This design comes from an exercise in tuning for small area and a short achievable clock period on the open sky130 flow, not from production work.
RTL that was checked went through simulation tests only; none was proved equivalent to the original.
The series may have gaps, and a smaller design here may also do less where the tests do not look.
No functional check of the RTL was part of run 10.
No activity file was given, so power comes from the tool's default toggle rates.

==> design.v <==
module twos_compliment(IN,OUT);
    input [7:0] IN;   
    output [7:0] OUT;   
    assign OUT = ~IN + 8'd1;
endmodule
module mux_2x1(IN0,IN1,SELECT,OUT);
    input [7:0] IN0,IN1;   
    input SELECT;   
    output reg [7:0] OUT;   
    always @(*) begin
        if (SELECT == 1'b0)
            OUT = IN0;
        else
            OUT = IN1;
    end
endmodule
module mux_32(IN0,IN1,SELECT,OUT);
    input [31:0] IN0,IN1;   
    input SELECT;   
    output reg [31:0] OUT;   
    always @(*) begin
        if (SELECT == 1'b0)
            OUT = IN0;
        else
            OUT = IN1;
    end
endmodule
module extend(address,byteAddress);
    input [7:0] address;
    output [31:0] byteAddress;
    assign byteAddress = { {32{address[7]}}, address,2'b00 };
endmodule
module branchControl(jump,branch,zero,branch_sel);
    input  branch,zero,jump;
    output branch_sel;
    assign branch_sel = jump ^ (branch & zero);  
endmodule
module pc_adder1(CURRENT_PC,PC_4);
    input [31:0] CURRENT_PC;   
    output [31:0] PC_4;   
    assign PC_4 = CURRENT_PC + 32'd4;
endmodule
module pc_adder2(pc_4,offset,offset_pc);
    input [31:0] offset,pc_4;   
    output [31:0] offset_pc;   
    assign offset_pc = pc_4 + offset;
endmodule
module pc_unit(CLK,RESET,NEXT_PC,PC);
    input CLK,RESET;   
    input  [31:0] NEXT_PC;
    output reg [31:0] PC;   
    always @(posedge CLK) begin
        if (RESET == 1'b1)
            PC <= 32'b0;
        else
            PC <= NEXT_PC;   
    end
endmodule
module control_unit(OPCODE,WRITE_ENABLE,ALUOP,REG2_SIGN_SEL,OP2_SEL,JUMP,BRANCH);
    input [7:0] OPCODE;
    output reg WRITE_ENABLE,REG2_SIGN_SEL,OP2_SEL;     
    output reg [2:0] ALUOP;
    output reg JUMP,BRANCH;
    always @ (*)begin
      JUMP = 0;
      BRANCH=0;
      WRITE_ENABLE = 0;      
      ALUOP = 3'b000;
      REG2_SIGN_SEL = 0;
      OP2_SEL = 0;
      case (OPCODE)
        8'b00000000: {WRITE_ENABLE,ALUOP,REG2_SIGN_SEL,OP2_SEL} = 6'b1_000_0_1;    
        8'b00000001: {WRITE_ENABLE,ALUOP,REG2_SIGN_SEL,OP2_SEL} = 6'b1_000_0_0;
        8'b00000010: {WRITE_ENABLE,ALUOP,REG2_SIGN_SEL,OP2_SEL} = 6'b1_001_0_0;
        8'b00000011: {WRITE_ENABLE,ALUOP,REG2_SIGN_SEL,OP2_SEL} = 6'b1_001_1_0;
        8'b00000100: {WRITE_ENABLE,ALUOP,REG2_SIGN_SEL,OP2_SEL} = 6'b1_010_0_0;
        8'b00000101: {WRITE_ENABLE,ALUOP,REG2_SIGN_SEL,OP2_SEL} = 6'b1_011_0_0;
        8'b00000110: {WRITE_ENABLE,ALUOP,REG2_SIGN_SEL,OP2_SEL,JUMP} = 7'b0_000_0_0_1;
	      8'b00000111: {WRITE_ENABLE,ALUOP,REG2_SIGN_SEL,OP2_SEL,BRANCH} = 7'b0_001_1_0_1;
			  8'b00001000: {WRITE_ENABLE,ALUOP,REG2_SIGN_SEL,OP2_SEL,BRANCH,JUMP} = 8'b0_001_1_0_1_1;
        8'b00001001:	{WRITE_ENABLE,ALUOP,REG2_SIGN_SEL,OP2_SEL} = 6'b1_110_0_0;
        8'b00001010:	{WRITE_ENABLE,ALUOP,REG2_SIGN_SEL,OP2_SEL} = 6'b1_100_0_1;
        8'b00001011:	{WRITE_ENABLE,ALUOP,REG2_SIGN_SEL,OP2_SEL} = 6'b1_101_0_1;
        8'b00001101:	{WRITE_ENABLE,ALUOP,REG2_SIGN_SEL,OP2_SEL} = 6'b1_101_0_1;
        8'b00001100:	{WRITE_ENABLE,ALUOP,REG2_SIGN_SEL,OP2_SEL} = 6'b1_101_0_1;
      endcase
    end
endmodule
module reg_file(IN, OUT1, OUT2, INADDRESS, OUT1ADDRESS, OUT2ADDRESS, WRITE, CLK, RESET );
    input [7:0] IN;   
    input [2:0] INADDRESS, OUT1ADDRESS, OUT2ADDRESS;   
    input WRITE, CLK, RESET;   
    output  [7:0] OUT1, OUT2;   
    reg [7:0] register [7:0];   
    integer i;   
    assign OUT1 = register[OUT1ADDRESS];   
    assign OUT2 = register[OUT2ADDRESS];   
    always @(posedge CLK) begin   
        if (RESET == 1'b1) begin   
            for (i = 0; i < 8; i = i + 1) begin   
                register[i] <= 8'b00000000;   
            end
        end
        else if (WRITE == 1'b1)   
            register[INADDRESS] <= IN;   
    end
endmodule
module FullAdder(A, B, Cin, SUM, Cout);
	input A, B, Cin;
	output SUM, Cout;
	assign SUM = (A ^ B ^ Cin);
	assign Cout = (A & B) + (Cin & (A ^ B));
endmodule
module MULT(OUT,MULTIPLICAND, MULTIPLIER);
	input signed [7:0] MULTIPLICAND, MULTIPLIER;
	output signed[7:0] OUT;
	wire C0 [5:0];
	wire C1 [4:0];
	wire C2 [3:0];
	wire C3 [2:0];
	wire C4 [1:0];
	wire C5;
	wire sum0 [5:0];
	wire sum1 [4:0];
	wire sum2 [3:0];
	wire sum3 [2:0];
	wire sum4 [1:0];
	wire sum5;
	wire [7:0] RESULT;
	assign RESULT[0] = MULTIPLIER[0] & MULTIPLICAND[0];	
	FullAdder FA00(MULTIPLIER[0] & MULTIPLICAND[1], MULTIPLIER[1] & MULTIPLICAND[0], 1'b0, RESULT[1], C0[0]);
	FullAdder FA01(MULTIPLIER[0] & MULTIPLICAND[2], MULTIPLIER[1] & MULTIPLICAND[1], C0[0], sum0[0], C0[1]);
	FullAdder FA02(MULTIPLIER[0] & MULTIPLICAND[3], MULTIPLIER[1] & MULTIPLICAND[2], C0[1], sum0[1], C0[2]);
	FullAdder FA03(MULTIPLIER[0] & MULTIPLICAND[4], MULTIPLIER[1] & MULTIPLICAND[3], C0[2], sum0[2], C0[3]);
	FullAdder FA04(MULTIPLIER[0] & MULTIPLICAND[5], MULTIPLIER[1] & MULTIPLICAND[4], C0[3], sum0[3], C0[4]);
	FullAdder FA05(MULTIPLIER[0] & MULTIPLICAND[6], MULTIPLIER[1] & MULTIPLICAND[5], C0[4], sum0[4], C0[5]);
	FullAdder FA06(MULTIPLIER[0] & MULTIPLICAND[7], MULTIPLIER[1] & MULTIPLICAND[6], C0[5], sum0[5], );
	FullAdder FA10(sum0[0], MULTIPLIER[2] & MULTIPLICAND[0], 1'b0, RESULT[2], C1[0]);
	FullAdder FA11(sum0[1], MULTIPLIER[2] & MULTIPLICAND[1], C1[0], sum1[0], C1[1]);
	FullAdder FA12(sum0[2], MULTIPLIER[2] & MULTIPLICAND[2], C1[1], sum1[1], C1[2]);
	FullAdder FA13(sum0[3], MULTIPLIER[2] & MULTIPLICAND[3], C1[2], sum1[2], C1[3]);
	FullAdder FA14(sum0[4], MULTIPLIER[2] & MULTIPLICAND[4], C1[3], sum1[3], C1[4]);
	FullAdder FA15(sum0[5], MULTIPLIER[2] & MULTIPLICAND[5], C1[4], sum1[4], );
	FullAdder FA20(sum1[0], MULTIPLIER[3] & MULTIPLICAND[0], 1'b0, RESULT[3], C2[0]);
	FullAdder FA21(sum1[1], MULTIPLIER[3] & MULTIPLICAND[1], C2[0], sum2[0], C2[1]);
	FullAdder FA22(sum1[2], MULTIPLIER[3] & MULTIPLICAND[2], C2[1], sum2[1], C2[2]);
	FullAdder FA23(sum1[3], MULTIPLIER[3] & MULTIPLICAND[3], C2[2], sum2[2], C2[3]);
	FullAdder FA24(sum1[4], MULTIPLIER[3] & MULTIPLICAND[4], C2[3], sum2[3], );
	FullAdder FA30(sum2[0], MULTIPLIER[4] & MULTIPLICAND[0], 1'b0, RESULT[4], C3[0]);
	FullAdder FA31(sum2[1], MULTIPLIER[4] & MULTIPLICAND[1], C3[0], sum3[0], C3[1]);
	FullAdder FA32(sum2[2], MULTIPLIER[4] & MULTIPLICAND[2], C3[1], sum3[1], C3[2]);
	FullAdder FA33(sum2[3], MULTIPLIER[4] & MULTIPLICAND[3], C3[2], sum3[2], );
	FullAdder FA40(sum3[0], MULTIPLIER[5] & MULTIPLICAND[0], 1'b0, RESULT[5], C4[0]);
	FullAdder FA41(sum3[1], MULTIPLIER[5] & MULTIPLICAND[1], C4[0], sum4[0], C4[1]);
	FullAdder FA42(sum3[2], MULTIPLIER[5] & MULTIPLICAND[2], C4[1], sum4[1], );
	FullAdder FA50(sum4[0], MULTIPLIER[6] & MULTIPLICAND[0], 1'b0, RESULT[6], C5);
	FullAdder FA51(sum4[1], MULTIPLIER[6] & MULTIPLICAND[1], C5, sum5, );
	FullAdder FA60(sum5, MULTIPLIER[7] & MULTIPLICAND[0], 1'b0, RESULT[7], );
	assign OUT = RESULT;
endmodule
module mux2x1(out, in0,in1,sel);
    input in0, in1,sel;
    output out ;
    wire orIn0 ,orIn1;
    and (orIn0,in0,!sel);
    and (orIn1,in1,sel);
    or (out , orIn0,orIn1);
endmodule
module mux3x1 (out , in2 , in1 , in0 , sel);
    input in0,in1,in2;
    output out ; 
    input [1:0] sel ;
    wire orIn [2:0] ;
    wire andOut[2:0];
    or (out , orIn[0], orIn[1] , orIn[2]);
    and(andOut[0] , !sel[0],!sel[1]);
    and (orIn[0] , in0 , andOut[0]);
    and(andOut[1] , sel[0],!sel[1]);
    and (orIn[1] , in1 , andOut[1]);
    and(andOut[2] , !sel[0],sel[1]);
    and (orIn[2] , in2 , andOut[2]);
endmodule
module LeftShift(out, data1, data2);
    input [7:0] data1, data2;  
    output [7:0] out;  
    wire [7:0] lOut [2:0];  
    mux2x1 layer00(lOut[0][0], data1[0], 1'b0, data2[0]);
    mux2x1 layer01(lOut[0][1], data1[1], data1[0], data2[0]);
    mux2x1 layer02(lOut[0][2], data1[2], data1[1], data2[0]);
    mux2x1 layer03(lOut[0][3], data1[3], data1[2], data2[0]);
    mux2x1 layer04(lOut[0][4], data1[4], data1[3], data2[0]);
    mux2x1 layer05(lOut[0][5], data1[5], data1[4], data2[0]);
    mux2x1 layer06(lOut[0][6], data1[6], data1[5], data2[0]);
    mux2x1 layer07(lOut[0][7], data1[7], data1[6], data2[0]);
    mux2x1 layer10(lOut[1][0], lOut[0][0], 1'b0, data2[1]);
    mux2x1 layer11(lOut[1][1], lOut[0][1], 1'b0, data2[1]);
    mux2x1 layer12(lOut[1][2], lOut[0][2], lOut[0][0], data2[1]);
    mux2x1 layer13(lOut[1][3], lOut[0][3], lOut[0][1], data2[1]);
    mux2x1 layer14(lOut[1][4], lOut[0][4], lOut[0][2], data2[1]);
    mux2x1 layer15(lOut[1][5], lOut[0][5], lOut[0][3], data2[1]);
    mux2x1 layer16(lOut[1][6], lOut[0][6], lOut[0][4], data2[1]);
    mux2x1 layer17(lOut[1][7], lOut[0][7], lOut[0][5], data2[1]);
    mux2x1 layer20(lOut[2][0], lOut[1][0], 1'b0, data2[2]);
    mux2x1 layer21(lOut[2][1], lOut[1][1], 1'b0, data2[2]);
    mux2x1 layer22(lOut[2][2], lOut[1][2], 1'b0, data2[2]);
    mux2x1 layer23(lOut[2][3], lOut[1][3], 1'b0, data2[2]);
    mux2x1 layer24(lOut[2][4], lOut[1][4], lOut[1][0], data2[2]);
    mux2x1 layer25(lOut[2][5], lOut[1][5], lOut[1][1], data2[2]);
    mux2x1 layer26(lOut[2][6], lOut[1][6], lOut[1][2], data2[2]);
    mux2x1 layer27(lOut[2][7], lOut[1][7], lOut[1][3], data2[2]);
    assign out = (data2 == 8'd8) ? 8'd0 : lOut[2];
endmodule
module RightShift(out, data1, data2);
    input [7:0] data1, data2;  
    output reg [7:0] out;  
    wire [7:0] rOut [2:0];  
    wire m07;  
    wire m17, m16;  
    wire m27, m26, m25, m24;  
    mux2x1 layer00(rOut[0][0], data1[0], data1[1], data2[0]);
    mux2x1 layer01(rOut[0][1], data1[1], data1[2], data2[0]);
    mux2x1 layer02(rOut[0][2], data1[2], data1[3], data2[0]);
    mux2x1 layer03(rOut[0][3], data1[3], data1[4], data2[0]);
    mux2x1 layer04(rOut[0][4], data1[4], data1[5], data2[0]);
    mux2x1 layer05(rOut[0][5], data1[5], data1[6], data2[0]);
    mux2x1 layer06(rOut[0][6], data1[6], data1[7], data2[0]);
    mux2x1 layer07(rOut[0][7], data1[7], m07, data2[0]);
    mux3x1 M07(m07, data1[0], data1[7], 1'b0, data2[7:6]);
    mux2x1 layer10(rOut[1][0], rOut[0][0], rOut[0][2], data2[1]);
    mux2x1 layer11(rOut[1][1], rOut[0][1], rOut[0][3], data2[1]);
    mux2x1 layer12(rOut[1][2], rOut[0][2], rOut[0][4], data2[1]);
    mux2x1 layer13(rOut[1][3], rOut[0][3], rOut[0][5], data2[1]);
    mux2x1 layer14(rOut[1][4], rOut[0][4], rOut[0][6], data2[1]);
    mux2x1 layer15(rOut[1][5], rOut[0][5], rOut[0][7], data2[1]);
    mux2x1 layer16(rOut[1][6], rOut[0][6], m16, data2[1]);
    mux3x1 M16(m16, rOut[0][0], rOut[0][7], 1'b0, data2[7:6]);
    mux2x1 layer17(rOut[1][7], rOut[0][7], m17, data2[1]);
    mux3x1 M17(m17, rOut[0][1], rOut[0][7], 1'b0, data2[7:6]);
    mux2x1 layer20(rOut[2][0], rOut[1][0], rOut[1][4], data2[2]);
    mux2x1 layer21(rOut[2][1], rOut[1][1], rOut[1][5], data2[2]);
    mux2x1 layer22(rOut[2][2], rOut[1][2], rOut[1][6], data2[2]);
    mux2x1 layer23(rOut[2][3], rOut[1][3], rOut[1][7], data2[2]);
    mux2x1 layer24(rOut[2][4], rOut[1][4], m24, data2[2]);
    mux3x1 M24(m24, rOut[1][0], rOut[1][7], 1'b0, data2[7:6]);
    mux2x1 layer25(rOut[2][5], rOut[1][5], m25, data2[2]);
    mux3x1 M25(m25, rOut[1][1], rOut[1][7], 1'b0, data2[7:6]);
    mux2x1 layer26(rOut[2][6], rOut[1][6], m26, data2[2]);
    mux3x1 M26(m26, rOut[1][2], rOut[1][7], 1'b0, data2[7:6]);
    mux2x1 layer27(rOut[2][7], rOut[1][7], m27, data2[2]);
    mux3x1 M27(m27, rOut[1][3], rOut[1][7], 1'b0, data2[7:6]);
	always @ (*)
	begin
		out = rOut[2];	 
		if (data2[7:6] == 2'b10) out = rOut[2];	 
		else if (data2[7:6] == 2'b01)    
		begin
			if (data2[3:0] == 4'd8) out = {8{data1[7]}};	 
			else out = rOut[2];		 
		end
		else if (data2[7:6] == 2'b00)    
		begin
			if (data2[3:0] == 4'd8) out = 8'b0;	 
			else out = rOut[2];		 
		end
    end
endmodule
module alu(aluResult, select, data1, data2,zero);
    input [2:0] select;   
    input [7:0] data1, data2;   
    output reg [7:0] aluResult;   
    output  zero;
    wire [7:0] forwardOut, andOut, addOut, orOut,LShiftOut,multOut,rightOut;
    ADD add1(addOut, data1, data2,zero);
    AND and1(andOut, data1, data2);
    OR or1(orOut, data1, data2);
    FORWARD f(forwardOut, data2);
    LeftShift lshiftUnit(LShiftOut,data1, data2 );
	MULT multUnit(multOut,data1, data2);
    RightShift rshiftUnit(rightOut,data1,data2);
    always @ (*) begin
        case (select)
            3'b000 : aluResult = forwardOut;   
            3'b001 : aluResult = addOut;       
            3'b010 : aluResult = andOut;       
            3'b011 : aluResult = orOut;        
            3'b100 : aluResult = LShiftOut;	   
			3'b101 : aluResult = rightOut;	   
            3'b110 : aluResult = multOut;	   
            default : aluResult = 8'b00000000;	   
        endcase
    end
endmodule
module ADD(out, data1, data2,zero);
    input [7:0] data1, data2;   
    output [7:0] out;   
    output zero;
    assign out = data1 + data2;   
    assign zero = (out == 8'b00000000); 
endmodule
module AND(out, data1, data2);
    input [7:0] data1, data2;   
    output [7:0] out;   
    assign out = data1 & data2;   
endmodule
module FORWARD(out, data2);
    input [7:0] data2;   
    output [7:0] out;   
    assign out = data2;   
endmodule
module OR(out, data1, data2);
    input [7:0] data1, data2;   
    output [7:0] out;   
    assign out = data1 | data2;   
endmodule
module cpu(PC,INSTRUCTION,CLK,RESET);
    input [31:0] INSTRUCTION;   
    input CLK,RESET;   
    output [31:0] PC;   
    wire [7:0] opcode , immediate,offset;   
    wire [2:0] readreg1 , readreg2 , writereg , aluop;   
    wire write_enable , reg2_sign_sel , op2_sel;   
    assign opcode   = INSTRUCTION[31:24];
    assign immediate = INSTRUCTION[7:0];
    assign readreg1 = INSTRUCTION[10:8];
    assign readreg2 = INSTRUCTION[2:0];
    assign writereg = INSTRUCTION [18:16]; 
    assign offset = INSTRUCTION [23:16];
    wire jump,branch,zero;
    wire [7:0] regout2,regout1;   
    wire [7:0] aluresult;   
    wire [7:0] regout2_negative;   
    wire [7:0] reg2_mux_out;   
    wire [7:0] oprend2;   
    control_unit cpu_control(opcode,write_enable,aluop,reg2_sign_sel,op2_sel,jump,branch);     
    reg_file cpu_reg(aluresult, regout1, regout2, writereg, readreg1, readreg2, write_enable, CLK, RESET );  
    twos_compliment cpu_compliment(regout2,regout2_negative);    
    mux_2x1 cpu_mux1(regout2,regout2_negative,reg2_sign_sel,reg2_mux_out);   
    mux_2x1 cpu_mux2(reg2_mux_out,immediate,op2_sel,oprend2);    
    alu cpu_alu(aluresult, aluop, regout1, oprend2,zero);    
    wire [31:0] byteAddress;             
    wire [31:0] pc_4,next_pc,b_address;     
    wire branch_sel;                     
    wire [31:0] branch_mux_out;          
    wire [31:0] jumpaddress;             
    extend cpu_extend(offset,byteAddress);   
    pc_adder1 cpu_pcadder1(PC,pc_4);     
    pc_adder2 cpu_pcadder2(pc_4,byteAddress,b_address);     
    branchControl cpu_branch(jump,branch,zero,branch_sel);    
    mux_32 cpu_branch_mux(pc_4,b_address,branch_sel,next_pc);    
    pc_unit cpu_pc(CLK,RESET,next_pc,PC);    
endmodule
==> run.sh <==
#!/bin/bash
# synth_recipe.tcl (not shown) runs the flow's synth.tcl, then flattens the netlist and writes it again
# the make line also repeats each setting of config.mk as NAME=value (left out here)
make -C /OpenROAD-flow-scripts/flow DESIGN_CONFIG=/design/flow/config.mk WORK_HOME=/design/flow/orfs CLKGATE_MAP_FILE= SYNTH_SCRIPT=/design/flow/synth_recipe.tcl finish
==> config.mk <==
export PLATFORM = sky130hd
export DESIGN_NAME = cpu
export DESIGN_NICKNAME = cpu
export VERILOG_FILES = /design/flow/design.v
export SDC_FILE = /design/flow/constraint.sdc
export NUM_CORES = 4
export LEC_CHECK = 0
export CAP_MARGIN = 20
export CORE_MARGIN = 2
export CORE_UTILIZATION = 40
export SLEW_MARGIN = 20
==> constraint.sdc <==
create_clock -name core_clock -period 11.0 [get_ports {CLK}]
set_input_delay 2.2000 -clock core_clock [delete_from_list [all_inputs] [get_ports {CLK}]]
set_output_delay 2.2000 -clock core_clock [all_outputs]
set_load 0.01 [all_outputs]
Figure 1. Full-chip view from the flow's report step (run 1).
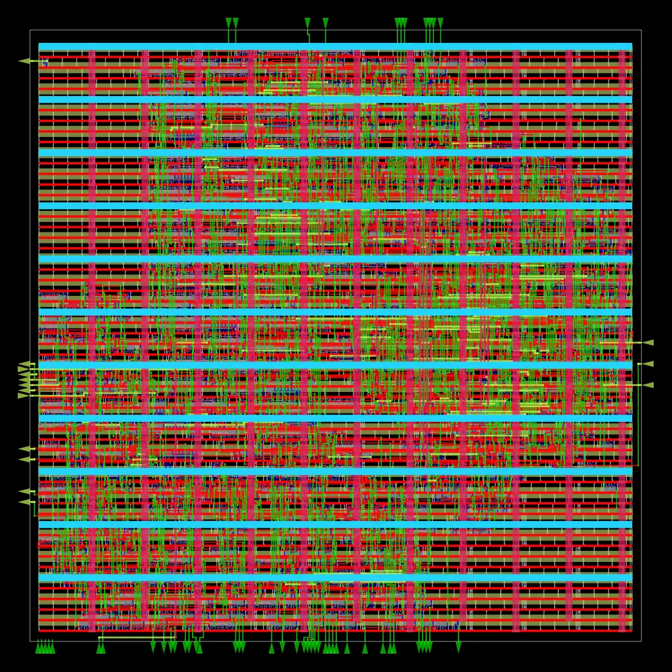
Layout Cells excl Fill: 1411
total length of routed wires: 25.6 mm

Figure 2. Local utilization (run 1).
16 x 16 tiles, from black (low) to pale yellow (high), 0 to 100% covered.
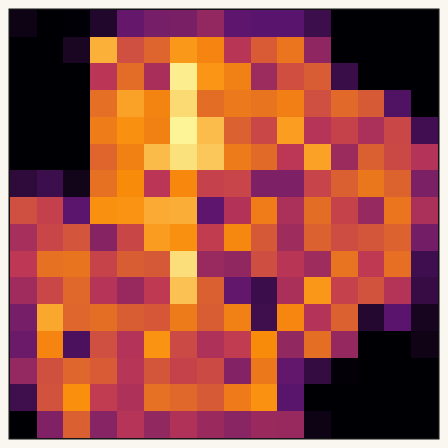
tiles over 75% full: 11%
emptiest ninth of the die: south-east
nearly empty tiles: 17%
effective utilization at floorplan: 0.410
end-of-flow core utilization: 0.489
floorplan core area: 0.0227 mm²

==> Implementation_results.wiki, run 1 <==
{| class="wikitable"
! Metric !! Value
|-
| Result of the run || no timing/DRC/antenna violations
|-
| Met1 track demand over resource || 0.287
|-
| Share of the synthesized netlist area taken by xor and xnor gates || 0.0684
|-
| Cell types with the highest counts after synthesis || nor2_1, mux2i_1, edfxtp_1
|-
| Category of the critical setup timing path || in -> reg
|-
| Clock-pin slew reported for the worst setup and hold paths after clock tree synthesis || 0.07 ns
|-
| Filler Cells Inserted || 2187
|-
| Finish-stage setup viols || 0
|-
| Number of diodes added for antenna fixing || 0
|-
| Peak-usage layer in the global routing report || met2
|-
| Final #Nets || 1234
|-
| Number of enable flip-flop cells after synthesis || 64
|-
| M1 WL || 11.5 mm
|-
| Routed vias || 7979
|-
| Vias per std cell || 5.65
|-
| CTS Root Cell || clkbuf_16
|-
| Crit path launch type || primary input
|-
| Number of gates on the worst path with buffers counted || 36
|-
| Internal reg-to-reg setup slack || 2.64 ns
|-
| Main combinational cell family by area after synthesis || simple AND/OR/NAND/NOR gates
|-
| Most frequent CP cell || fa_1
|-
| Portion of the clock cycle consumed by the worst path in the final layout || 0.963
|-
| Flip-flop and latch count after synthesis || 94
|-
| Syn_area_per_cell || 9.20 µm²
|-
| Detailed-routed wire length on met2 || 12.3 mm
|-
| HPWL after detailed placement || 20.3 mm
|-
| Critical-path cell with the highest stage delay || fa_1
|-
| Buffer count from post-CTS setup fixing || 0
|-
| Largest net degree at the start of global routing || 44
|-
| Unique masters post-synth || 87
|-
| Setup Slack @ Placement || -0.345 ns
|-
| Initial antenna violation count || 0
|-
| Number of synthesis warnings || 10
|-
| Overall die height || 157 µm
|-
| Depth of the worst hold-timing path || 3
|-
| Routability cong. || 0.949
|}
Figure 3. Clock network drawn from the DEF (run 1).
Scale bar: 50 µm.
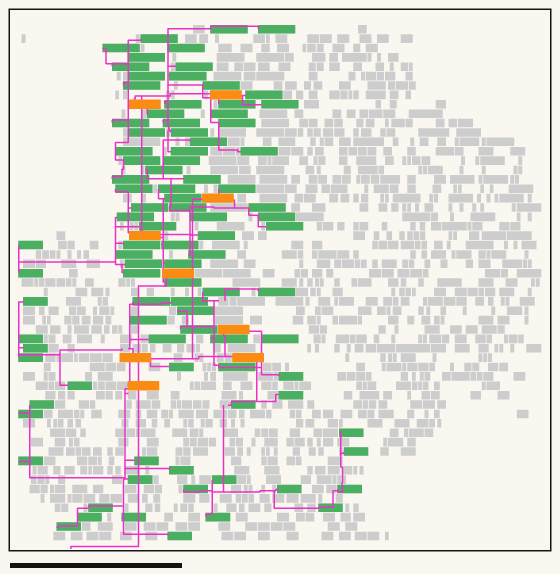
[orange] cells driving clock nets | count: 9
[green] flip-flops | count: 94
[magenta] clock wires | length: 1250 µm
routed clock nets: 10
clk_skew: 0.0105 ns
clock latency at the later pin of the worst-skew pair: 0.34 ns
clock network power: 339 µW
clock network fraction of design power: 0.293

run 1: state kept, by name, indices dropped and copies added (netlist names):
register	cells
cpu_reg.register	64
cpu_pc.PC	30
run 1: placed cells by master, fill, tap and decap left out, types with 11 or more instances in the layout:
cell             netlist  routed
o21ai_0               23      23
and3_1                14      14
nand2_1               55      55
inv_1                 50      50
a21oi_1               51      50
buf_4                  4      76
mux4_2                22      22
nand3_1               30      29
and2_1                11      11
clkdlybuf4s50_1        0      58
nor3_1                22      22
xnor2_1               44      41
fa_1                  16      15
mux2i_1               69      62
xor2_1                21      21
edfxtp_1              64      64
ha_1                  63      60
nor2b_1               18      18
a21o_1                17      17
nor2_1               150     150
nand2b_1              19      19
dfxtp_1               30      30
run 1: layout make-up:
type | count | area share
Clock inverter | 6 | 0.00846
Timing Repair Buffer | 136 | 0.106
Sequential cell | 94 | 0.227
Multi-Input combinational cell | 825 | 0.586
Tap cell | 285 | 0.0321
Clock buffer | 10 | 0.0206
Inverter | 55 | 0.0188
run 1: where the power goes:
part           internal, mW  total (mW)  switching, mW
Combinational         0.186       0.426          0.241
Clock                 0.201       0.339          0.138
Sequential            0.386       0.394        0.00808
Total                 0.773        1.16          0.387
Figure 4. I/O pins on the die edge (run 1).
Scale bar: 50 µm. Pins as bars across the die edge, other pins in gray.
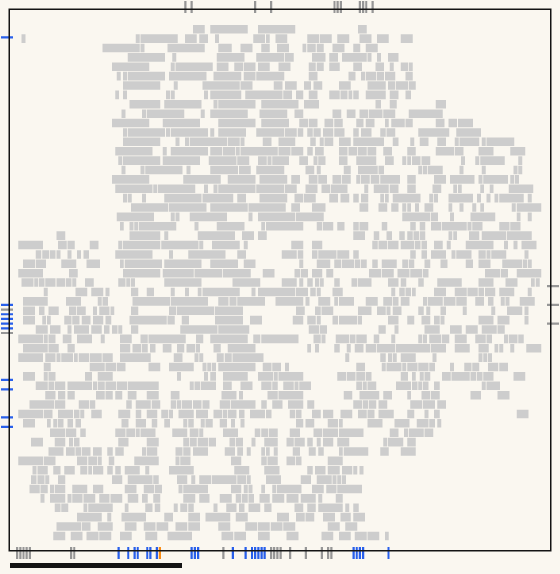

==> run 2: a larger rewrite; changed files in full <==
==> design.v <==
module mul8lo(a, b, p);
    input  [7:0] a, b;
    output [7:0] p;
    assign p = a * b;
endmodule
module shifter(d, imm, is_sll, out);
    input  [7:0] d, imm;
    input        is_sll;
    output [7:0] out;
    wire [2:0] n   = imm[2:0];
    wire [1:0] k   = imm[7:6];
    wire [2:0] amt = is_sll ? (3'd0 - n) : n;
    wire [7:0] r0 = amt[0] ? {d[0],  d[7:1]}  : d;
    wire [7:0] r1 = amt[1] ? {r0[1:0], r0[7:2]} : r0;
    wire [7:0] r2 = amt[2] ? {r1[3:0], r1[7:4]} : r1;
    wire [7:0] ml, mr;
    genvar j;
    generate for (j = 0; j < 8; j = j + 1) begin : m
        assign ml[j] = (n <= j);
        assign mr[j] = (n <= 7 - j);
    end endgenerate
    wire spec_l = (imm == 8'd8);
    wire spec_r = ~k[1] & (imm[3:0] == 4'd8);
    wire [7:0] msk = is_sll ? (spec_l ? 8'd0 : ml)
                            : (k == 2'b10) ? 8'hff : (spec_r ? 8'd0 : mr);
    wire fill = ~is_sll & (k == 2'b01) & d[7];
    assign out = (r2 & msk) | ({8{fill}} & ~msk);
endmodule
module cpu(PC, INSTRUCTION, CLK, RESET);
    input  [31:0] INSTRUCTION;
    input         CLK, RESET;
    output [31:0] PC;
    wire [3:0] o   = INSTRUCTION[27:24];
    wire       vld = (INSTRUCTION[31:28] == 4'd0);
    wire [7:0] off = INSTRUCTION[23:16];
    wire [2:0] rd  = INSTRUCTION[18:16];
    wire [2:0] rt  = INSTRUCTION[10:8];
    wire [2:0] rs  = INSTRUCTION[2:0];
    wire [7:0] imm = INSTRUCTION[7:0];
    reg  [29:0] pc_q;
    reg  [7:0]  R [0:7];
    assign PC = {pc_q, 2'b00};
    wire [7:0] d1 = R[rt];
    wire [7:0] d2 = R[rs];
    wire nr     = ~RESET;
    wire s_imm  = nr & ~o[2] & ~o[1] & ~o[0];           
    wire s_mov  = nr & ~o[3] & ~o[2] & ~o[1] & o[0];    
    wire s_add  = nr & ~o[3] & o[1];                    
    wire s_and  = nr & ~o[3] & o[2] & ~o[0];            
    wire s_or   = nr & ~o[3] & o[2] & o[0];             
    wire s_mul  = nr & o[3] & ~o[2] & ~o[1];            
    wire s_sh   = nr & o[3] & (o[2] | o[1]);            
    wire we     = vld & ((~o[3] & ~(o[2] & o[1])) | (o[3] & (o[2] ? ~o[1] : (o[1] | o[0]))));
    wire       sub = o[0];
    wire [7:0] sum = d1 + (d2 ^ {8{sub}}) + {7'd0, sub};
    wire [7:0] prod;
    mul8lo mu(.a(d1), .b(d2), .p(prod));
    wire [7:0] shv;
    shifter sh(.d(d1), .imm(imm), .is_sll(o[1] & ~o[0]), .out(shv));
    wire [7:0] res = ({8{s_imm}} & imm) | ({8{s_mov}} & d2) | ({8{s_add}} & sum) |
                     ({8{s_and}} & (d1 & d2)) | ({8{s_or}} & (d1 | d2)) |
                     ({8{s_mul}} & prod) | ({8{s_sh}} & shv);
    integer i;
    always @(posedge CLK) begin
        for (i = 0; i < 8; i = i + 1)
            if (RESET | (we & (rd == i))) R[i] <= res;
    end
    wire eq   = (d1 == d2);
    wire take = vld & ((o == 4'd6) | ((o == 4'd7) & eq) | ((o == 4'd8) & ~eq));
    wire [7:0]  L = pc_q[7:0];
    wire [21:0] U = pc_q[29:8];
    wire [8:0] lb = {1'b0, L} + {1'b0, off} + 9'd1;
    wire [8:0] li = {1'b0, L} + 9'd1;
    wire [7:0] nl  = take ? lb[7:0] : li[7:0];
    wire       inc = take ? (lb[8] & ~off[7]) : li[8];
    wire       dec = take & ~lb[8] & off[7];
    wire [21:0] A, Z;
    assign A[0] = 1'b1;
    assign Z[0] = 1'b1;
    genvar g;
    generate for (g = 1; g < 22; g = g + 1) begin : chain
        assign A[g] = A[g-1] & U[g-1];
        assign Z[g] = Z[g-1] & ~U[g-1];
    end endgenerate
    wire [21:0] nu = U ^ (({22{inc}} & A) | ({22{dec}} & Z));
    always @(posedge CLK) begin
        if (RESET) pc_q <= 30'd0;
        else       pc_q <= {nu, nl};
    end
endmodule
Figure 5. I/O pins on the die edge (run 2).
Scale bar: 50 µm. Pins as bars across the die edge, other pins in gray.
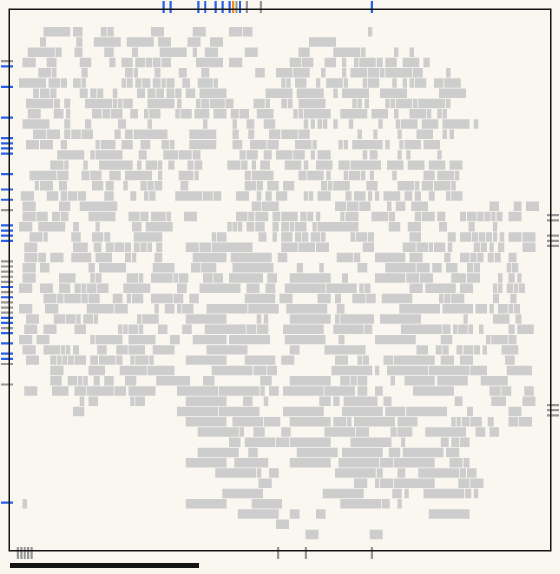
| color | port | pins | direction | edge |
|---|---|---|---|---|
| blue | `PC` | 32 | output | 23 west, 9 north |
| orange | `RESET` | 1 | input | north |
all pins by edge: 37 west, 13 north, 8 east, 8 south
overall die height: 143 µm
die width: 143 µm

Figure 6. Full-chip view from the flow's report step (run 2).
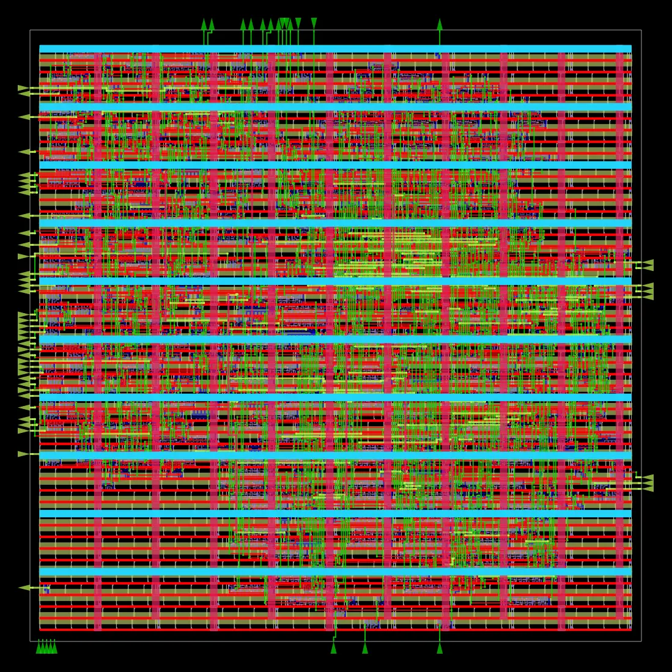
die area: 0.0205 mm²
total length of routed wires: 20.9 mm

Figure 7. Clock network drawn from the DEF (run 2).
Scale bar: 50 µm.
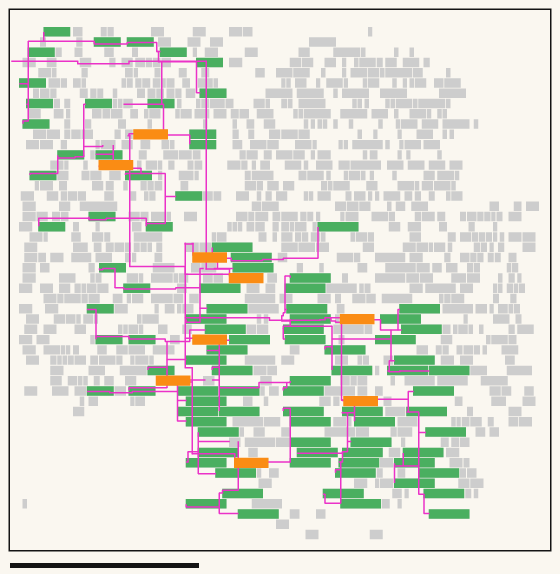
[magenta] clock wires | length: 1210 µm
[green] flip-flops | count: 94
[orange] cells driving clock nets | count: 9
routed clock nets: 10

==> run 2 against run 1 <==
Net effect:
- worst hold slack got worse by 0.15 ns
- register-to-register slack better by 2.4 ns
- setup slack better by 1.2 ns
- fmax grew 13%
- largest cell class unchanged
- clock power is 9.1% lower
- synthesized cell count shrank 21%
- still clean
- via count fell by 19%
- wire length shrank 19%
==> Implementation_results.wiki, run 2 <==
{| class="wikitable"
! Metric !! Value
|-
| Layout Cells excl Fill || 1122
|-
| Number of enable flip-flop cells after synthesis || 64
|-
| Portion of the clock cycle consumed by the worst path in the final layout || 0.854
|-
| Peak-usage layer in the global routing report || met2
|-
| Critical-path cell with the highest stage delay || clkdlybuf4s50_1
|-
| Initial antenna violation count || 0
|-
| Effective utilization at floorplan || 0.411
|-
| Filler Cells Inserted || 1780
|-
| Switching share of power || 0.375
|-
| Switching pwr || 550 µW
|-
| Number of synthesis warnings || 2
|-
| Final #Nets || 957
|-
| Category of the critical setup timing path || in -> reg
|-
| Result of the run || no timing/DRC/antenna violations
|-
| Syn_area_per_cell || 9.65 µm²
|-
| Clock latency at the later pin of the worst-skew pair || 0.36 ns
|-
| Flip-flop count of the largest register after layout || 64
|-
| Floorplan core area || 0.0188 mm²
|-
| Number of gates on the worst path with buffers counted || 23
|-
| Number of diodes added for antenna fixing || 0
|-
| Clock network fraction of design power || 0.210
|-
| Commonest cells after routing, fill and taps aside || nor2_1, edfxtp_1, inv_1
|-
| Met1 track demand over resource || 0.285
|-
| Relative contribution of combinational cells to total power || 0.464
|-
| Flip-flop and latch count after synthesis || 94
|-
| Buffer count from post-CTS setup fixing || 0
|-
| Largest net degree at the start of global routing || 38
|-
| Vias per std cell || 5.77
|-
| HPWL after detailed placement || 15.2 mm
|-
| Cell types with the highest counts after synthesis || nor2_1, edfxtp_1, inv_1
|-
| Internal Dissipation || 918 µW
|-
| Routed vias || 6478
|-
| Finish-stage setup viols || 0
|-
| Depth of the worst hold-timing path || 2
|-
| Clock-pin slew reported for the worst setup and hold paths after clock tree synthesis || 0.07 ns
|-
| Clk_skew || 0.00684 ns
|-
| Register containing the most flip-flops in the final layout || R
|}
run 2: area by class of cell:
class / instances / area, µm² / share of cell area
Multi-Input combinational cell: 605 / 4790 / 0.536
Sequential cell: 94 / 2520 / 0.282
Timing Repair Buffer: 83 / 768 / 0.0859
Tap cell: 260 / 325 / 0.0364
Inverter: 64 / 240 / 0.0269
Clock buffer: 9 / 225 / 0.0252
Clock inverter: 7 / 68.8 / 0.00770
run 2: power by group through the flow:
stage	Sequential, mW	Clock, mW	Combinational (mW)
after floorplan	0.478	0	0.505
after global placement	0.485	0	0.674
after detailed placement	0.486	0	0.680
after CTS	0.478	0.314	0.684
after global routing	0.484	0.328	0.755
final	0.479	0.308	0.682
run 2: kinds of logic (layout without fill, tap and decap cells):
family,count (synthesis),in the layout,synth area share
and+or+nand+nor,245,245,0.157
AOI/OAI and AO/OA,200,200,0.191
buffers and inverters,104,163,0.0604
DFF,94,94,0.326
adders and majority gates,66,66,0.120
muxes,47,47,0.0912
xor gates and xnor gates,45,45,0.0545
other,1,2,0.000484
run 2: routing by layer:
layer | share of wire | wire (µm)
met4 | 0.012 | 252
met1 | 0.46 | 9610
met5 | 0 | 0
met3 | 0.061 | 1260
met2 | 0.47 | 9730
Figure 8. Port wiring (run 2).
Scale bar: 50 µm.
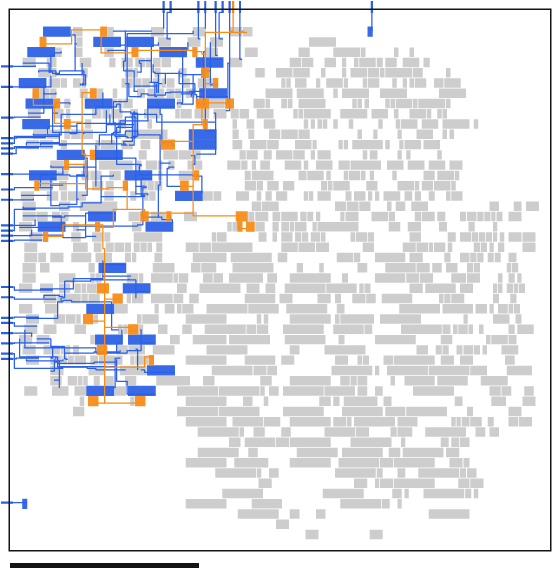

--- run 3 (changed files replaced; the others as in run 2) ---
==> design.v <==
module pcnext(pc, off, take, n);
    input  [29:0] pc;
    input  [7:0]  off;
    input         take;
    output [29:0] n;
    wire [7:0]  L = pc[7:0];
    wire [21:0] U = pc[29:8];
    wire [8:0] lb = {1'b0, L} + {1'b0, off} + 9'd1;
    wire [8:0] li = {1'b0, L} + 9'd1;
    wire [7:0] nl  = take ? lb[7:0] : li[7:0];
    wire       inc = take ? (lb[8] & ~off[7]) : li[8];
    wire       dec = take & ~lb[8] & off[7];
    wire [21:0] A, Z;
    assign A[0] = 1'b1;
    assign Z[0] = 1'b1;
    genvar g;
    generate for (g = 1; g < 22; g = g + 1) begin : chain
        assign A[g] = A[g-1] & U[g-1];
        assign Z[g] = Z[g-1] & ~U[g-1];
    end endgenerate
    wire [21:0] nu = U ^ (({22{inc}} & A) | ({22{dec}} & Z));
    assign n = {nu, nl};
endmodule
module rdmux(s, i0, i1, i2, i3, i4, i5, i6, i7, o);
    input  [2:0] s;
    input  [7:0] i0, i1, i2, i3, i4, i5, i6, i7;
    output [7:0] o;
    wire [7:0] a = s[1] ? (s[0] ? i3 : i2) : (s[0] ? i1 : i0);
    wire [7:0] b = s[1] ? (s[0] ? i7 : i6) : (s[0] ? i5 : i4);
    assign o = s[2] ? b : a;
endmodule
module mul8lo(a, b, p);
    input  [7:0] a, b;
    output [7:0] p;
    wire pp0_0 = a[0] & b[0];
    wire pp0_1 = a[1] & b[0];
    wire pp0_2 = a[2] & b[0];
    wire pp0_3 = a[3] & b[0];
    wire pp0_4 = a[4] & b[0];
    wire pp0_5 = a[5] & b[0];
    wire pp0_6 = a[6] & b[0];
    wire pp0_7 = a[7] & b[0];
    wire pp1_0 = a[0] & b[1];
    wire pp1_1 = a[1] & b[1];
    wire pp1_2 = a[2] & b[1];
    wire pp1_3 = a[3] & b[1];
    wire pp1_4 = a[4] & b[1];
    wire pp1_5 = a[5] & b[1];
    wire pp1_6 = a[6] & b[1];
    wire pp2_0 = a[0] & b[2];
    wire pp2_1 = a[1] & b[2];
    wire pp2_2 = a[2] & b[2];
    wire pp2_3 = a[3] & b[2];
    wire pp2_4 = a[4] & b[2];
    wire pp2_5 = a[5] & b[2];
    wire pp3_0 = a[0] & b[3];
    wire pp3_1 = a[1] & b[3];
    wire pp3_2 = a[2] & b[3];
    wire pp3_3 = a[3] & b[3];
    wire pp3_4 = a[4] & b[3];
    wire pp4_0 = a[0] & b[4];
    wire pp4_1 = a[1] & b[4];
    wire pp4_2 = a[2] & b[4];
    wire pp4_3 = a[3] & b[4];
    wire pp5_0 = a[0] & b[5];
    wire pp5_1 = a[1] & b[5];
    wire pp5_2 = a[2] & b[5];
    wire pp6_0 = a[0] & b[6];
    wire pp6_1 = a[1] & b[6];
    wire pp7_0 = a[0] & b[7];
    wire s1 = pp0_6 ^ pp1_5;
    wire c2 = pp0_6 & pp1_5;
    wire s3 = pp0_7 ^ pp1_6 ^ pp2_5;
    wire s5 = pp3_4 ^ pp4_3;
    wire s7 = pp0_4 ^ pp1_3;
    wire c8 = pp0_4 & pp1_3;
    wire s9 = pp0_5 ^ pp1_4 ^ pp2_3;
    wire c10 = (pp0_5 & pp1_4) | (pp2_3 & (pp0_5 ^ pp1_4));
    wire s11 = pp3_2 ^ pp4_1;
    wire c12 = pp3_2 & pp4_1;
    wire s13 = s1 ^ pp2_4 ^ pp3_3;
    wire c14 = (s1 & pp2_4) | (pp3_3 & (s1 ^ pp2_4));
    wire s15 = pp4_2 ^ pp5_1 ^ pp6_0;
    wire c16 = (pp4_2 & pp5_1) | (pp6_0 & (pp4_2 ^ pp5_1));
    wire s17 = c2 ^ s3 ^ s5;
    wire s19 = pp5_2 ^ pp6_1 ^ pp7_0;
    wire s21 = pp0_3 ^ pp1_2;
    wire c22 = pp0_3 & pp1_2;
    wire s23 = s7 ^ pp2_2 ^ pp3_1;
    wire c24 = (s7 & pp2_2) | (pp3_1 & (s7 ^ pp2_2));
    wire s25 = c8 ^ s9 ^ s11;
    wire c26 = (c8 & s9) | (s11 & (c8 ^ s9));
    wire s27 = c10 ^ c12 ^ s13;
    wire c28 = (c10 & c12) | (s13 & (c10 ^ c12));
    wire s29 = c14 ^ c16 ^ s17;
    wire s31 = pp0_2 ^ pp1_1;
    wire c32 = pp0_2 & pp1_1;
    wire s33 = s21 ^ pp2_1 ^ pp3_0;
    wire c34 = (s21 & pp2_1) | (pp3_0 & (s21 ^ pp2_1));
    wire s35 = c22 ^ s23 ^ pp4_0;
    wire c36 = (c22 & s23) | (pp4_0 & (c22 ^ s23));
    wire s37 = c24 ^ s25 ^ pp5_0;
    wire c38 = (c24 & s25) | (pp5_0 & (c24 ^ s25));
    wire s39 = c26 ^ s27 ^ s15;
    wire c40 = (c26 & s27) | (s15 & (c26 ^ s27));
    wire s41 = c28 ^ s29 ^ s19;
    wire [7:0] ra = {c40, c38, c36, c34, c32, s31, pp0_1, pp0_0};
    wire [7:0] rb = {s41, s39, s37, s35, s33, pp2_0, pp1_0, 1'b0};
    assign p = ra + rb;
endmodule
module shifter(d, imm, is_sll, out);
    input  [7:0] d, imm;
    input        is_sll;
    output [7:0] out;
    wire [2:0] n   = imm[2:0];
    wire [1:0] k   = imm[7:6];
    wire [2:0] amt = is_sll ? (3'd0 - n) : n;
    wire [7:0] r0 = amt[0] ? {d[0],  d[7:1]}  : d;
    wire [7:0] r1 = amt[1] ? {r0[1:0], r0[7:2]} : r0;
    wire [7:0] r2 = amt[2] ? {r1[3:0], r1[7:4]} : r1;
    wire [7:0] ml, mr;
    genvar j;
    generate for (j = 0; j < 8; j = j + 1) begin : m
        assign ml[j] = (n <= j);
        assign mr[j] = (n <= 7 - j);
    end endgenerate
    wire spec_l = (imm == 8'd8);
    wire spec_r = ~k[1] & (imm[3:0] == 4'd8);
    wire [7:0] msk = is_sll ? (spec_l ? 8'd0 : ml)
                            : (k == 2'b10) ? 8'hff : (spec_r ? 8'd0 : mr);
    wire fill = ~is_sll & (k == 2'b01) & d[7];
    assign out = (r2 & msk) | ({8{fill}} & ~msk);
endmodule
module cpu(PC, INSTRUCTION, CLK, RESET);
    input  [31:0] INSTRUCTION;
    input         CLK, RESET;
    output [31:0] PC;
    wire [3:0] o   = INSTRUCTION[27:24];
    wire       vld = (INSTRUCTION[31:28] == 4'd0);
    wire [7:0] off = INSTRUCTION[23:16];
    wire [2:0] rd  = INSTRUCTION[18:16];
    wire [2:0] rt  = INSTRUCTION[10:8];
    wire [2:0] rs  = INSTRUCTION[2:0];
    wire [7:0] imm = INSTRUCTION[7:0];
    reg  [29:0] pc_q;
    reg  [7:0]  r0, r1, r2, r3, r4, r5, r6, r7;
    assign PC = {pc_q, 2'b00};
    wire [7:0] d1, d2;
    rdmux rm1(.s(rt), .i0(r0), .i1(r1), .i2(r2), .i3(r3), .i4(r4), .i5(r5), .i6(r6), .i7(r7), .o(d1));
    rdmux rm2(.s(rs), .i0(r0), .i1(r1), .i2(r2), .i3(r3), .i4(r4), .i5(r5), .i6(r6), .i7(r7), .o(d2));
    wire nr     = ~RESET;
    wire s_imm  = nr & ~o[2] & ~o[1] & ~o[0];           
    wire s_mov  = nr & ~o[3] & ~o[2] & ~o[1] & o[0];    
    wire s_add  = nr & ~o[3] & o[1];                    
    wire s_and  = nr & ~o[3] & o[2] & ~o[0];            
    wire s_or   = nr & ~o[3] & o[2] & o[0];             
    wire s_mul  = nr & o[3] & ~o[2] & ~o[1];            
    wire s_sh   = nr & o[3] & (o[2] | o[1]);            
    wire we     = vld & ((~o[3] & ~(o[2] & o[1])) | (o[3] & (o[2] ? ~o[1] : (o[1] | o[0]))));
    wire       sub = o[0];
    wire [7:0] sum = d1 + (d2 ^ {8{sub}}) + {7'd0, sub};
    wire [7:0] prod;
    mul8lo mu(.a(d1), .b(d2), .p(prod));
    wire [7:0] shv;
    shifter sh(.d(d1), .imm(imm), .is_sll(o[1] & ~o[0]), .out(shv));
    wire [7:0] res = ({8{s_imm}} & imm) | ({8{s_mov}} & d2) | ({8{s_add}} & sum) |
                     ({8{s_and}} & (d1 & d2)) | ({8{s_or}} & (d1 | d2)) |
                     ({8{s_mul}} & prod) | ({8{s_sh}} & shv);
    wire [7:0] wen;
    assign wen[0] = RESET | (we & ~rd[2] & ~rd[1] & ~rd[0]);
    assign wen[1] = RESET | (we & ~rd[2] & ~rd[1] &  rd[0]);
    assign wen[2] = RESET | (we & ~rd[2] &  rd[1] & ~rd[0]);
    assign wen[3] = RESET | (we & ~rd[2] &  rd[1] &  rd[0]);
    assign wen[4] = RESET | (we &  rd[2] & ~rd[1] & ~rd[0]);
    assign wen[5] = RESET | (we &  rd[2] & ~rd[1] &  rd[0]);
    assign wen[6] = RESET | (we &  rd[2] &  rd[1] & ~rd[0]);
    assign wen[7] = RESET | (we &  rd[2] &  rd[1] &  rd[0]);
    always @(posedge CLK) begin
        if (wen[0]) r0 <= res;
        if (wen[1]) r1 <= res;
        if (wen[2]) r2 <= res;
        if (wen[3]) r3 <= res;
        if (wen[4]) r4 <= res;
        if (wen[5]) r5 <= res;
        if (wen[6]) r6 <= res;
        if (wen[7]) r7 <= res;
    end
    wire eq   = (d1 == d2);
    wire take = vld & ((o == 4'd6) | ((o == 4'd7) & eq) | ((o == 4'd8) & ~eq));
    wire [29:0] pc_n;
    pcnext pn(.pc(pc_q), .off(off), .take(take), .n(pc_n));
    always @(posedge CLK) begin
        if (RESET) pc_q <= 30'd0;
        else       pc_q <= pc_n;
    end
endmodule
Figure 9. Port wiring (run 3).
Scale bar: 50 µm.
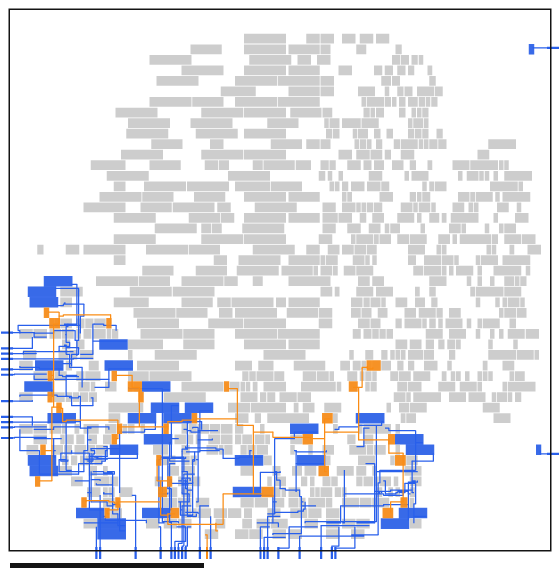
| color | port | direction | edge | end cells | buffers | wire |
|---|---|---|---|---|---|---|
| orange | `RESET` | input | south | 36 | 2 | 377 µm |
| blue | `PC` | output | 19 south, 11 west, 2 east | 32 | 30 | 1660 µm |
port buffer count: 58
number of top-level design ports: 66

Figure 10. Full-chip view from the flow's report step (run 3).
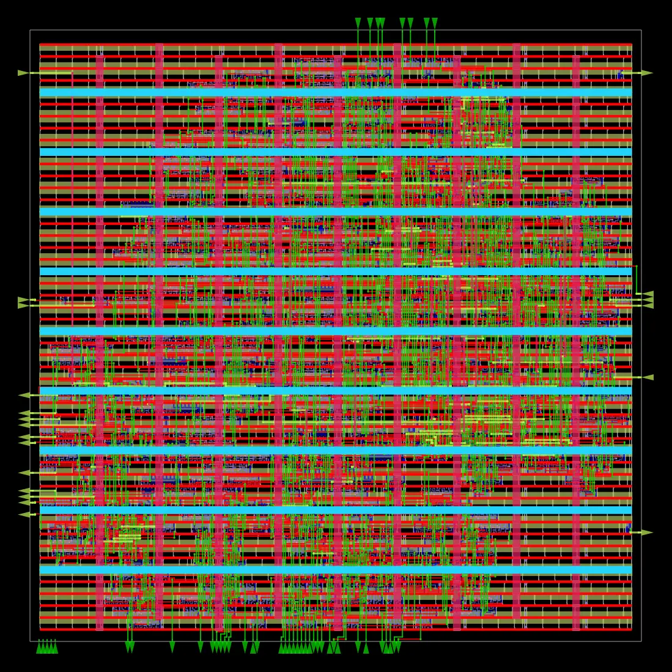
number of placement rows: 49
final non-filler cell area: 0.00849 mm²

==> run 3 against run 2 <==
Net effect:
- sequential share of layout area rose by 1.5 points
- design area fell by 5.1%
- largest cell class unchanged
- setup slack improved by 1.4 ns
- area after synthesis fell by 5.4%
- non-clock buffer count fell by 11
- wire length fell by 9.2%
- fmax rose by 17%
- register-to-register slack improved by 0.47 ns
- critical endpoint is now r6[7]
==> Implementation_results.wiki, run 3 <==
{| class="wikitable"
! Metric !! Value
|-
| Filler Cells Inserted || 1643
|-
| Detailed-routed wire length on met2 || 9.42 mm
|-
| Die area || 0.0194 mm²
|-
| Cell types with the highest counts after synthesis || nor2_1, edfxtp_1, inv_1
|-
| Clock-pin slew reported for the worst setup and hold paths after clock tree synthesis || 0.07 ns
|-
| CTS Root Cell || clkbuf_16
|-
| Number of enable flip-flop cells after synthesis || 64
|-
| Count of clock-net buffers in the final layout || 9
|-
| Crit path launch type || primary input
|-
| Non-clock inverter count || 58
|-
| Total length of routed met3 wires || 679 µm
|-
| Data-path buffer share of cell area in the final layout || 0.0802
|-
| Flip-flop and latch count after synthesis || 94
|-
| Routed vias || 5797
|-
| M1 WL || 8.28 mm
|-
| Floorplan core area || 0.0180 mm²
|-
| Largest net degree at the start of global routing || 37
|-
| Overall die height || 139 µm
|-
| Tapcell Cnt || 229
|-
| Commonest non-fill, non-tap cell in the layout || nor2_1
|-
| Required time at the endpoint of the critical path || 11.06 ns
|-
| Number of diodes added for antenna fixing || 0
|-
| Most frequent CP cell || xnor2_1
|-
| Number of sequential storage elements || 94
|-
| Setup Slack @ Placement || 2.35 ns
|-
| Layout Cells excl Fill || 1012
|-
| Commonest cells after routing, fill and taps aside || nor2_1, edfxtp_1, inv_1, clkdlybuf4s50_1, nand2_1
|-
| HPWL after detailed placement || 14.1 mm
|-
| Result of the run || no timing/DRC/antenna violations
|-
| Layout buffer count excluding clock buffers || 72
|-
| Initial antenna violation count || 0
|-
| Iteration count of the initial detailed-routing pass || 6
|-
| Total number of multi-input combinational cells || 543
|-
| Combined area of the multi-input logic cells || 0.00448 mm²
|-
| Die width || 139 µm
|-
| End-of-flow core utilization || 0.473
|-
| Critical-path cell with the highest stage delay || clkdlybuf4s50_1
|-
| RSZ-0062 raised after global routing || false
|-
| Depth of the worst hold-timing path || 2
|-
| Cell class ranked first by area || multi-input gates
|-
| Effective utilization at floorplan || 0.408
|-
| Unique masters post-synth || 66
|-
| Category of the critical setup timing path || in -> reg
|-
| Internal reg-to-reg setup slack || 5.46 ns
|-
| Clk_skew || 0.00735 ns
|-
| Buffer count from post-CTS setup fixing || 0
|-
| Number of gates on the worst path with buffers counted || 17
|-
| Routability cong. || 0.951
|-
| Vias per std cell || 5.73
|-
| Sequential cell area share || 0.297
|}
Figure 11. Clock network drawn from the DEF (run 3).
Scale bar: 50 µm.
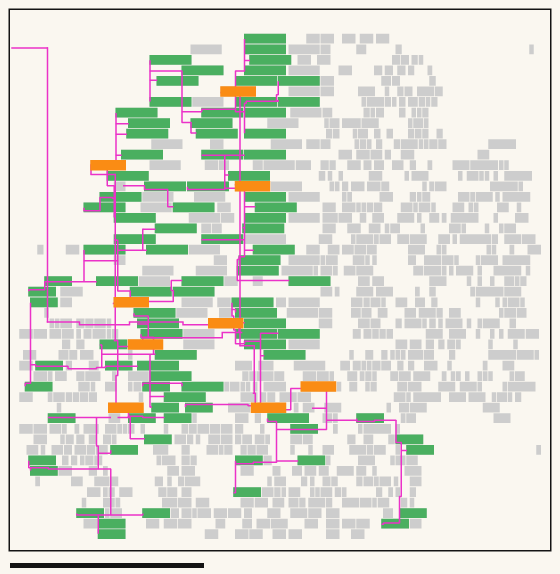
[orange] cells driving clock nets | count: 9
[green] flip-flops | count: 94
[magenta] clock wires | length: 1130 µm
routed clock nets: 10
clock network fraction of design power: 0.229
clock network power: 318 µW
clock latency at the later pin of the worst-skew pair: 0.35 ns

run 3: where the power goes:
group | switching, mW | total [mW] | internal (mW)
combinational | 0.331 | 0.599 | 0.268
clock | 0.138 | 0.318 | 0.180
sequential | 0.0232 | 0.474 | 0.451
run 3: metal layers:
layer	vias up	GRT usage
li1	2781	-
met1	2839	0.254
met2	141	0.341
met3	36	0.0220
met4	0	0.0813
met5	-	0
run 3: cells by family after synthesis:
| kind of cell | after synthesis | share of synthesized area |
|---|---|---|
| AND/OR/NAND/NOR | 206 | 0.133 |
| AO/OA/AOI/OAI | 151 | 0.138 |
| other | 1 | 0.000512 |
| flip-flops | 94 | 0.344 |
| multiplexers | 66 | 0.146 |
| XOR/XNOR | 58 | 0.0712 |
| buffers and inverters | 94 | 0.0506 |
| adder cells (fa/ha/maj) | 60 | 0.116 |
run 3: worst max-delay path by stage:
stage                        start    end
global placement    INSTRUCTION[9]  r0[7]
detailed placement  INSTRUCTION[9]  r0[7]
global route        INSTRUCTION[0]  r6[7]
floorplan           INSTRUCTION[9]  r0[7]
finish              INSTRUCTION[8]  r6[7]
CTS                 INSTRUCTION[9]  r0[7]
Figure 12. Local utilization (run 3).
14 x 14 tiles, from black (low) to pale yellow (high), 0 to 100% covered.
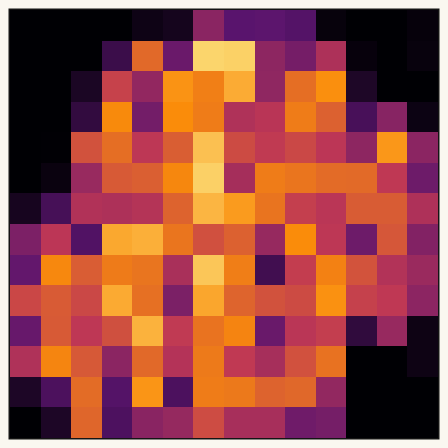

==> inputs of run 4 (changes only) <==
--- a/config.mk
+++ b/config.mk
@@ -9,3 +9,4 @@
 export CORE_MARGIN = 2
 export CORE_UTILIZATION = 40
+export SETUP_SLACK_MARGIN = 4.5
 export SLEW_MARGIN = 20
Figure 13. Local utilization (run 4).
14 x 14 tiles, from black (low) to pale yellow (high), 0 to 100% covered.
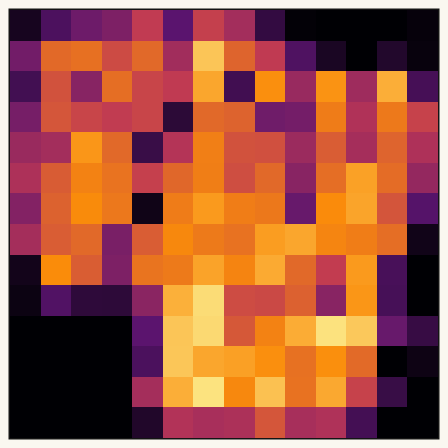
tiles over 75% full: 16%
mean over tiles: 46%
fullest tile: 94%
floorplan core area: 0.0180 mm²
effective utilization at floorplan: 0.408
end-of-flow core utilization: 0.508

Figure 14. I/O pins on the die edge (run 4).
Scale bar: 50 µm. Pins as bars across the die edge, other pins in gray.
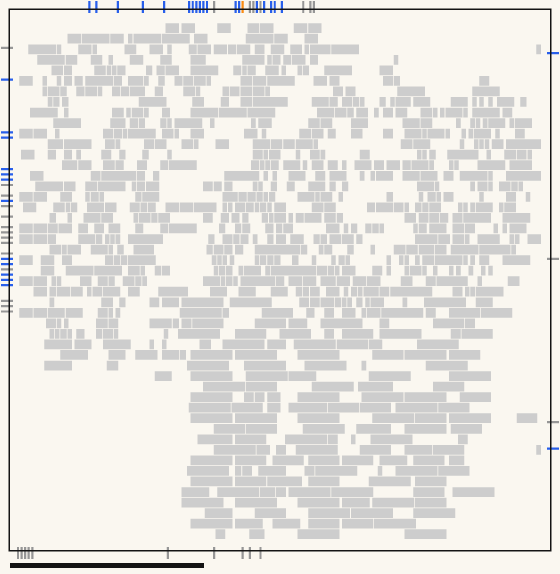
| color | port | pins | direction | edge |
|---|---|---|---|---|
| blue | `PC` | 32 | output | 18 north, 12 west, 2 east |
| orange | `RESET` | 1 | input | north |
all pins by edge: 26 west, 26 north, 10 south, 4 east
overall die height: 139 µm
die width: 139 µm

Figure 15. Port wiring (run 4).
Scale bar: 50 µm.
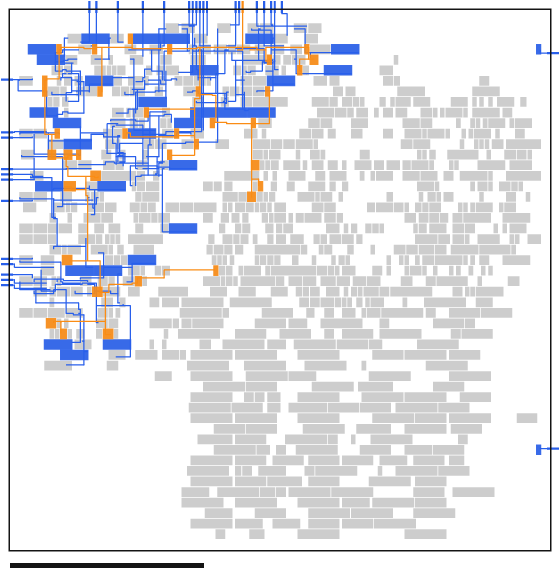
| color | port | direction | edge | end cells | buffers | wire |
|---|---|---|---|---|---|---|
| blue | `PC` | output | 18 north, 12 west, 2 east | 32 | 30 | 1620 µm |
| orange | `RESET` | input | north | 36 | 2 | 401 µm |

==> run 4 against run 3 <==
Net effect:
- global-route usage is 1.5 points higher
- count of clock-buffer cells in the layout grew 1
- synthesized cell count unchanged
- flip-flop and latch count unchanged
- sequential power barely moved
- non-clock buffer count grew 31
- area after synthesis stayed put
- register-to-register slack improved by 0.74 ns
- critical path type unchanged
- largest power group unchanged
- highest routed layer unchanged
==> Implementation_results.wiki, run 4 <==
{| class="wikitable"
! Metric !! Value
|-
| Result of the run || no timing/DRC/antenna violations
|-
| Required time at the endpoint of the critical path || 11.10 ns
|-
| Number of gates on the worst path with buffers counted || 20
|-
| Met3 demand-to-capacity share in global routing || 0.0334
|-
| Critical-path cell with the highest stage delay || mux4_2
|-
| Switching share of power || 0.376
|-
| Highest signal layer in the routed design || met4
|-
| Number of diodes added for antenna fixing || 0
|-
| Peak-usage layer in the global routing report || met2
|-
| Final #Nets || 903
|-
| Clock network fraction of design power || 0.201
|-
| Number of placement rows || 49
|-
| Relative contribution of combinational cells to total power || 0.485
|-
| Number of top-level design ports || 66
|-
| Total length of routed met3 wires || 1.22 mm
|-
| Die area || 0.0194 mm²
|-
| Port buffer count || 58
|-
| Iteration count of the initial detailed-routing pass || 4
|-
| Unique masters post-synth || 66
|-
| Sequential share of power || 0.314
|-
| Flip-flop and latch count after synthesis || 94
|-
| Finish-stage setup viols || 0
|-
| Internal Dissipation || 948 µW
|-
| Comb. pwr || 737 µW
|-
| Total length of routed wires || 20.8 mm
|-
| Detailed-routed wire length on met2 || 10.2 mm
|-
| Final non-filler cell area || 0.00913 mm²
|-
| Cell types with the highest counts after synthesis || nor2_1, edfxtp_1, inv_1
|-
| RSZ-0062 raised after global routing || true
|-
| Switching pwr || 571 µW
|-
| CTS Root Cell || clkbuf_16
|}
## run 4: layout make-up
| class | count | area (µm²) | share of cell area |
|---|---|---|---|
| tap | 229 | 287 | 0.0314 |
| timing repair buffer | 103 | 1110 | 0.121 |
| sequential | 94 | 2520 | 0.276 |
| multi-input combinational | 543 | 4710 | 0.516 |
| clock inverter | 6 | 50.0 | 0.00548 |
| inverter | 58 | 218 | 0.0239 |
| clock buffer | 10 | 229 | 0.0251 |
## run 4: what timing repair did
action | 4_1_cts | 5_1_grt
hold endpoints to repair | 0 | 0
endpoints found under the setup margin | 86 | 42
gates cloned | 3 | 0
pin swaps | 14 | 14
gates resized for setup | 58 | 16
buffers inserted | 24 | 8
hold buffers | 0 | 0
## run 4: cell families after synthesis
kind of cell / after synthesis / synth area share
AO/OA/AOI/OAI: 151 / 0.138
XOR/XNOR: 58 / 0.0712
adder cells (fa/ha/maj): 60 / 0.116
buffers and inverters: 94 / 0.0506
flip-flops: 94 / 0.344
multiplexers: 66 / 0.146
other: 1 / 0.000512
AND/OR/NAND/NOR: 206 / 0.133
Figure 16. Clock network drawn from the DEF (run 4).
Scale bar: 50 µm.
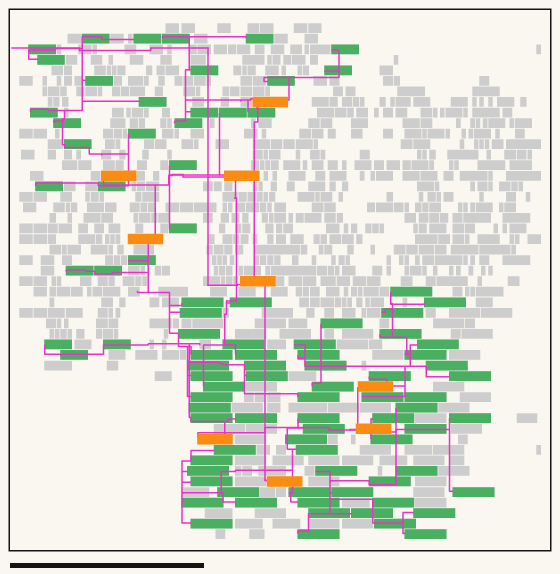

==> inputs of run 5 (changes only) <==
--- a/config.mk
+++ b/config.mk
@@ -9,4 +9,4 @@
 export CORE_MARGIN = 2
 export CORE_UTILIZATION = 40
-export SETUP_SLACK_MARGIN = 4.5
+export SETUP_SLACK_MARGIN = 5
 export SLEW_MARGIN = 20
Figure 17. Clock network drawn from the DEF (run 5).
Scale bar: 50 µm.
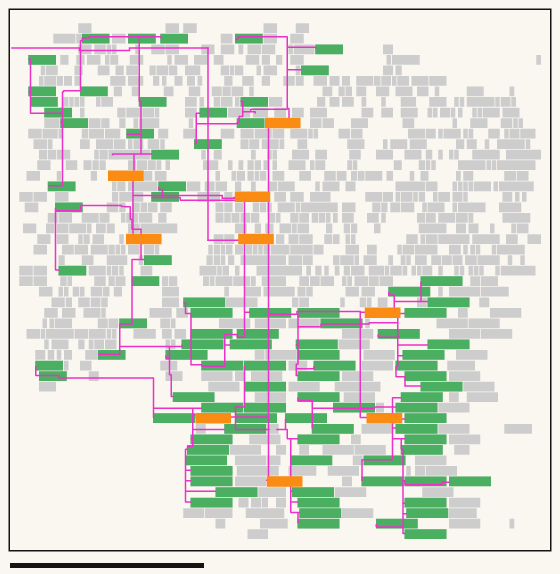
[orange] cells driving clock nets | count: 9
[green] flip-flops | count: 94
[magenta] clock wires | length: 1210 µm
routed clock nets: 10

Figure 18. Local utilization (run 5).
14 x 14 tiles, from black (low) to pale yellow (high), 0 to 100% covered.
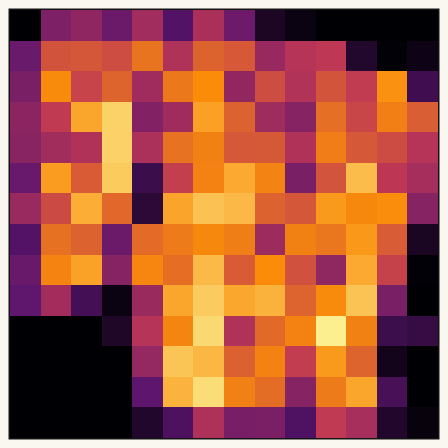
mean over tiles: 47%
fullest tile: 97%
densest ninth of the die: center
nearly empty tiles: 13%
tiles over 75% full: 17%

Figure 19. I/O pins on the die edge (run 5).
Scale bar: 50 µm. Pins as bars across the die edge, other pins in gray.
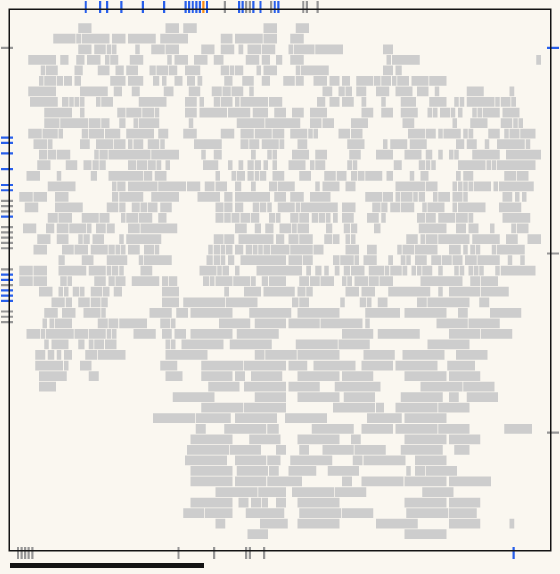
| color | port | pins | direction | edge |
|---|---|---|---|---|
| blue | `PC` | 32 | output | 18 north, 12 west, 1 south, 1 east |
| orange | `RESET` | 1 | input | north |
all pins by edge: 26 west, 26 north, 11 south, 3 east

==> run 5 against run 4 <==
Net effect:
- the layout now fails its checks (max-capacitance violations, max-slew violations)
- worst hold slack got worse by 0.023 ns
- cell count increased by 0.67%
- area after synthesis unchanged
- via count increased by 0.95%
- core utilization increased by 1.6 points
- global-route usage increased by 0.082 points
- non-clock buffer count increased by 6
- first-iteration DRC count increased by 6.3%
- critical endpoint is now r1[7]
- largest cell class unchanged
- highest routed layer unchanged
==> Implementation_results.wiki, run 5 <==
{| class="wikitable"
! Metric !! Value
|-
| Result of the run || finished with violations
|-
| Violated Checks || max-capacitance violations, max-slew violations
|-
| Syn_area_per_cell || 10.0 µm²
|-
| Final non-filler cell area || 0.00941 mm²
|-
| Cell types with the highest counts after synthesis || nor2_1, edfxtp_1, inv_1
|-
| Commonest non-fill, non-tap cell in the layout || nor2_1
|-
| Flip-flop count of the largest register after layout || 30
|-
| Clk_skew || 0.0102 ns
|-
| Routability cong. || 0.930
|-
| Routed vias || 6166
|-
| Max-slew violation total from the final report || 7
|-
| Crit path launch type || primary input
|-
| Setup Slack @ Placement || 2.49 ns
|-
| Switching share of power || 0.369
|-
| Clock latency at the later pin of the worst-skew pair || 0.35 ns
|-
| End-of-flow core utilization || 0.524
|-
| Unique masters post-synth || 66
|-
| Clock network fraction of design power || 0.200
|-
| Die width || 139 µm
|-
| Sequential share of power || 0.295
|-
| Number of max-cap violations || 1
|-
| Register containing the most flip-flops in the final layout || pc_q
|-
| Adder-Cell Fraction of Synth Area || 0.116
|-
| Port buffer count || 58
|-
| RSZ-0062 raised after global routing || true
|-
| Post-CTS Resized || 72
|-
| Iteration count of the initial detailed-routing pass || 5
|-
| Category of the critical setup timing path || in -> reg
|-
| CTS Root Cell || clkbuf_16
|-
| Vias per std cell || 5.87
|-
| Critical-path cell with the highest stage delay || mux4_2
|-
| Layout Cells excl Fill || 1050
|-
| Total length of routed wires || 20.8 mm
|-
| Number of diodes added for antenna fixing || 0
|-
| Required time at the endpoint of the critical path || 11.10 ns
|-
| Switching pwr || 592 µW
|-
| Clock-pin slew reported for the worst setup and hold paths after clock tree synthesis || 0.07 ns
|-
| Filler Cells Inserted || 1591
|}
run 5: power by group through the flow:
stage / combinational (mW) / sequential, mW / clock (mW)
floorplan: 0.492 / 0.473 / 0
global placement: 0.633 / 0.476 / 0
detailed placement: 0.654 / 0.482 / 0
CTS: 0.762 / 0.474 / 0.330
global route: 0.872 / 0.480 / 0.342
finish: 0.810 / 0.474 / 0.322
run 5: worst paths after layout:
path / start / to / slack, ns / cells after the start
setup reg to reg: r7[0] / r1[7] / 6.19 / 18
setup / recovery: INSTRUCTION[9] / r1[7] / 4.56 / 19
hold / removal: pc_q[19] / pc_q[19] / 0.51 / 2
hold reg to reg: pc_q[19] / pc_q[19] / 0.51 / 2
run 5: area by class of cell:
type | count | area [µm²] | share of cell area
Multi-Input combinational cell | 544 | 4930 | 0.524
Sequential cell | 94 | 2520 | 0.268
Timing Repair Buffer | 109 | 1140 | 0.122
Tap cell | 229 | 287 | 0.0305
Clock buffer | 10 | 229 | 0.0243
Inverter | 58 | 220 | 0.0234
Clock inverter | 6 | 75.1 | 0.00798
run 5: layer usage:
metal	global-route usage	part of all wire
met1	0.276	0.42
met4	0.0638	0.024
met3	0.0372	0.053
met5	0	0
met2	0.369	0.51
Figure 20. Full-chip view from the flow's report step (run 5).
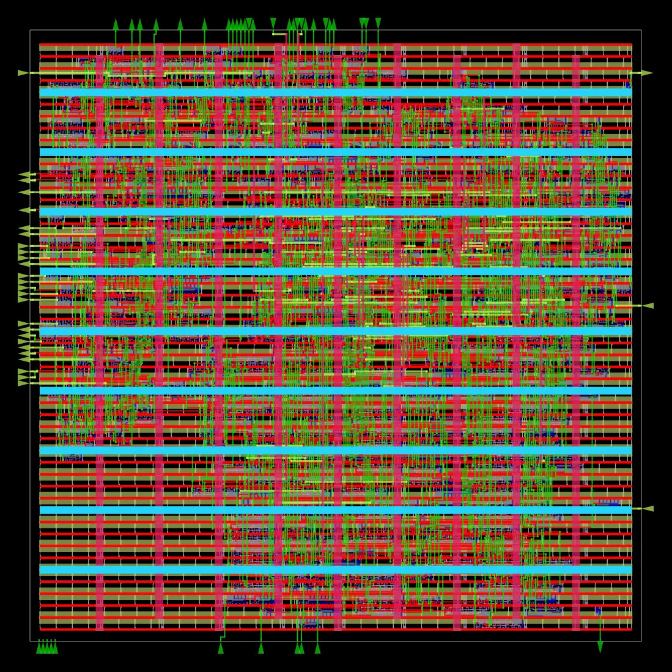

==> inputs of run 6 (changes only) <==
--- a/design.v
+++ b/design.v
@@ -6,9 +6,9 @@
     wire [7:0]  L = pc[7:0];
     wire [21:0] U = pc[29:8];
-    wire [8:0] lb = {1'b0, L} + {1'b0, off} + 9'd1;
-    wire [8:0] li = {1'b0, L} + 9'd1;
-    wire [7:0] nl  = take ? lb[7:0] : li[7:0];
-    wire       inc = take ? (lb[8] & ~off[7]) : li[8];
-    wire       dec = take & ~lb[8] & off[7];
+    wire [8:0] lb = {1'b0, L} + {1'b0, off & {8{take}}} + 9'd1;
+    wire [7:0] nl  = lb[7:0];
+    wire       s   = take & off[7];
+    wire       inc = lb[8] & ~s;
+    wire       dec = ~lb[8] & s;
     wire [21:0] A, Z;
     assign A[0] = 1'b1;
@@ -113,22 +113,20 @@
     input        is_sll;
     output [7:0] out;
-    wire [2:0] n   = imm[2:0];
-    wire [1:0] k   = imm[7:6];
-    wire [2:0] amt = is_sll ? (3'd0 - n) : n;
-    wire [7:0] r0 = amt[0] ? {d[0],  d[7:1]}  : d;
-    wire [7:0] r1 = amt[1] ? {r0[1:0], r0[7:2]} : r0;
-    wire [7:0] r2 = amt[2] ? {r1[3:0], r1[7:4]} : r1;
-    wire [7:0] ml, mr;
+    wire [2:0] n = imm[2:0];
+    wire a0 = n[0];
+    wire a1 = n[1] ^ (is_sll & n[0]);
+    wire a2 = n[2] ^ (is_sll & (n[1] | n[0]));
+    wire [7:0] r0 = a0 ? {d[0],  d[7:1]}  : d;
+    wire [7:0] r1 = a1 ? {r0[1:0], r0[7:2]} : r0;
+    wire [7:0] r2 = a2 ? {r1[3:0], r1[7:4]} : r1;
+    wire kill = is_sll ? (imm == 8'd8) : (~imm[7] & (imm[3:0] == 4'd8));
+    wire all  = ~is_sll & imm[7] & ~imm[6];
+    wire [7:0] keep;
     genvar j;
     generate for (j = 0; j < 8; j = j + 1) begin : m
-        assign ml[j] = (n <= j);
-        assign mr[j] = (n <= 7 - j);
+        assign keep[j] = ~kill & (all | (is_sll ? (n <= j) : (n <= 7 - j)));
     end endgenerate
-    wire spec_l = (imm == 8'd8);
-    wire spec_r = ~k[1] & (imm[3:0] == 4'd8);
-    wire [7:0] msk = is_sll ? (spec_l ? 8'd0 : ml)
-                            : (k == 2'b10) ? 8'hff : (spec_r ? 8'd0 : mr);
-    wire fill = ~is_sll & (k == 2'b01) & d[7];
-    assign out = (r2 & msk) | ({8{fill}} & ~msk);
+    wire fill = ~is_sll & ~imm[7] & imm[6] & d[7];
+    assign out = (r2 & keep) | ({8{fill}} & ~keep);
 endmodule
 module cpu(PC, INSTRUCTION, CLK, RESET);
Figure 21. Full-chip view from the flow's report step (run 6).
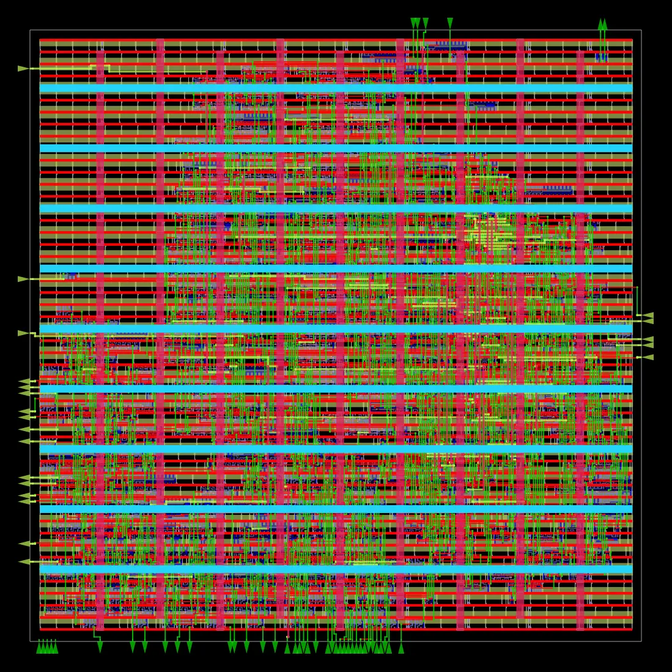
die area: 0.0191 mm²
end-of-flow core utilization: 0.535
total length of routed wires: 19.7 mm

Figure 22. Clock network drawn from the DEF (run 6).
Scale bar: 50 µm.
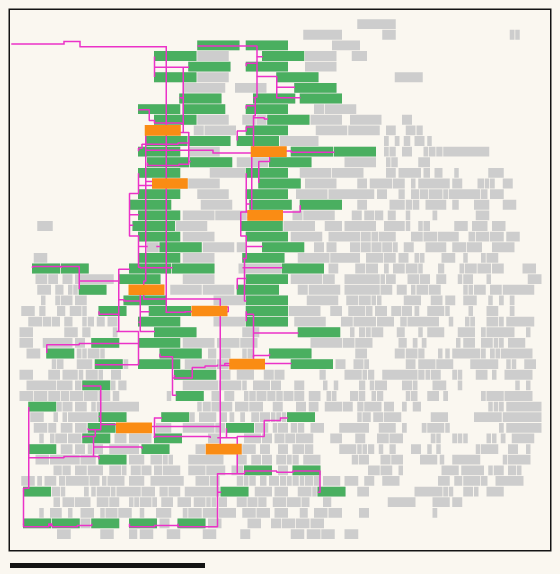
[magenta] clock wires | length: 1090 µm
[green] flip-flops | count: 94
[orange] cells driving clock nets | count: 9
routed clock nets: 10

Figure 23. I/O pins on the die edge (run 6).
Scale bar: 50 µm. Pins as bars across the die edge, other pins in gray.
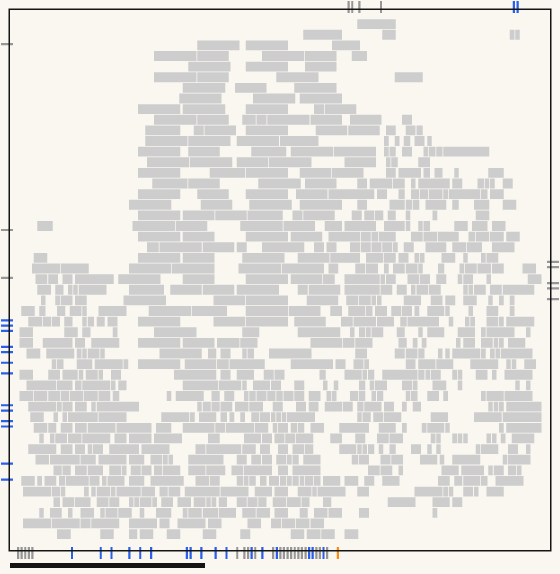
| color | port | pins | direction | edge |
|---|---|---|---|---|
| orange | `RESET` | 1 | input | south |
| blue | `PC` | 32 | output | 17 south, 13 west, 2 north |
all pins by edge: 39 south, 16 west, 6 north, 5 east

==> run 6 against run 5 <==
Net effect:
- the run now finishes clean
- count of clock-buffer cells in the layout unchanged
- non-clock buffer count rose by 34
- total power up 1.6%
- critical path depth up 16
- register-to-register slack lost 0.74 ns
- clock skew decreased by 0.0024 ns
- cell count decreased by 2.7%
- first-iteration DRC count decreased by 37%
- wire length is 5.2% lower
- die area is 1.5% lower
- largest power group unchanged
==> Implementation_results.wiki, run 6 <==
{| class="wikitable"
! Metric !! Value
|-
| Number of sequential storage elements || 94
|-
| Filler Cells Inserted || 1504
|-
| Basic-gate share of the synthesized area counting and, or, nand and nor cells || 0.136
|-
| Clock-pin slew reported for the worst setup and hold paths after clock tree synthesis || 0.07 ns
|-
| Finish-stage setup viols || 0
|-
| Required time at the endpoint of the critical path || 11.21 ns
|-
| Clock latency at the later pin of the worst-skew pair || 0.34 ns
|-
| Vias per std cell || 5.60
|-
| Sequential cell area share || 0.264
|-
| Initial antenna violation count || 0
|-
| Result of the run || no timing/DRC/antenna violations
|-
| Largest net degree at the start of global routing || 36
|-
| Number of max-cap violations || 0
|-
| Post-CTS Resized || 94
|-
| Max-slew violation total from the final report || 0
|-
| CTS Hold Buffers Added || 0
|-
| Adder-Cell Fraction of Synth Area || 0.112
|-
| Fraction of standard cell area in multi-input logic || 0.498
|-
| Share of synthesized area spent on multiplexers || 0.179
|-
| Switching pwr || 577 µW
|-
| Cell types with the highest counts after synthesis || nor2_1, edfxtp_1, inv_1
|-
| Layout Cells excl Fill || 1022
|-
| Fraction of the mapped netlist area in compound gates || 0.0970
|-
| Relative contribution of combinational cells to total power || 0.490
|-
| Number of enable flip-flop cells after synthesis || 64
|-
| Setup Slack @ Placement || 1.60 ns
|-
| Internal Dissipation || 1.05 mW
|-
| Routability cong. || 0.926
|-
| Routed vias || 5725
|-
| Overall die height || 138 µm
|-
| Die width || 138 µm
|-
| Combined area of the multi-input logic cells || 0.00475 mm²
|-
| Final #Nets || 879
|-
| RSZ-0062 raised after global routing || true
|-
| Crit path launch type || primary input
|-
| Syn_area_per_cell || 10.9 µm²
|-
| CTS Root Cell || clkbuf_16
|-
| Share of the synthesized netlist area taken by xor and xnor gates || 0.0673
|-
| Storage element area || 0.00252 mm²
|-
| HPWL after detailed placement || 13.1 mm
|-
| Number of diodes added for antenna fixing || 0
|-
| Portion of the clock cycle consumed by the worst path in the final layout || 0.651
|-
| Number of synthesis warnings || 1
|-
| Critical-path cell with the highest stage delay || mux4_2
|-
| Data-path buffer share of cell area in the final layout || 0.149
|-
| Register containing the most flip-flops in the final layout || pc_q
|-
| Buffer count from post-CTS setup fixing || 60
|-
| Flip-flop and latch count after synthesis || 94
|-
| Total number of multi-input combinational cells || 484
|-
| Clk tree area frac || 0.0362
|-
| Main combinational cell family by area after synthesis || multiplexers
|-
| Effective utilization at floorplan || 0.404
|}
[run 6: cell types whose count changed in the layout (fill, tap and decap cells not counted), moves of 8 or more]
cell / change
buf_4: +27
nand2_1: -14
o21ai_0: -12
buf_6: +11
nand3_1: -9
o22ai_1: -9
a21oi_1: -8
ha_1: -8
[run 6: final timing paths]
path                                      from  endpoint  slack, ns  cells after the start
worst max register to register           r7[0]   pc_q[6]       5.45                     34
worst min-delay path                   pc_q[0]   pc_q[0]       0.59                      3
worst min register to register         pc_q[0]   pc_q[0]       0.59                      3
worst max-delay path            INSTRUCTION[0]   pc_q[6]       3.84                     35
[run 6: routing by layer]
layer / GRT usage / routed length [µm]
met5: 0 / 0
met3: 0.0270 / 968
met4: 0.0875 / 662
met2: 0.354 / 10200
met1: 0.247 / 7880
[run 6: power by group through the flow]
stage	combinational, mW	sequential [mW]	clock [mW]
2_1_floorplan	0.481	0.474	0
3_3_place_gp	0.622	0.479	0
3_5_place_dp	0.634	0.484	0
4_1_cts	0.739	0.477	0.360
5_1_grt	0.860	0.484	0.377
6_report	0.799	0.478	0.355
Figure 24. Port wiring (run 6).
Scale bar: 50 µm.
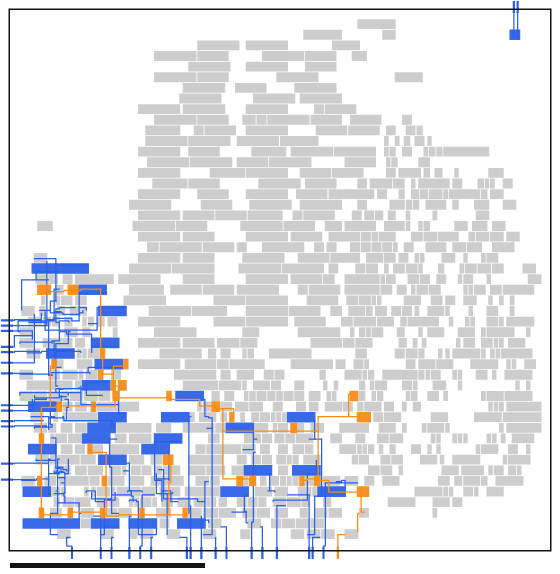

--- run 7 (changed files replaced; the others as in run 6) ---
removed: run.sh
==> design.v <==
module pcout(l, u, t, c, s, take, pc);
    input  [7:0]  l, t;
    input  [21:0] u;
    input         c, s, take;
    output [29:0] pc;
    wire [8:0] ln  = {1'b0, l} + 9'd1;
    wire [7:0] low = take ? t : ln[7:0];
    wire       inc = take ? (c & ~s) : ln[8];
    wire       dec = take & ~c & s;
    wire [21:0] A, Z;
    assign A[0] = 1'b1;
    assign Z[0] = 1'b1;
    genvar g;
    generate for (g = 1; g < 22; g = g + 1) begin : chain
        assign A[g] = A[g-1] & u[g-1];
        assign Z[g] = Z[g-1] & ~u[g-1];
    end endgenerate
    assign pc = {u ^ (({22{inc}} & A) | ({22{dec}} & Z)), low};
endmodule
module control_unit(vld, o, we, br, use_imm);
    input       vld;           
    input [3:0] o;             
    output      we, br, use_imm;
    assign we = vld & ((~o[3] & ~(o[2] & o[1])) | (o[3] & (o[2] ? ~o[1] : (o[1] | o[0]))));
    assign br = vld & ((~o[3] & o[2] & o[1]) | (o[3] & ~o[2] & ~o[1] & ~o[0]));
    assign use_imm = (~o[3] & ~o[2] & ~o[1] & ~o[0]) | (o[3] & (o[2] | o[1]));
endmodule
module wdec(we, rd, rst, wen);
    input       we, rst;
    input [2:0] rd;
    output [7:0] wen;
    genvar i;
    generate for (i = 0; i < 8; i = i + 1) begin : g
        assign wen[i] = rst | (we & (rd == i));
    end endgenerate
endmodule
module rdmux(s, i0, i1, i2, i3, i4, i5, i6, i7, o);
    input  [2:0] s;
    input  [7:0] i0, i1, i2, i3, i4, i5, i6, i7;
    output [7:0] o;
    wire [7:0] a = s[1] ? (s[0] ? i3 : i2) : (s[0] ? i1 : i0);
    wire [7:0] b = s[1] ? (s[0] ? i7 : i6) : (s[0] ? i5 : i4);
    assign o = s[2] ? b : a;
endmodule
module mul8lo(a, b, p);
    input  [7:0] a, b;
    output [7:0] p;
    wire pp0_0 = a[0] & b[0];
    wire pp0_1 = a[1] & b[0];
    wire pp0_2 = a[2] & b[0];
    wire pp0_3 = a[3] & b[0];
    wire pp0_4 = a[4] & b[0];
    wire pp0_5 = a[5] & b[0];
    wire pp0_6 = a[6] & b[0];
    wire pp0_7 = a[7] & b[0];
    wire pp1_0 = a[0] & b[1];
    wire pp1_1 = a[1] & b[1];
    wire pp1_2 = a[2] & b[1];
    wire pp1_3 = a[3] & b[1];
    wire pp1_4 = a[4] & b[1];
    wire pp1_5 = a[5] & b[1];
    wire pp1_6 = a[6] & b[1];
    wire pp2_0 = a[0] & b[2];
    wire pp2_1 = a[1] & b[2];
    wire pp2_2 = a[2] & b[2];
    wire pp2_3 = a[3] & b[2];
    wire pp2_4 = a[4] & b[2];
    wire pp2_5 = a[5] & b[2];
    wire pp3_0 = a[0] & b[3];
    wire pp3_1 = a[1] & b[3];
    wire pp3_2 = a[2] & b[3];
    wire pp3_3 = a[3] & b[3];
    wire pp3_4 = a[4] & b[3];
    wire pp4_0 = a[0] & b[4];
    wire pp4_1 = a[1] & b[4];
    wire pp4_2 = a[2] & b[4];
    wire pp4_3 = a[3] & b[4];
    wire pp5_0 = a[0] & b[5];
    wire pp5_1 = a[1] & b[5];
    wire pp5_2 = a[2] & b[5];
    wire pp6_0 = a[0] & b[6];
    wire pp6_1 = a[1] & b[6];
    wire pp7_0 = a[0] & b[7];
    wire s1 = pp0_6 ^ pp1_5;
    wire c2 = pp0_6 & pp1_5;
    wire s3 = pp0_7 ^ pp1_6 ^ pp2_5;
    wire s5 = pp3_4 ^ pp4_3;
    wire s7 = pp0_4 ^ pp1_3;
    wire c8 = pp0_4 & pp1_3;
    wire s9 = pp0_5 ^ pp1_4 ^ pp2_3;
    wire c10 = (pp0_5 & pp1_4) | (pp2_3 & (pp0_5 ^ pp1_4));
    wire s11 = pp3_2 ^ pp4_1;
    wire c12 = pp3_2 & pp4_1;
    wire s13 = s1 ^ pp2_4 ^ pp3_3;
    wire c14 = (s1 & pp2_4) | (pp3_3 & (s1 ^ pp2_4));
    wire s15 = pp4_2 ^ pp5_1 ^ pp6_0;
    wire c16 = (pp4_2 & pp5_1) | (pp6_0 & (pp4_2 ^ pp5_1));
    wire s17 = c2 ^ s3 ^ s5;
    wire s19 = pp5_2 ^ pp6_1 ^ pp7_0;
    wire s21 = pp0_3 ^ pp1_2;
    wire c22 = pp0_3 & pp1_2;
    wire s23 = s7 ^ pp2_2 ^ pp3_1;
    wire c24 = (s7 & pp2_2) | (pp3_1 & (s7 ^ pp2_2));
    wire s25 = c8 ^ s9 ^ s11;
    wire c26 = (c8 & s9) | (s11 & (c8 ^ s9));
    wire s27 = c10 ^ c12 ^ s13;
    wire c28 = (c10 & c12) | (s13 & (c10 ^ c12));
    wire s29 = c14 ^ c16 ^ s17;
    wire s31 = pp0_2 ^ pp1_1;
    wire c32 = pp0_2 & pp1_1;
    wire s33 = s21 ^ pp2_1 ^ pp3_0;
    wire c34 = (s21 & pp2_1) | (pp3_0 & (s21 ^ pp2_1));
    wire s35 = c22 ^ s23 ^ pp4_0;
    wire c36 = (c22 & s23) | (pp4_0 & (c22 ^ s23));
    wire s37 = c24 ^ s25 ^ pp5_0;
    wire c38 = (c24 & s25) | (pp5_0 & (c24 ^ s25));
    wire s39 = c26 ^ s27 ^ s15;
    wire c40 = (c26 & s27) | (s15 & (c26 ^ s27));
    wire s41 = c28 ^ s29 ^ s19;
    wire [7:0] ra = {c40, c38, c36, c34, c32, s31, pp0_1, pp0_0};
    wire [7:0] rb = {s41, s39, s37, s35, s33, pp2_0, pp1_0, 1'b0};
    assign p = ra + rb;
endmodule
module shifter(d, imm, is_sll, out);
    input  [7:0] d, imm;
    input        is_sll;
    output [7:0] out;
    wire [2:0] n = imm[2:0];
    wire a0 = n[0];
    wire a1 = n[1] ^ (is_sll & n[0]);
    wire a2 = n[2] ^ (is_sll & (n[1] | n[0]));
    wire [7:0] r0 = a0 ? {d[0],  d[7:1]}  : d;
    wire [7:0] r1 = a1 ? {r0[1:0], r0[7:2]} : r0;
    wire [7:0] r2 = a2 ? {r1[3:0], r1[7:4]} : r1;
    wire kill = is_sll ? (imm == 8'd8) : (~imm[7] & (imm[3:0] == 4'd8));
    wire all  = ~is_sll & imm[7] & ~imm[6];
    wire [7:0] keep;
    genvar j;
    generate for (j = 0; j < 8; j = j + 1) begin : m
        assign keep[j] = ~kill & (all | (is_sll ? (n <= j) : (n <= 7 - j)));
    end endgenerate
    wire fill = ~is_sll & ~imm[7] & imm[6] & d[7];
    assign out = (r2 & keep) | ({8{fill}} & ~keep);
endmodule
module alu(o, a, b, br, res, take);
    input  [3:0] o;
    input  [7:0] a, b;
    input        br;
    output [7:0] res;
    output       take;
    wire s_b   = ~o[3] & ~o[2] & ~o[1];             
    wire s_add = ~o[3] & o[1];                      
    wire s_and = ~o[3] & o[2] & ~o[0];              
    wire s_or  = ~o[3] & o[2] & o[0];               
    wire s_mul = o[3] & ~o[2] & ~o[1];              
    wire s_sh  = o[3] & (o[2] | o[1]);              
    wire       sub = o[0];
    wire [7:0] sum = a + (b ^ {8{sub}}) + {7'd0, sub};
    wire [7:0] prod;
    mul8lo u_mul(.a(a), .b(b), .p(prod));
    wire [7:0] shv;
    shifter u_sh(.d(a), .imm(b), .is_sll(o[1] & ~o[0]), .out(shv));
    assign res = ({8{s_b}} & b) | ({8{s_add}} & sum) | ({8{s_and}} & (a & b)) |
                 ({8{s_or}} & (a | b)) | ({8{s_mul}} & prod) | ({8{s_sh}} & shv);
    wire eq = (a == b);
    assign take = br & (o[3] ? ~eq : (o[0] ? eq : 1'b1));
endmodule
module cpu(PC, INSTRUCTION, CLK, RESET);
    input  [31:0] INSTRUCTION;
    input         CLK, RESET;
    output [31:0] PC;
    wire       vld = (INSTRUCTION[31:28] == 4'd0);
    wire [3:0] o   = INSTRUCTION[27:24];
    wire [7:0] off = INSTRUCTION[23:16];
    wire [2:0] rd  = INSTRUCTION[18:16];
    wire [2:0] rt  = INSTRUCTION[10:8];
    wire [2:0] rs  = INSTRUCTION[2:0];
    wire [7:0] imm = INSTRUCTION[7:0];
    reg [7:0] r0, r1, r2, r3, r4, r5, r6, r7;    
    reg [7:0] e_a, e_b;                          
    reg [3:0] e_o;                               
    reg [2:0] e_rd;                              
    reg       e_we, e_br;                        
    reg [7:0] p_l;                               
    reg [21:0] p_u;                              
    reg [7:0] p_t;                               
    reg       p_c, p_s;                          
    wire [7:0] res;
    wire       take;
    alu u_alu(.o(e_o), .a(e_a), .b(e_b), .br(e_br), .res(res), .take(take));
    wire [7:0] wen;
    wdec u_wdec(.we(e_we), .rd(e_rd), .rst(RESET), .wen(wen));
    wire [7:0] wd = res & {8{~RESET}};
    always @(posedge CLK) begin
        if (wen[0]) r0 <= wd;
        if (wen[1]) r1 <= wd;
        if (wen[2]) r2 <= wd;
        if (wen[3]) r3 <= wd;
        if (wen[4]) r4 <= wd;
        if (wen[5]) r5 <= wd;
        if (wen[6]) r6 <= wd;
        if (wen[7]) r7 <= wd;
    end
    wire [29:0] pc;
    pcout u_pc(.l(p_l), .u(p_u), .t(p_t), .c(p_c), .s(p_s), .take(take), .pc(pc));
    assign PC = {pc, 2'b00};
    wire [8:0] tsum = {1'b0, pc[7:0]} + {1'b0, off} + 9'd1;
    always @(posedge CLK) begin
        p_l <= pc[7:0] | {8{RESET}};
        p_u <= pc[29:8] | {22{RESET}};
        p_t <= tsum[7:0];
        p_c <= tsum[8];
        p_s <= off[7];
    end
    wire [7:0] q1, q2;
    rdmux rm1(.s(rt), .i0(r0), .i1(r1), .i2(r2), .i3(r3), .i4(r4), .i5(r5), .i6(r6), .i7(r7), .o(q1));
    rdmux rm2(.s(rs), .i0(r0), .i1(r1), .i2(r2), .i3(r3), .i4(r4), .i5(r5), .i6(r6), .i7(r7), .o(q2));
    wire f1 = e_we & (e_rd == rt);
    wire f2 = e_we & (e_rd == rs);
    wire [7:0] d1 = f1 ? res : q1;
    wire [7:0] d2 = f2 ? res : q2;
    wire we, br, use_imm;
    control_unit u_cu(.vld(vld), .o(o), .we(we), .br(br), .use_imm(use_imm));
    always @(posedge CLK) begin
        e_a  <= d1;
        e_b  <= use_imm ? imm : d2;
        e_o  <= o;
        e_rd <= rd;
        e_we <= we & ~RESET;
        e_br <= br & ~RESET;
    end
endmodule
==> flow/run.sh <==
#!/bin/bash
# Standard ORFS layout (standard.sh) with: plain buf_1 port buffers,
# a lighter clock tree (no dummy loads), and a tighter setup repair target.
export BUFFER_PORTS_ARGS="-buffer_cell sky130_fd_sc_hd__buf_1"
export CTS_ARGS="-sink_clustering_enable -repair_clock_nets -buf_list sky130_fd_sc_hd__clkbuf_8 -root_buf sky130_fd_sc_hd__clkbuf_8 -sink_clustering_size 20 -dont_use_dummy_load"
bash standard.sh SETUP_SLACK_MARGIN=6.5  finish > standard.log 2>&1
==> standard.sh <==
#!/bin/bash
# synth_recipe.tcl (not shown) runs the flow's synth.tcl, then flattens the netlist and writes it again
# the make line also repeats each setting of config.mk as NAME=value (left out here)
make -C /OpenROAD-flow-scripts/flow DESIGN_CONFIG=/design/flow/config.mk WORK_HOME=/design/flow/orfs CLKGATE_MAP_FILE= SYNTH_SCRIPT=/design/flow/synth_recipe.tcl "${@:-finish}"
==> config.mk <==
export PLATFORM = sky130hd
export DESIGN_NAME = cpu
export DESIGN_NICKNAME = cpu
export VERILOG_FILES = /design/flow/design.v
export SDC_FILE = /design/flow/constraint.sdc
export NUM_CORES = 4
export LEC_CHECK = 0
export CAP_MARGIN = 20
export CORE_MARGIN = 2
export CORE_UTILIZATION = 40
export SETUP_SLACK_MARGIN = 4.5
export SLEW_MARGIN = 20
Figure 25. Port wiring (run 7).
Scale bar: 50 µm.
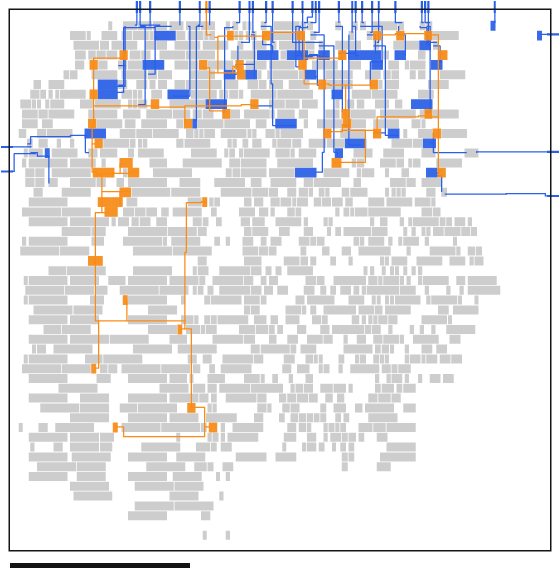
| color | port | direction | edge | end cells | buffers | wire |
|---|---|---|---|---|---|---|
| blue | `PC` | output | 27 north, 3 east, 2 west | 32 | 30 | 880 µm |
| orange | `RESET` | input | north | 47 | 1 | 569 µm |

Figure 26. Clock network drawn from the DEF (run 7).
Scale bar: 50 µm.
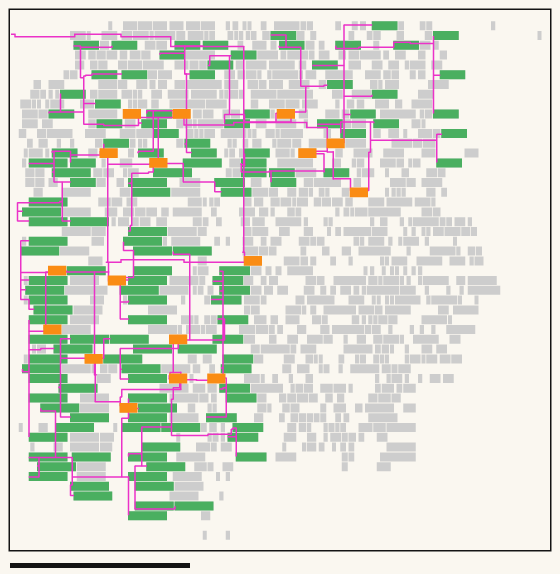
[magenta] clock wires | length: 1590 µm
[green] flip-flops | count: 129
[orange] cells driving clock nets | count: 17
routed clock nets: 18
clk_skew: 0.0292 ns
clock latency at the later pin of the worst-skew pair: 0.45 ns
clock network power: 289 µW
clock network fraction of design power: 0.127

Figure 27. Local utilization (run 7).
15 x 15 tiles, from black (low) to pale yellow (high), 0 to 100% covered.
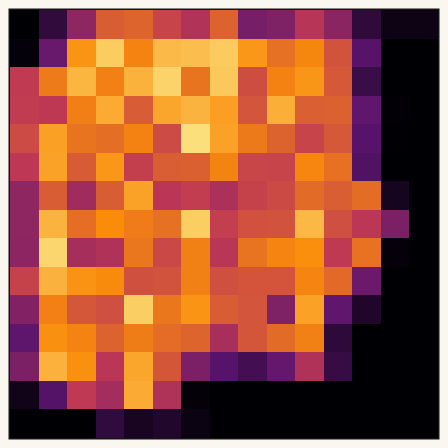
mean over tiles: 45%
emptiest ninth of the die: south-east
tiles over 75% full: 17%
nearly empty tiles: 20%
fullest tile: 93%
floorplan core area: 0.0210 mm²
end-of-flow core utilization: 0.501

==> run 7 against run 6 <==
Net effect:
- clock power is 19% lower
- via count is 15% higher
- first-iteration DRC count is 43% higher
- setup slack better by 1.8 ns
- largest cell class unchanged
- highest routed layer unchanged
==> Implementation_results.wiki, run 7 <==
{| class="wikitable"
! Metric !! Value
|-
| Result of the run || no timing/DRC/antenna violations
|-
| Relative contribution of combinational cells to total power || 0.548
|-
| Highest signal layer in the routed design || met4
|-
| Switching share of power || 0.397
|-
| Largest net degree at the start of global routing || 48
|-
| Flip-flop and latch power || 739 µW
|-
| Max-slew violation total from the final report || 0
|-
| Commonest non-fill, non-tap cell in the layout || edfxtp_1
|-
| Commonest cells after routing, fill and taps aside || edfxtp_1, nor2_1, nand2_1
|-
| Routed vias || 6606
|-
| Number of enable flip-flop cells after synthesis || 64
|-
| Post-CTS Resized || 129
|-
| Category of the critical setup timing path || reg -> out
|-
| Met3 demand-to-capacity share in global routing || 0.0409
|-
| Cell types with the highest counts after synthesis || dfxtp_1, edfxtp_1, nor2_1
|-
| Portion of the clock cycle consumed by the worst path in the final layout || 0.490
|-
| Number of placement rows || 53
|-
| CTS Hold Buffers Added || 0
|-
| Layout Cells excl Fill || 1191
|-
| Critical-path cell with the highest stage delay || or4b_4
|-
| Overall die height || 150 µm
|-
| Syn_area_per_cell || 10.4 µm²
|-
| Final #Nets || 1007
|-
| Total length of routed met3 wires || 1.17 mm
|-
| Initial antenna violation count || 0
|-
| Switching pwr || 903 µW
|-
| Iteration count of the initial detailed-routing pass || 5
|-
| Met1 track demand over resource || 0.249
|-
| Detailed-routed wire length on met2 || 10.9 mm
|-
| Peak-usage layer in the global routing report || met2
|-
| CTS Root Cell || clkbuf_8
|-
| Register containing the most flip-flops in the final layout || p_u
|-
| Internal Dissipation || 1.37 mW
|-
| Sequential share of power || 0.325
|-
| Fraction of met2 tracks used by global routing || 0.340
|-
| Flip-flop count of the largest register after layout || 22
|-
| Number of max-cap violations || 0
|-
| Number of synthesis warnings || 1
|-
| HPWL after detailed placement || 14.4 mm
|-
| Flip-flop and latch count after synthesis || 129
|-
| Clock-pin slew reported for the worst setup and hold paths after clock tree synthesis || 0.06 ns
|-
| Total length of routed wires || 22.0 mm
|-
| Crit path launch type || flop
|-
| Finish-stage setup viols || 0
|-
| Required time at the endpoint of the critical path || 8.80 ns
|-
| Top power consumer group || combinational logic
|}
-- run 7: cell count changes after synthesis, moves of 9 or more --
cell / change
a211oi_1: +9
a21oi_1: +23
clkbuf_1: +21
dfxtp_1: +35
mux4_2: +11
nand2_1: +23
nor2_1: -20
nor3_1: -9
o21ai_0: +14
or2_1: +12
or2_2: +18
xor2_1: +13
-- run 7: worst paths after layout --
kind,end,cells after the start,startpoint,slack [ns]
max,PC[19],12,e_b[5],5.61
min,p_u[19],2,p_u[19],0.61
max reg2reg,p_t[7],34,e_b[5],6.00
min reg2reg,p_u[19],2,p_u[19],0.61
-- run 7: cell families after synthesis --
family	Yosys count	share of synthesized area
multiplexers	71	0.141
flip-flops	129	0.379
AND/OR/NAND/NOR	238	0.143
buffers and inverters	102	0.0475
XOR/XNOR	63	0.0711
adder cells (fa/ha/maj)	55	0.0923
other	1	0.000440
AO/OA/AOI/OAI	162	0.126
-- run 7: layout make-up --
class | instances | area, µm²
multi-input combinational | 591 | 5480
tap | 275 | 344
inverter | 56 | 241
clock buffer | 17 | 234
fill | 1918 | 10400
sequential | 129 | 3280
timing repair buffer | 123 | 923
Figure 28. I/O pins on the die edge (run 7).
Scale bar: 50 µm. Pins as bars across the die edge, other pins in gray.
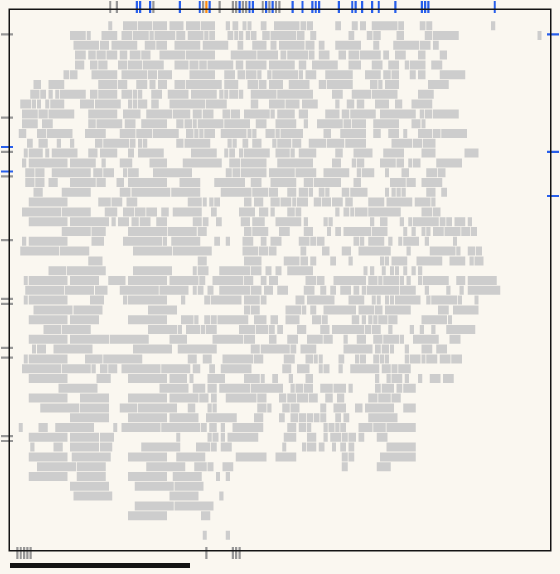

==> inputs of run 8 (changes only) <==
--- a/flow/run.sh
+++ b/flow/run.sh
@@ -4,3 +4,3 @@
 export BUFFER_PORTS_ARGS="-buffer_cell sky130_fd_sc_hd__buf_1"
 export CTS_ARGS="-sink_clustering_enable -repair_clock_nets -buf_list sky130_fd_sc_hd__clkbuf_8 -root_buf sky130_fd_sc_hd__clkbuf_8 -sink_clustering_size 20 -dont_use_dummy_load"
-bash standard.sh SETUP_SLACK_MARGIN=6.5  finish > standard.log 2>&1
+bash standard.sh SETUP_SLACK_MARGIN=6.5 MATCH_CELL_FOOTPRINT=0 finish > standard.log 2>&1
Figure 29. I/O pins on the die edge (run 8).
Scale bar: 50 µm. Pins as bars across the die edge, other pins in gray.
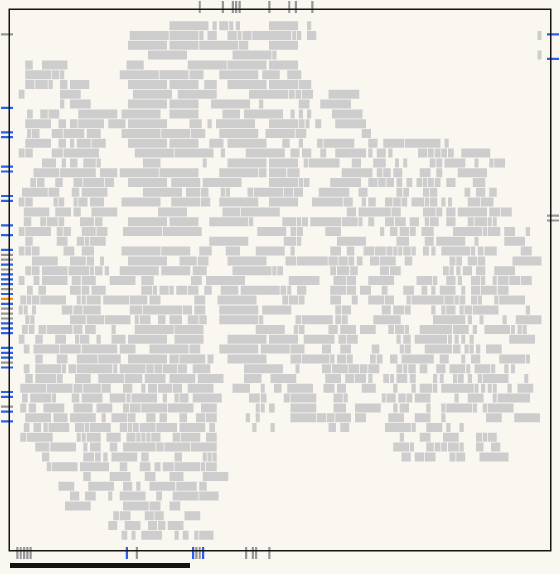
| color | port | pins | direction | edge |
|---|---|---|---|---|
| orange | `RESET` | 1 | input | west |
| blue | `PC` | 32 | output | 27 west, 3 south, 2 east |
all pins by edge: 38 west, 15 south, 9 north, 4 east

Figure 30. Clock network drawn from the DEF (run 8).
Scale bar: 50 µm.
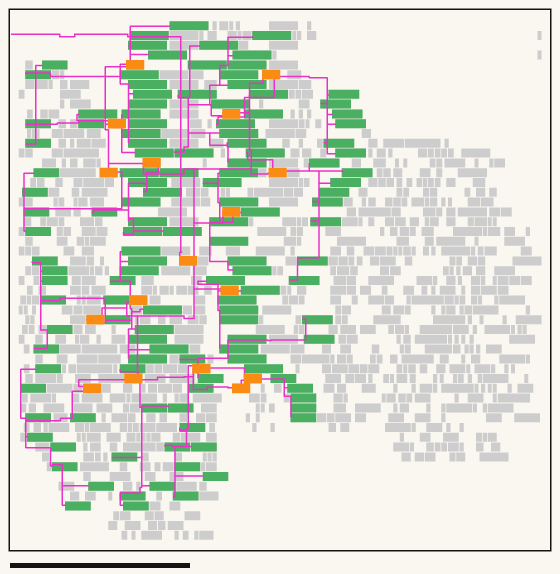
[green] flip-flops | count: 129
[orange] cells driving clock nets | count: 17
[magenta] clock wires | length: 1480 µm
routed clock nets: 18
clock latency at the later pin of the worst-skew pair: 0.44 ns
clock network fraction of design power: 0.126
clock network power: 286 µW

==> run 8 against run 7 <==
Net effect:
- worst hold slack got worse by 0.076 ns
- still clean
- global-route usage fell by 0.086 points
- clock skew up 0.0088 ns
- combinational power hardly changed
- cell count shrank 0.25%
- critical path type unchanged
- die area did not move
- sequential share of layout area rose by 0.37 points
- largest power group unchanged
- critical endpoint is now PC[27]
- flip-flop and latch count unchanged
==> Implementation_results.wiki, run 8 <==
{| class="wikitable"
! Metric !! Value
|-
| Flip-flop and latch power || 737 µW
|-
| Setup Slack @ Placement || 5.40 ns
|-
| Routability cong. || 0.904
|-
| End-of-flow core utilization || 0.496
|-
| Total length of routed wires || 22.2 mm
|-
| Most frequent CP cell || buf_6
|-
| Critical-path cell with the highest stage delay || or4_4
|-
| Depth of the worst hold-timing path || 2
|-
| Commonest non-fill, non-tap cell in the layout || edfxtp_1
|-
| Portion of the clock cycle consumed by the worst path in the final layout || 0.496
|-
| Category of the critical setup timing path || reg -> out
|-
| Number of gates on the worst path with buffers counted || 12
|-
| Initial antenna violation count || 0
|-
| Top power consumer group || combinational logic
|-
| Destination of the worst hold path || p_l[0]
|-
| Number of max-cap violations || 0
|-
| Routed vias || 6603
|-
| Result of the run || no timing/DRC/antenna violations
|-
| Comb. pwr || 1.24 mW
|-
| Capturing element of the worst setup path || PC[27]
|-
| Die width || 150 µm
|-
| End of the worst register-to-register path || r5[6]
|-
| R2R Path Start || e_b[0]
|-
| Effective utilization at floorplan || 0.406
|-
| Required time at the endpoint of the critical path || 8.80 ns
|-
| Post-CTS Resized || 89
|-
| Relative contribution of combinational cells to total power || 0.548
|-
| Port buffer count || 58
|-
| CTS Hold Buffers Added || 0
|-
| Register containing the most flip-flops in the final layout || p_u
|-
| Filler Cells Inserted || 1938
|-
| Max-slew violation total from the final report || 0
|-
| Vias per std cell || 5.56
|-
| Internal reg-to-reg setup slack || 6.65 ns
|-
| Clock-pin slew reported for the worst setup and hold paths after clock tree synthesis || 0.07 ns
|-
| Final #Nets || 1004
|-
| Layout Cells excl Fill || 1188
|-
| Critical hold path startpoint || p_t[0]
|-
| Combined area of the multi-input logic cells || 0.00547 mm²
|-
| Commonest cells after routing, fill and taps aside || edfxtp_1, nor2_1, nand2_1
|-
| Iteration count of the initial detailed-routing pass || 5
|-
| Overall die height || 150 µm
|-
| Storage element area || 0.00328 mm²
|-
| Floorplan core area || 0.0210 mm²
|-
| Number of enable flip-flop cells after synthesis || 64
|-
| HPWL after detailed placement || 14.8 mm
|}
Figure 31. Port wiring (run 8).
Scale bar: 50 µm.
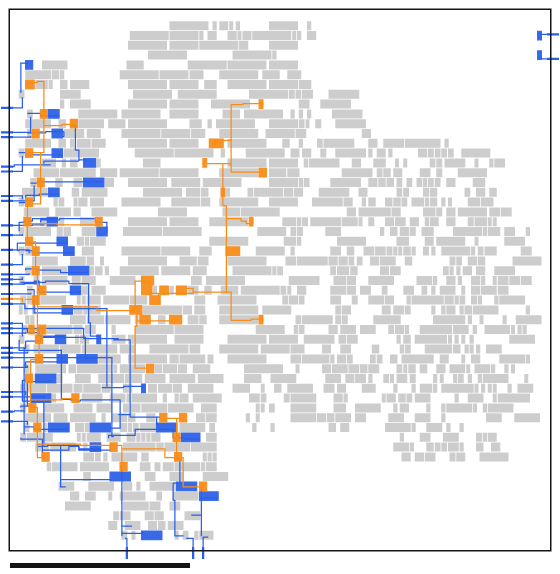
| color | port | direction | edge | end cells | buffers | wire |
|---|---|---|---|---|---|---|
| blue | `PC` | output | 27 west, 3 south, 2 east | 32 | 30 | 989 µm |
| orange | `RESET` | input | west | 47 | 1 | 482 µm |

-- run 8: cell counts after synthesis --
No cell type changed its count.
-- run 8: worst min-delay path, delay by kind of cell, from the launching register on --
family          cells  cell delay, ns
compound gates      1            0.08
flops               1            0.35
simple gates        1            0.07
-- run 8: final cells by class --
type,instances,area share
clock buffer,17,0.0225
timing repair buffer,119,0.0785
sequential,129,0.316
tap,275,0.0331
multi-input combinational,592,0.527
inverter,56,0.0231
-- run 8: per-layer routing --
| metal | GRT usage | wire (µm) | share of wire |
|---|---|---|---|
| met1 | 0.242 | 8930 | 0.40 |
| met2 | 0.346 | 11200 | 0.51 |
| met3 | 0.0436 | 1450 | 0.066 |
| met4 | 0.0684 | 544 | 0.025 |
| met5 | 0 | 0 | 0 |
-- run 8: cells by family after synthesis --
logic type,count (synthesis),synth area share
other,1,0.000440
flip-flops,129,0.379
AO/OA/AOI/OAI,162,0.126
multiplexers,71,0.141
XOR/XNOR,63,0.0711
buffers and inverters,102,0.0475
AND/OR/NAND/NOR,238,0.143
adder cells (fa/ha/maj),55,0.0923
Figure 32. Local utilization (run 8).
15 x 15 tiles, from black (low) to pale yellow (high), 0 to 100% covered.
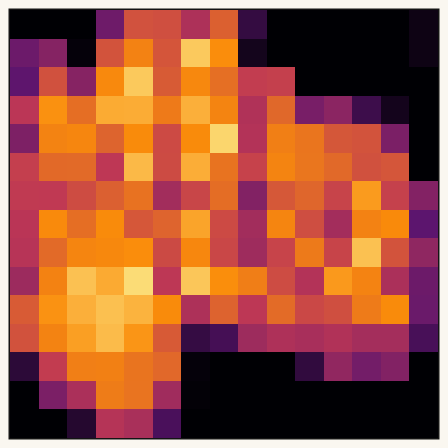

==> inputs of run 9 (changes only) <==
==> run.sh (new file) <==
#!/bin/bash
# synth_recipe.tcl (not shown) runs the flow's synth.tcl, then flattens the netlist and writes it again
# the make line also repeats each setting of config.mk as NAME=value (left out here)
make -C /OpenROAD-flow-scripts/flow DESIGN_CONFIG=/design/flow/config.mk WORK_HOME=/design/flow/orfs CLKGATE_MAP_FILE= SYNTH_SCRIPT=/design/flow/synth_recipe.tcl finish
--- a/config.mk
+++ b/config.mk
@@ -6,4 +6,5 @@
 export NUM_CORES = 4
 export LEC_CHECK = 0
+export ABC_AREA = 1
 export CAP_MARGIN = 20
 export CORE_MARGIN = 2
removed: flow/run.sh
removed: standard.sh
Figure 33. Local utilization (run 9).
15 x 15 tiles, from black (low) to pale yellow (high), 0 to 100% covered.
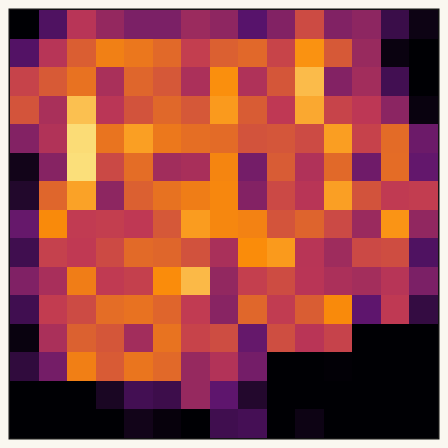
tiles over 75% full: 8.0%
mean over tiles: 43%
fullest tile: 93%
floorplan core area: 0.0210 mm²
effective utilization at floorplan: 0.407
end-of-flow core utilization: 0.478

Figure 34. I/O pins on the die edge (run 9).
Scale bar: 50 µm. Pins as bars across the die edge, other pins in gray.
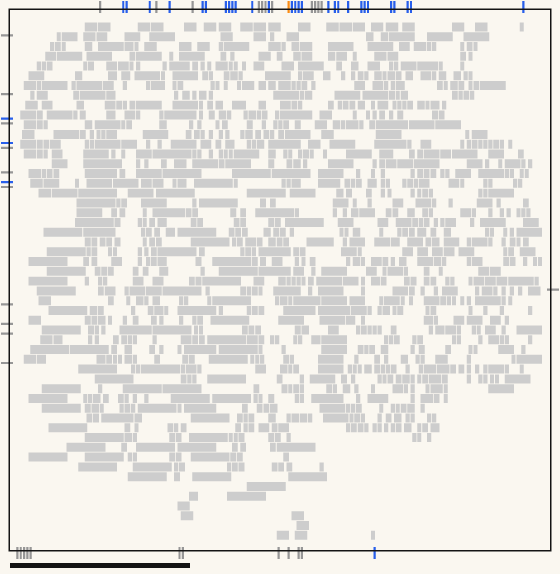
| color | port | pins | direction | edge |
|---|---|---|---|---|
| blue | `PC` | 32 | output | 28 north, 3 west, 1 south |
| orange | `RESET` | 1 | input | north |
die width: 150 µm
overall die height: 150 µm

Figure 35. Full-chip view from the flow's report step (run 9).
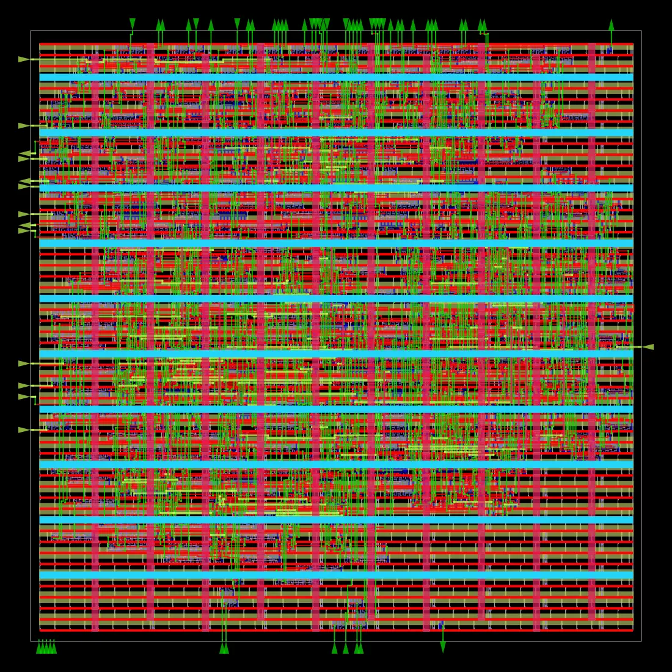
final non-filler cell area: 0.0100 mm²
total length of routed wires: 23.0 mm

==> run 9 against run 8 <==
Net effect:
- still clean
- flip-flop and latch count did not move
- fmax fell by 11%
- cell count rose by 22%
- design area fell by 3.3%
- global-route usage rose by 1.3 points
- critical path type unchanged
- critical endpoint is now PC[17]
- largest power group unchanged
==> Implementation_results.wiki, run 9 <==
{| class="wikitable"
! Metric !! Value
|-
| Crit path launch || e_b[2]
|-
| Largest net degree at the start of global routing || 46
|-
| Switching share of power || 0.370
|-
| Routability cong. || 0.886
|-
| Clock-pin slew reported for the worst setup and hold paths after clock tree synthesis || 0.06 ns
|-
| Non-clock inverter count || 158
|-
| Met3 demand-to-capacity share in global routing || 0.0382
|-
| Max-slew violation total from the final report || 0
|-
| Data-path buffer share of cell area in the final layout || 0.0680
|-
| Combined area of the multi-input logic cells || 0.00457 mm²
|-
| Commonest cells after routing, fill and taps aside || nand2_1, inv_1, o21ai_0
|-
| Routed vias || 7554
|-
| Commonest non-fill, non-tap cell in the layout || nand2_1
|-
| RSZ-0062 raised after global routing || false
|-
| Destination of the worst hold path || p_l[2]
|-
| Storage element area || 0.00323 mm²
|-
| Flip-flop count of the largest register after layout || 22
|-
| Switching pwr || 803 µW
|-
| Port buffer count || 58
|-
| Internal reg-to-reg setup slack || 6.87 ns
|-
| R2R Path Start || e_b[2]
|-
| Unique masters post-synth || 56
|-
| Initial antenna violation count || 0
|-
| Iteration count of the initial detailed-routing pass || 5
|-
| Number of max-cap violations || 0
|-
| Result of the run || no timing/DRC/antenna violations
|-
| Met1 track demand over resource || 0.281
|-
| Crit path launch type || flop
|-
| Clk tree area frac || 0.0626
|-
| Layout buffer count excluding clock buffers || 70
|-
| Internal Dissipation || 1.37 mW
|-
| Total number of multi-input combinational cells || 784
|-
| Number of diodes added for antenna fixing || 0
|-
| HPWL after detailed placement || 16.6 mm
|-
| Total length of routed met3 wires || 1.18 mm
|-
| Detailed-routed wire length on met2 || 11.0 mm
|-
| Peak-usage layer in the global routing report || met2
|-
| Comb. pwr || 870 µW
|-
| Number of synthesis warnings || 1
|-
| Setup Slack @ Placement || 4.98 ns
|-
| Die area || 0.0226 mm²
|-
| End of the worst register-to-register path || r7[7]
|-
| Flip-flop and latch count after synthesis || 129
|-
| Top power consumer group || combinational logic
|-
| Cell class ranked first by area || multi-input gates
|-
| Sequential share of power || 0.322
|-
| Number of top-level design ports || 66
|-
| Critical-path cell with the highest stage delay || dfxtp_1
|-
| Worst R2R Path Depth || 15
|-
| Depth of the worst hold-timing path || 2
|-
| Required time at the endpoint of the critical path || 8.80 ns
|-
| Final #Nets || 1249
|}
-- run 9: changes by cell type in the layout (fill, tap and decap cells not counted), moves of 18 or more --
cell / change
xnor2_1: -18
nand2_1: +141
a21oi_1: +20
buf_2: -20
nor2_1: +37
o21ai_1: +20
clkdlybuf4s50_1: +58
buf_4: -42
buf_1: -28
o21ai_0: +94
inv_1: +107
nand3_1: +45
mux4_2: -38
-- run 9: worst max-delay path: cells and delay by family (launching register included) --
family / cells / cell delay, ns
adder cells (fa/ha/maj): 1 / 0.32
AND/OR/NAND/NOR: 12 / 1.40
flip-flops: 1 / 0.72
buffers and inverters: 5 / 1.08
-- run 9: cell families (layout without fill, tap and decap cells) --
family                   Yosys count  in the layout  share of synthesized area
adder cells (fa/ha/maj)           55             55                     0.0919
AND/OR/NAND/NOR                  417            417                      0.219
multiplexers                       6              6                    0.00702
buffers and inverters            201            260                     0.0907
AO/OA/AOI/OAI                    260            260                      0.168
XOR/XNOR                          44             44                     0.0459
flip-flops                       129            129                      0.377
other                              1              2                   0.000438
-- run 9: repair_timing --
item,in CTS,in global routing
endpoints found under the setup margin,0,9
endpoints found under the hold margin,0,0
hold buffers,0,0
gates resized for setup,0,3
setup buffers,0,2
Figure 36. Clock network drawn from the DEF (run 9).
Scale bar: 50 µm.
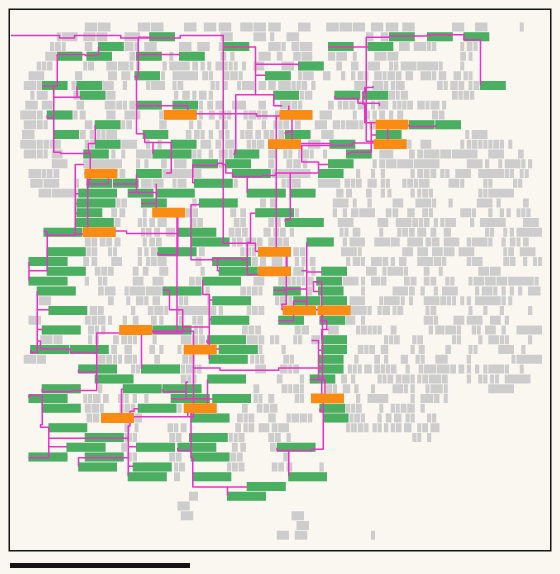

==> inputs of run 10 (changes only) <==
--- a/design.v
+++ b/design.v
@@ -143,8 +143,8 @@
     assign out = (r2 & keep) | ({8{fill}} & ~keep);
 endmodule
-module alu(o, a, b, br, res, take);
+module alu(o, a, b, br, eq, res, take);
     input  [3:0] o;
     input  [7:0] a, b;
-    input        br;
+    input        br, eq;
     output [7:0] res;
     output       take;
@@ -163,5 +163,4 @@
     assign res = ({8{s_b}} & b) | ({8{s_add}} & sum) | ({8{s_and}} & (a & b)) |
                  ({8{s_or}} & (a | b)) | ({8{s_mul}} & prod) | ({8{s_sh}} & shv);
-    wire eq = (a == b);
     assign take = br & (o[3] ? ~eq : (o[0] ? eq : 1'b1));
 endmodule
@@ -182,4 +181,5 @@
     reg [2:0] e_rd;                              
     reg       e_we, e_br;                        
+    reg       e_eq;                              
     reg [7:0] p_l;                               
     reg [21:0] p_u;                              
@@ -188,5 +188,5 @@
     wire [7:0] res;
     wire       take;
-    alu u_alu(.o(e_o), .a(e_a), .b(e_b), .br(e_br), .res(res), .take(take));
+    alu u_alu(.o(e_o), .a(e_a), .b(e_b), .br(e_br), .eq(e_eq), .res(res), .take(take));
     wire [7:0] wen;
     wdec u_wdec(.we(e_we), .rd(e_rd), .rst(RESET), .wen(wen));
@@ -229,4 +229,5 @@
         e_we <= we & ~RESET;
         e_br <= br & ~RESET;
+        e_eq <= (d1 == d2);
     end
 endmodule
==> flow/run.sh (new file) <==
#!/bin/bash
# Standard ORFS layout (standard.sh) with: plain buf_1 port buffers,
# a lighter clock tree (no dummy loads), and a tighter setup repair target.
export BUFFER_PORTS_ARGS="-buffer_cell sky130_fd_sc_hd__buf_1"
export CTS_ARGS="-sink_clustering_enable -repair_clock_nets -buf_list sky130_fd_sc_hd__clkbuf_8 -root_buf sky130_fd_sc_hd__clkbuf_8 -sink_clustering_size 20 -dont_use_dummy_load"
bash standard.sh SETUP_SLACK_MARGIN=6.5  finish > standard.log 2>&1
==> standard.sh (new file) <==
#!/bin/bash
# synth_recipe.tcl (not shown) runs the flow's synth.tcl, then flattens the netlist and writes it again
# the make line also repeats each setting of config.mk as NAME=value (left out here)
make -C /OpenROAD-flow-scripts/flow DESIGN_CONFIG=/design/flow/config.mk WORK_HOME=/design/flow/orfs CLKGATE_MAP_FILE= SYNTH_SCRIPT=/design/flow/synth_recipe.tcl "${@:-finish}"
removed: run.sh
Figure 37. Clock network drawn from the DEF (run 10).
Scale bar: 50 µm.
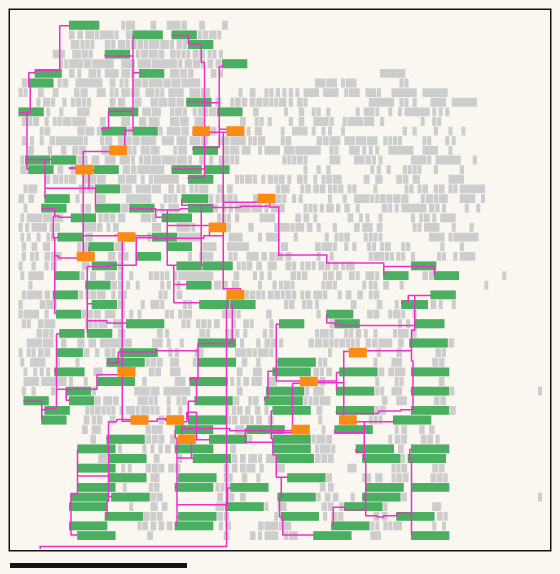
[orange] cells driving clock nets | count: 17
[green] flip-flops | count: 130
[magenta] clock wires | length: 1680 µm
flops lie: widely spread
routed clock nets: 18
clock latency at the later pin of the worst-skew pair: 0.45 ns
clk_skew: 0.0326 ns
clock network power: 296 µW

Figure 38. Full-chip view from the flow's report step (run 10).
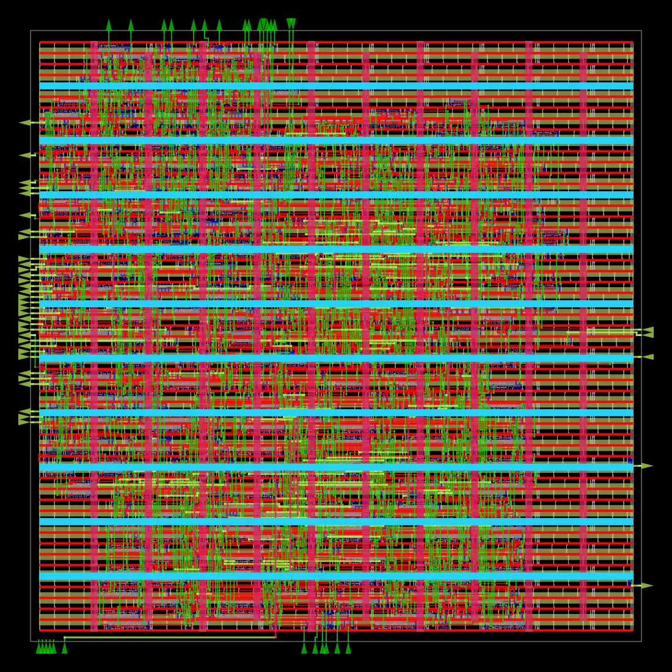
end-of-flow core utilization: 0.467
Layout Cells excl Fill: 1565
number of placement rows: 54
die width: 153 µm
overall die height: 153 µm

Figure 39. Local utilization (run 10).
15 x 15 tiles, from black (low) to pale yellow (high), 0 to 100% covered.
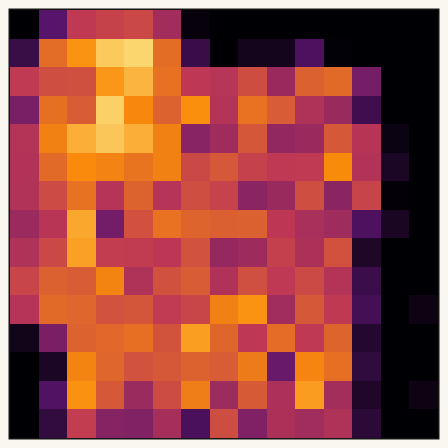
nearly empty tiles: 17%
tiles over 75% full: 7.1%
emptiest ninth of the die: north-east

==> run 10 against run 9 <==
Net effect:
- clock skew grew 0.020 ns
- core utilization fell by 1.1 points
- combinational power down 5.9%
- clock power fell by 51%
- flip-flop and latch count increased by 1
- setup slack better by 1.3 ns
==> Implementation_results.wiki, run 10 <==
{| class="wikitable"
! Metric !! Value
|-
| Iteration count of the initial detailed-routing pass || 5
|-
| Die area || 0.0233 mm²
|-
| RSZ-0062 raised after global routing || true
|-
| Register containing the most flip-flops in the final layout || p_u
|-
| Initial antenna violation count || 0
|-
| Unique masters post-synth || 57
|-
| Cell type group with the largest total delay on the critical path || simple AND/OR/NAND/NOR gates
|-
| Clock network fraction of design power || 0.165
|-
| Post-CTS Resized || 41
|-
| Comb. pwr || 819 µW
|-
| Proportion of register bits with asynchronous set or reset after synthesis || 0
|-
| Relative contribution of combinational cells to total power || 0.455
|-
| Clock-pin slew reported for the worst setup and hold paths after clock tree synthesis || 0.06 ns
|-
| Number of top-level design ports || 66
|-
| Total length of routed wires || 23.9 mm
|-
| Vias in the first global route || 7449
|-
| Cell types with the highest counts after synthesis || nand2_1, inv_1, o21ai_0
|-
| Syn_area_per_cell || 7.37 µm²
|-
| Largest net degree at the start of global routing || 56
|-
| Commonest cells after routing, fill and taps aside || nand2_1, inv_1, a21oi_1
|-
| Flip-flop and latch count after synthesis || 130
|-
| Vias per std cell || 5.20
|-
| Finish-stage setup viols || 0
|-
| Category of the critical setup timing path || reg -> out
|-
| Final non-filler cell area || 0.0102 mm²
|-
| Buffer count from post-CTS setup fixing || 15
|-
| Required time at the endpoint of the critical path || 8.80 ns
|-
| Routed vias || 8142
|-
| CTS Root Cell || clkbuf_8
|-
| Count of buffer and inverter cells on the critical path || 3
|-
| Global route overflow || 0
|-
| Filler Cells Inserted || 2206
|-
| Floorplan core area || 0.0218 mm²
|-
| Top power consumer group || combinational logic
|-
| Number of enable flip-flop cells after synthesis || 64
|-
| Port buffer count || 58
|-
| Result of the run || no timing/DRC/antenna violations
|-
| HPWL after detailed placement || 16.8 mm
|-
| Critical-path cell with the highest stage delay || dfxtp_4
|-
| Routability cong. || 0.909
|-
| Effective utilization at floorplan || 0.406
|-
| Setup Slack @ Placement || 5.63 ns
|-
| Internal Dissipation || 1.08 mW
|-
| Number of diodes added for antenna fixing || 0
|-
| Number of max-cap violations || 0
|-
| Number of synthesis warnings || 1
|-
| Commonest non-fill, non-tap cell in the layout || nand2_1
|-
| Most frequent CP cell || nor2_4
|-
| Crit path launch type || flop
|-
| Final #Nets || 1362
|-
| Sequential share of power || 0.380
|-
| Flip-flop and latch power || 684 µW
|-
| Portion of the clock cycle consumed by the worst path in the final layout || 0.442
|-
| Flip-flop count of the largest register after layout || 22
|-
| Switching pwr || 722 µW
|-
| Max-slew violation total from the final report || 0
|-
| First-pass GRT wire length || 38.0 mm
|-
| Switching share of power || 0.401
|-
| Largest fanout on the critical path || 3
|}
## run 10: final cells by class
class / instances / area (µm²) / share of cell area
inverter: 180 / 692 / 0.0681
timing repair inverter: 1 / 7.51 / 0.000739
tap: 280 / 350 / 0.0345
clock buffer: 17 / 234 / 0.0230
timing repair buffer: 112 / 711 / 0.0699
multi-input combinational: 845 / 4890 / 0.481
sequential: 130 / 3280 / 0.323
## run 10: metal layers
metal | global-route usage | vias to the layer above | wire length (µm)
li1 | - | 4129 | -
met1 | 0.272 | 3747 | 11000
met2 | 0.338 | 223 | 11100
met3 | 0.0373 | 43 | 1330
met4 | 0.0635 | 0 | 564
met5 | 0 | - | 0
## run 10: cell families (layout without fill, tap and decap cells)
kind of cell	after synthesis	in the layout	synth area share
xor+xnor	38	38	0.0398
other cells	1	2	0.000425
simple gates	493	493	0.252
fa+ha+maj	41	41	0.0692
buf+inv	224	310	0.100
compound gates	271	271	0.171
flops	130	130	0.367
## run 10: worst paths after layout
path	depth (start not counted)	endpoint	slack [ns]	from
setup reg to reg	20	r2[7]	6.83	e_a[4]
hold reg to reg	2	p_l[4]	0.46	p_t[4]
hold / removal	2	p_l[4]	0.46	p_t[4]
setup / recovery	15	PC[28]	6.14	p_u[1]

==> port drivers added, routing unchanged <==
In the flow no input, the clock included, has a driving cell. The finished layouts below were timed again as built, in two steps.
Step 1 assumes that a clkbuf_16 drives the clock port and a buf_2 every other input.
Step 2, shift: input delay + t, output delay - t, t = (earliest + latest rising clock arrival at the registers) / 2. This alone moves slack from input paths to output paths.
a / b / c = no drivers / after step 1 / after step 2; a / b = the first two.
| run | t (ns) | slack for setup (ns) | worst slew at a driven data input, ns |
|---|---|---|---|
| run 1 | 0.379 | 0.406 / 0.421 / 0.042 | 0.06 |
| run 2 | 0.396 | 1.603 / 1.617 / 1.222 | 0.06 |
| run 3 | 0.385 | 2.996 / 3.010 / 2.625 | 0.05 |
| run 4 | 0.395 | 4.487 / 4.478 / 4.083 | 0.06 |
| run 5 | 0.387 | 4.562 / 4.550 / 4.163 | 0.08 |
| run 6 | 0.373 | 3.844 / 3.672 / 3.298 | 0.22 |
| run 7 | 0.472 | 5.613 / 5.574 / 6.002 | 0.06 |
| run 8 | 0.455 | 5.539 / 5.502 / 5.957 | 0.06 |
| run 9 | 0.469 | 4.863 / 4.819 / 5.288 | 0.05 |
| run 10 | 0.471 | 6.136 / 6.100 / 6.276 | 0.06 |
The setup slack of run 6, which loses most, moves by -0.172 ns with the drivers and by -0.546 ns with both steps.
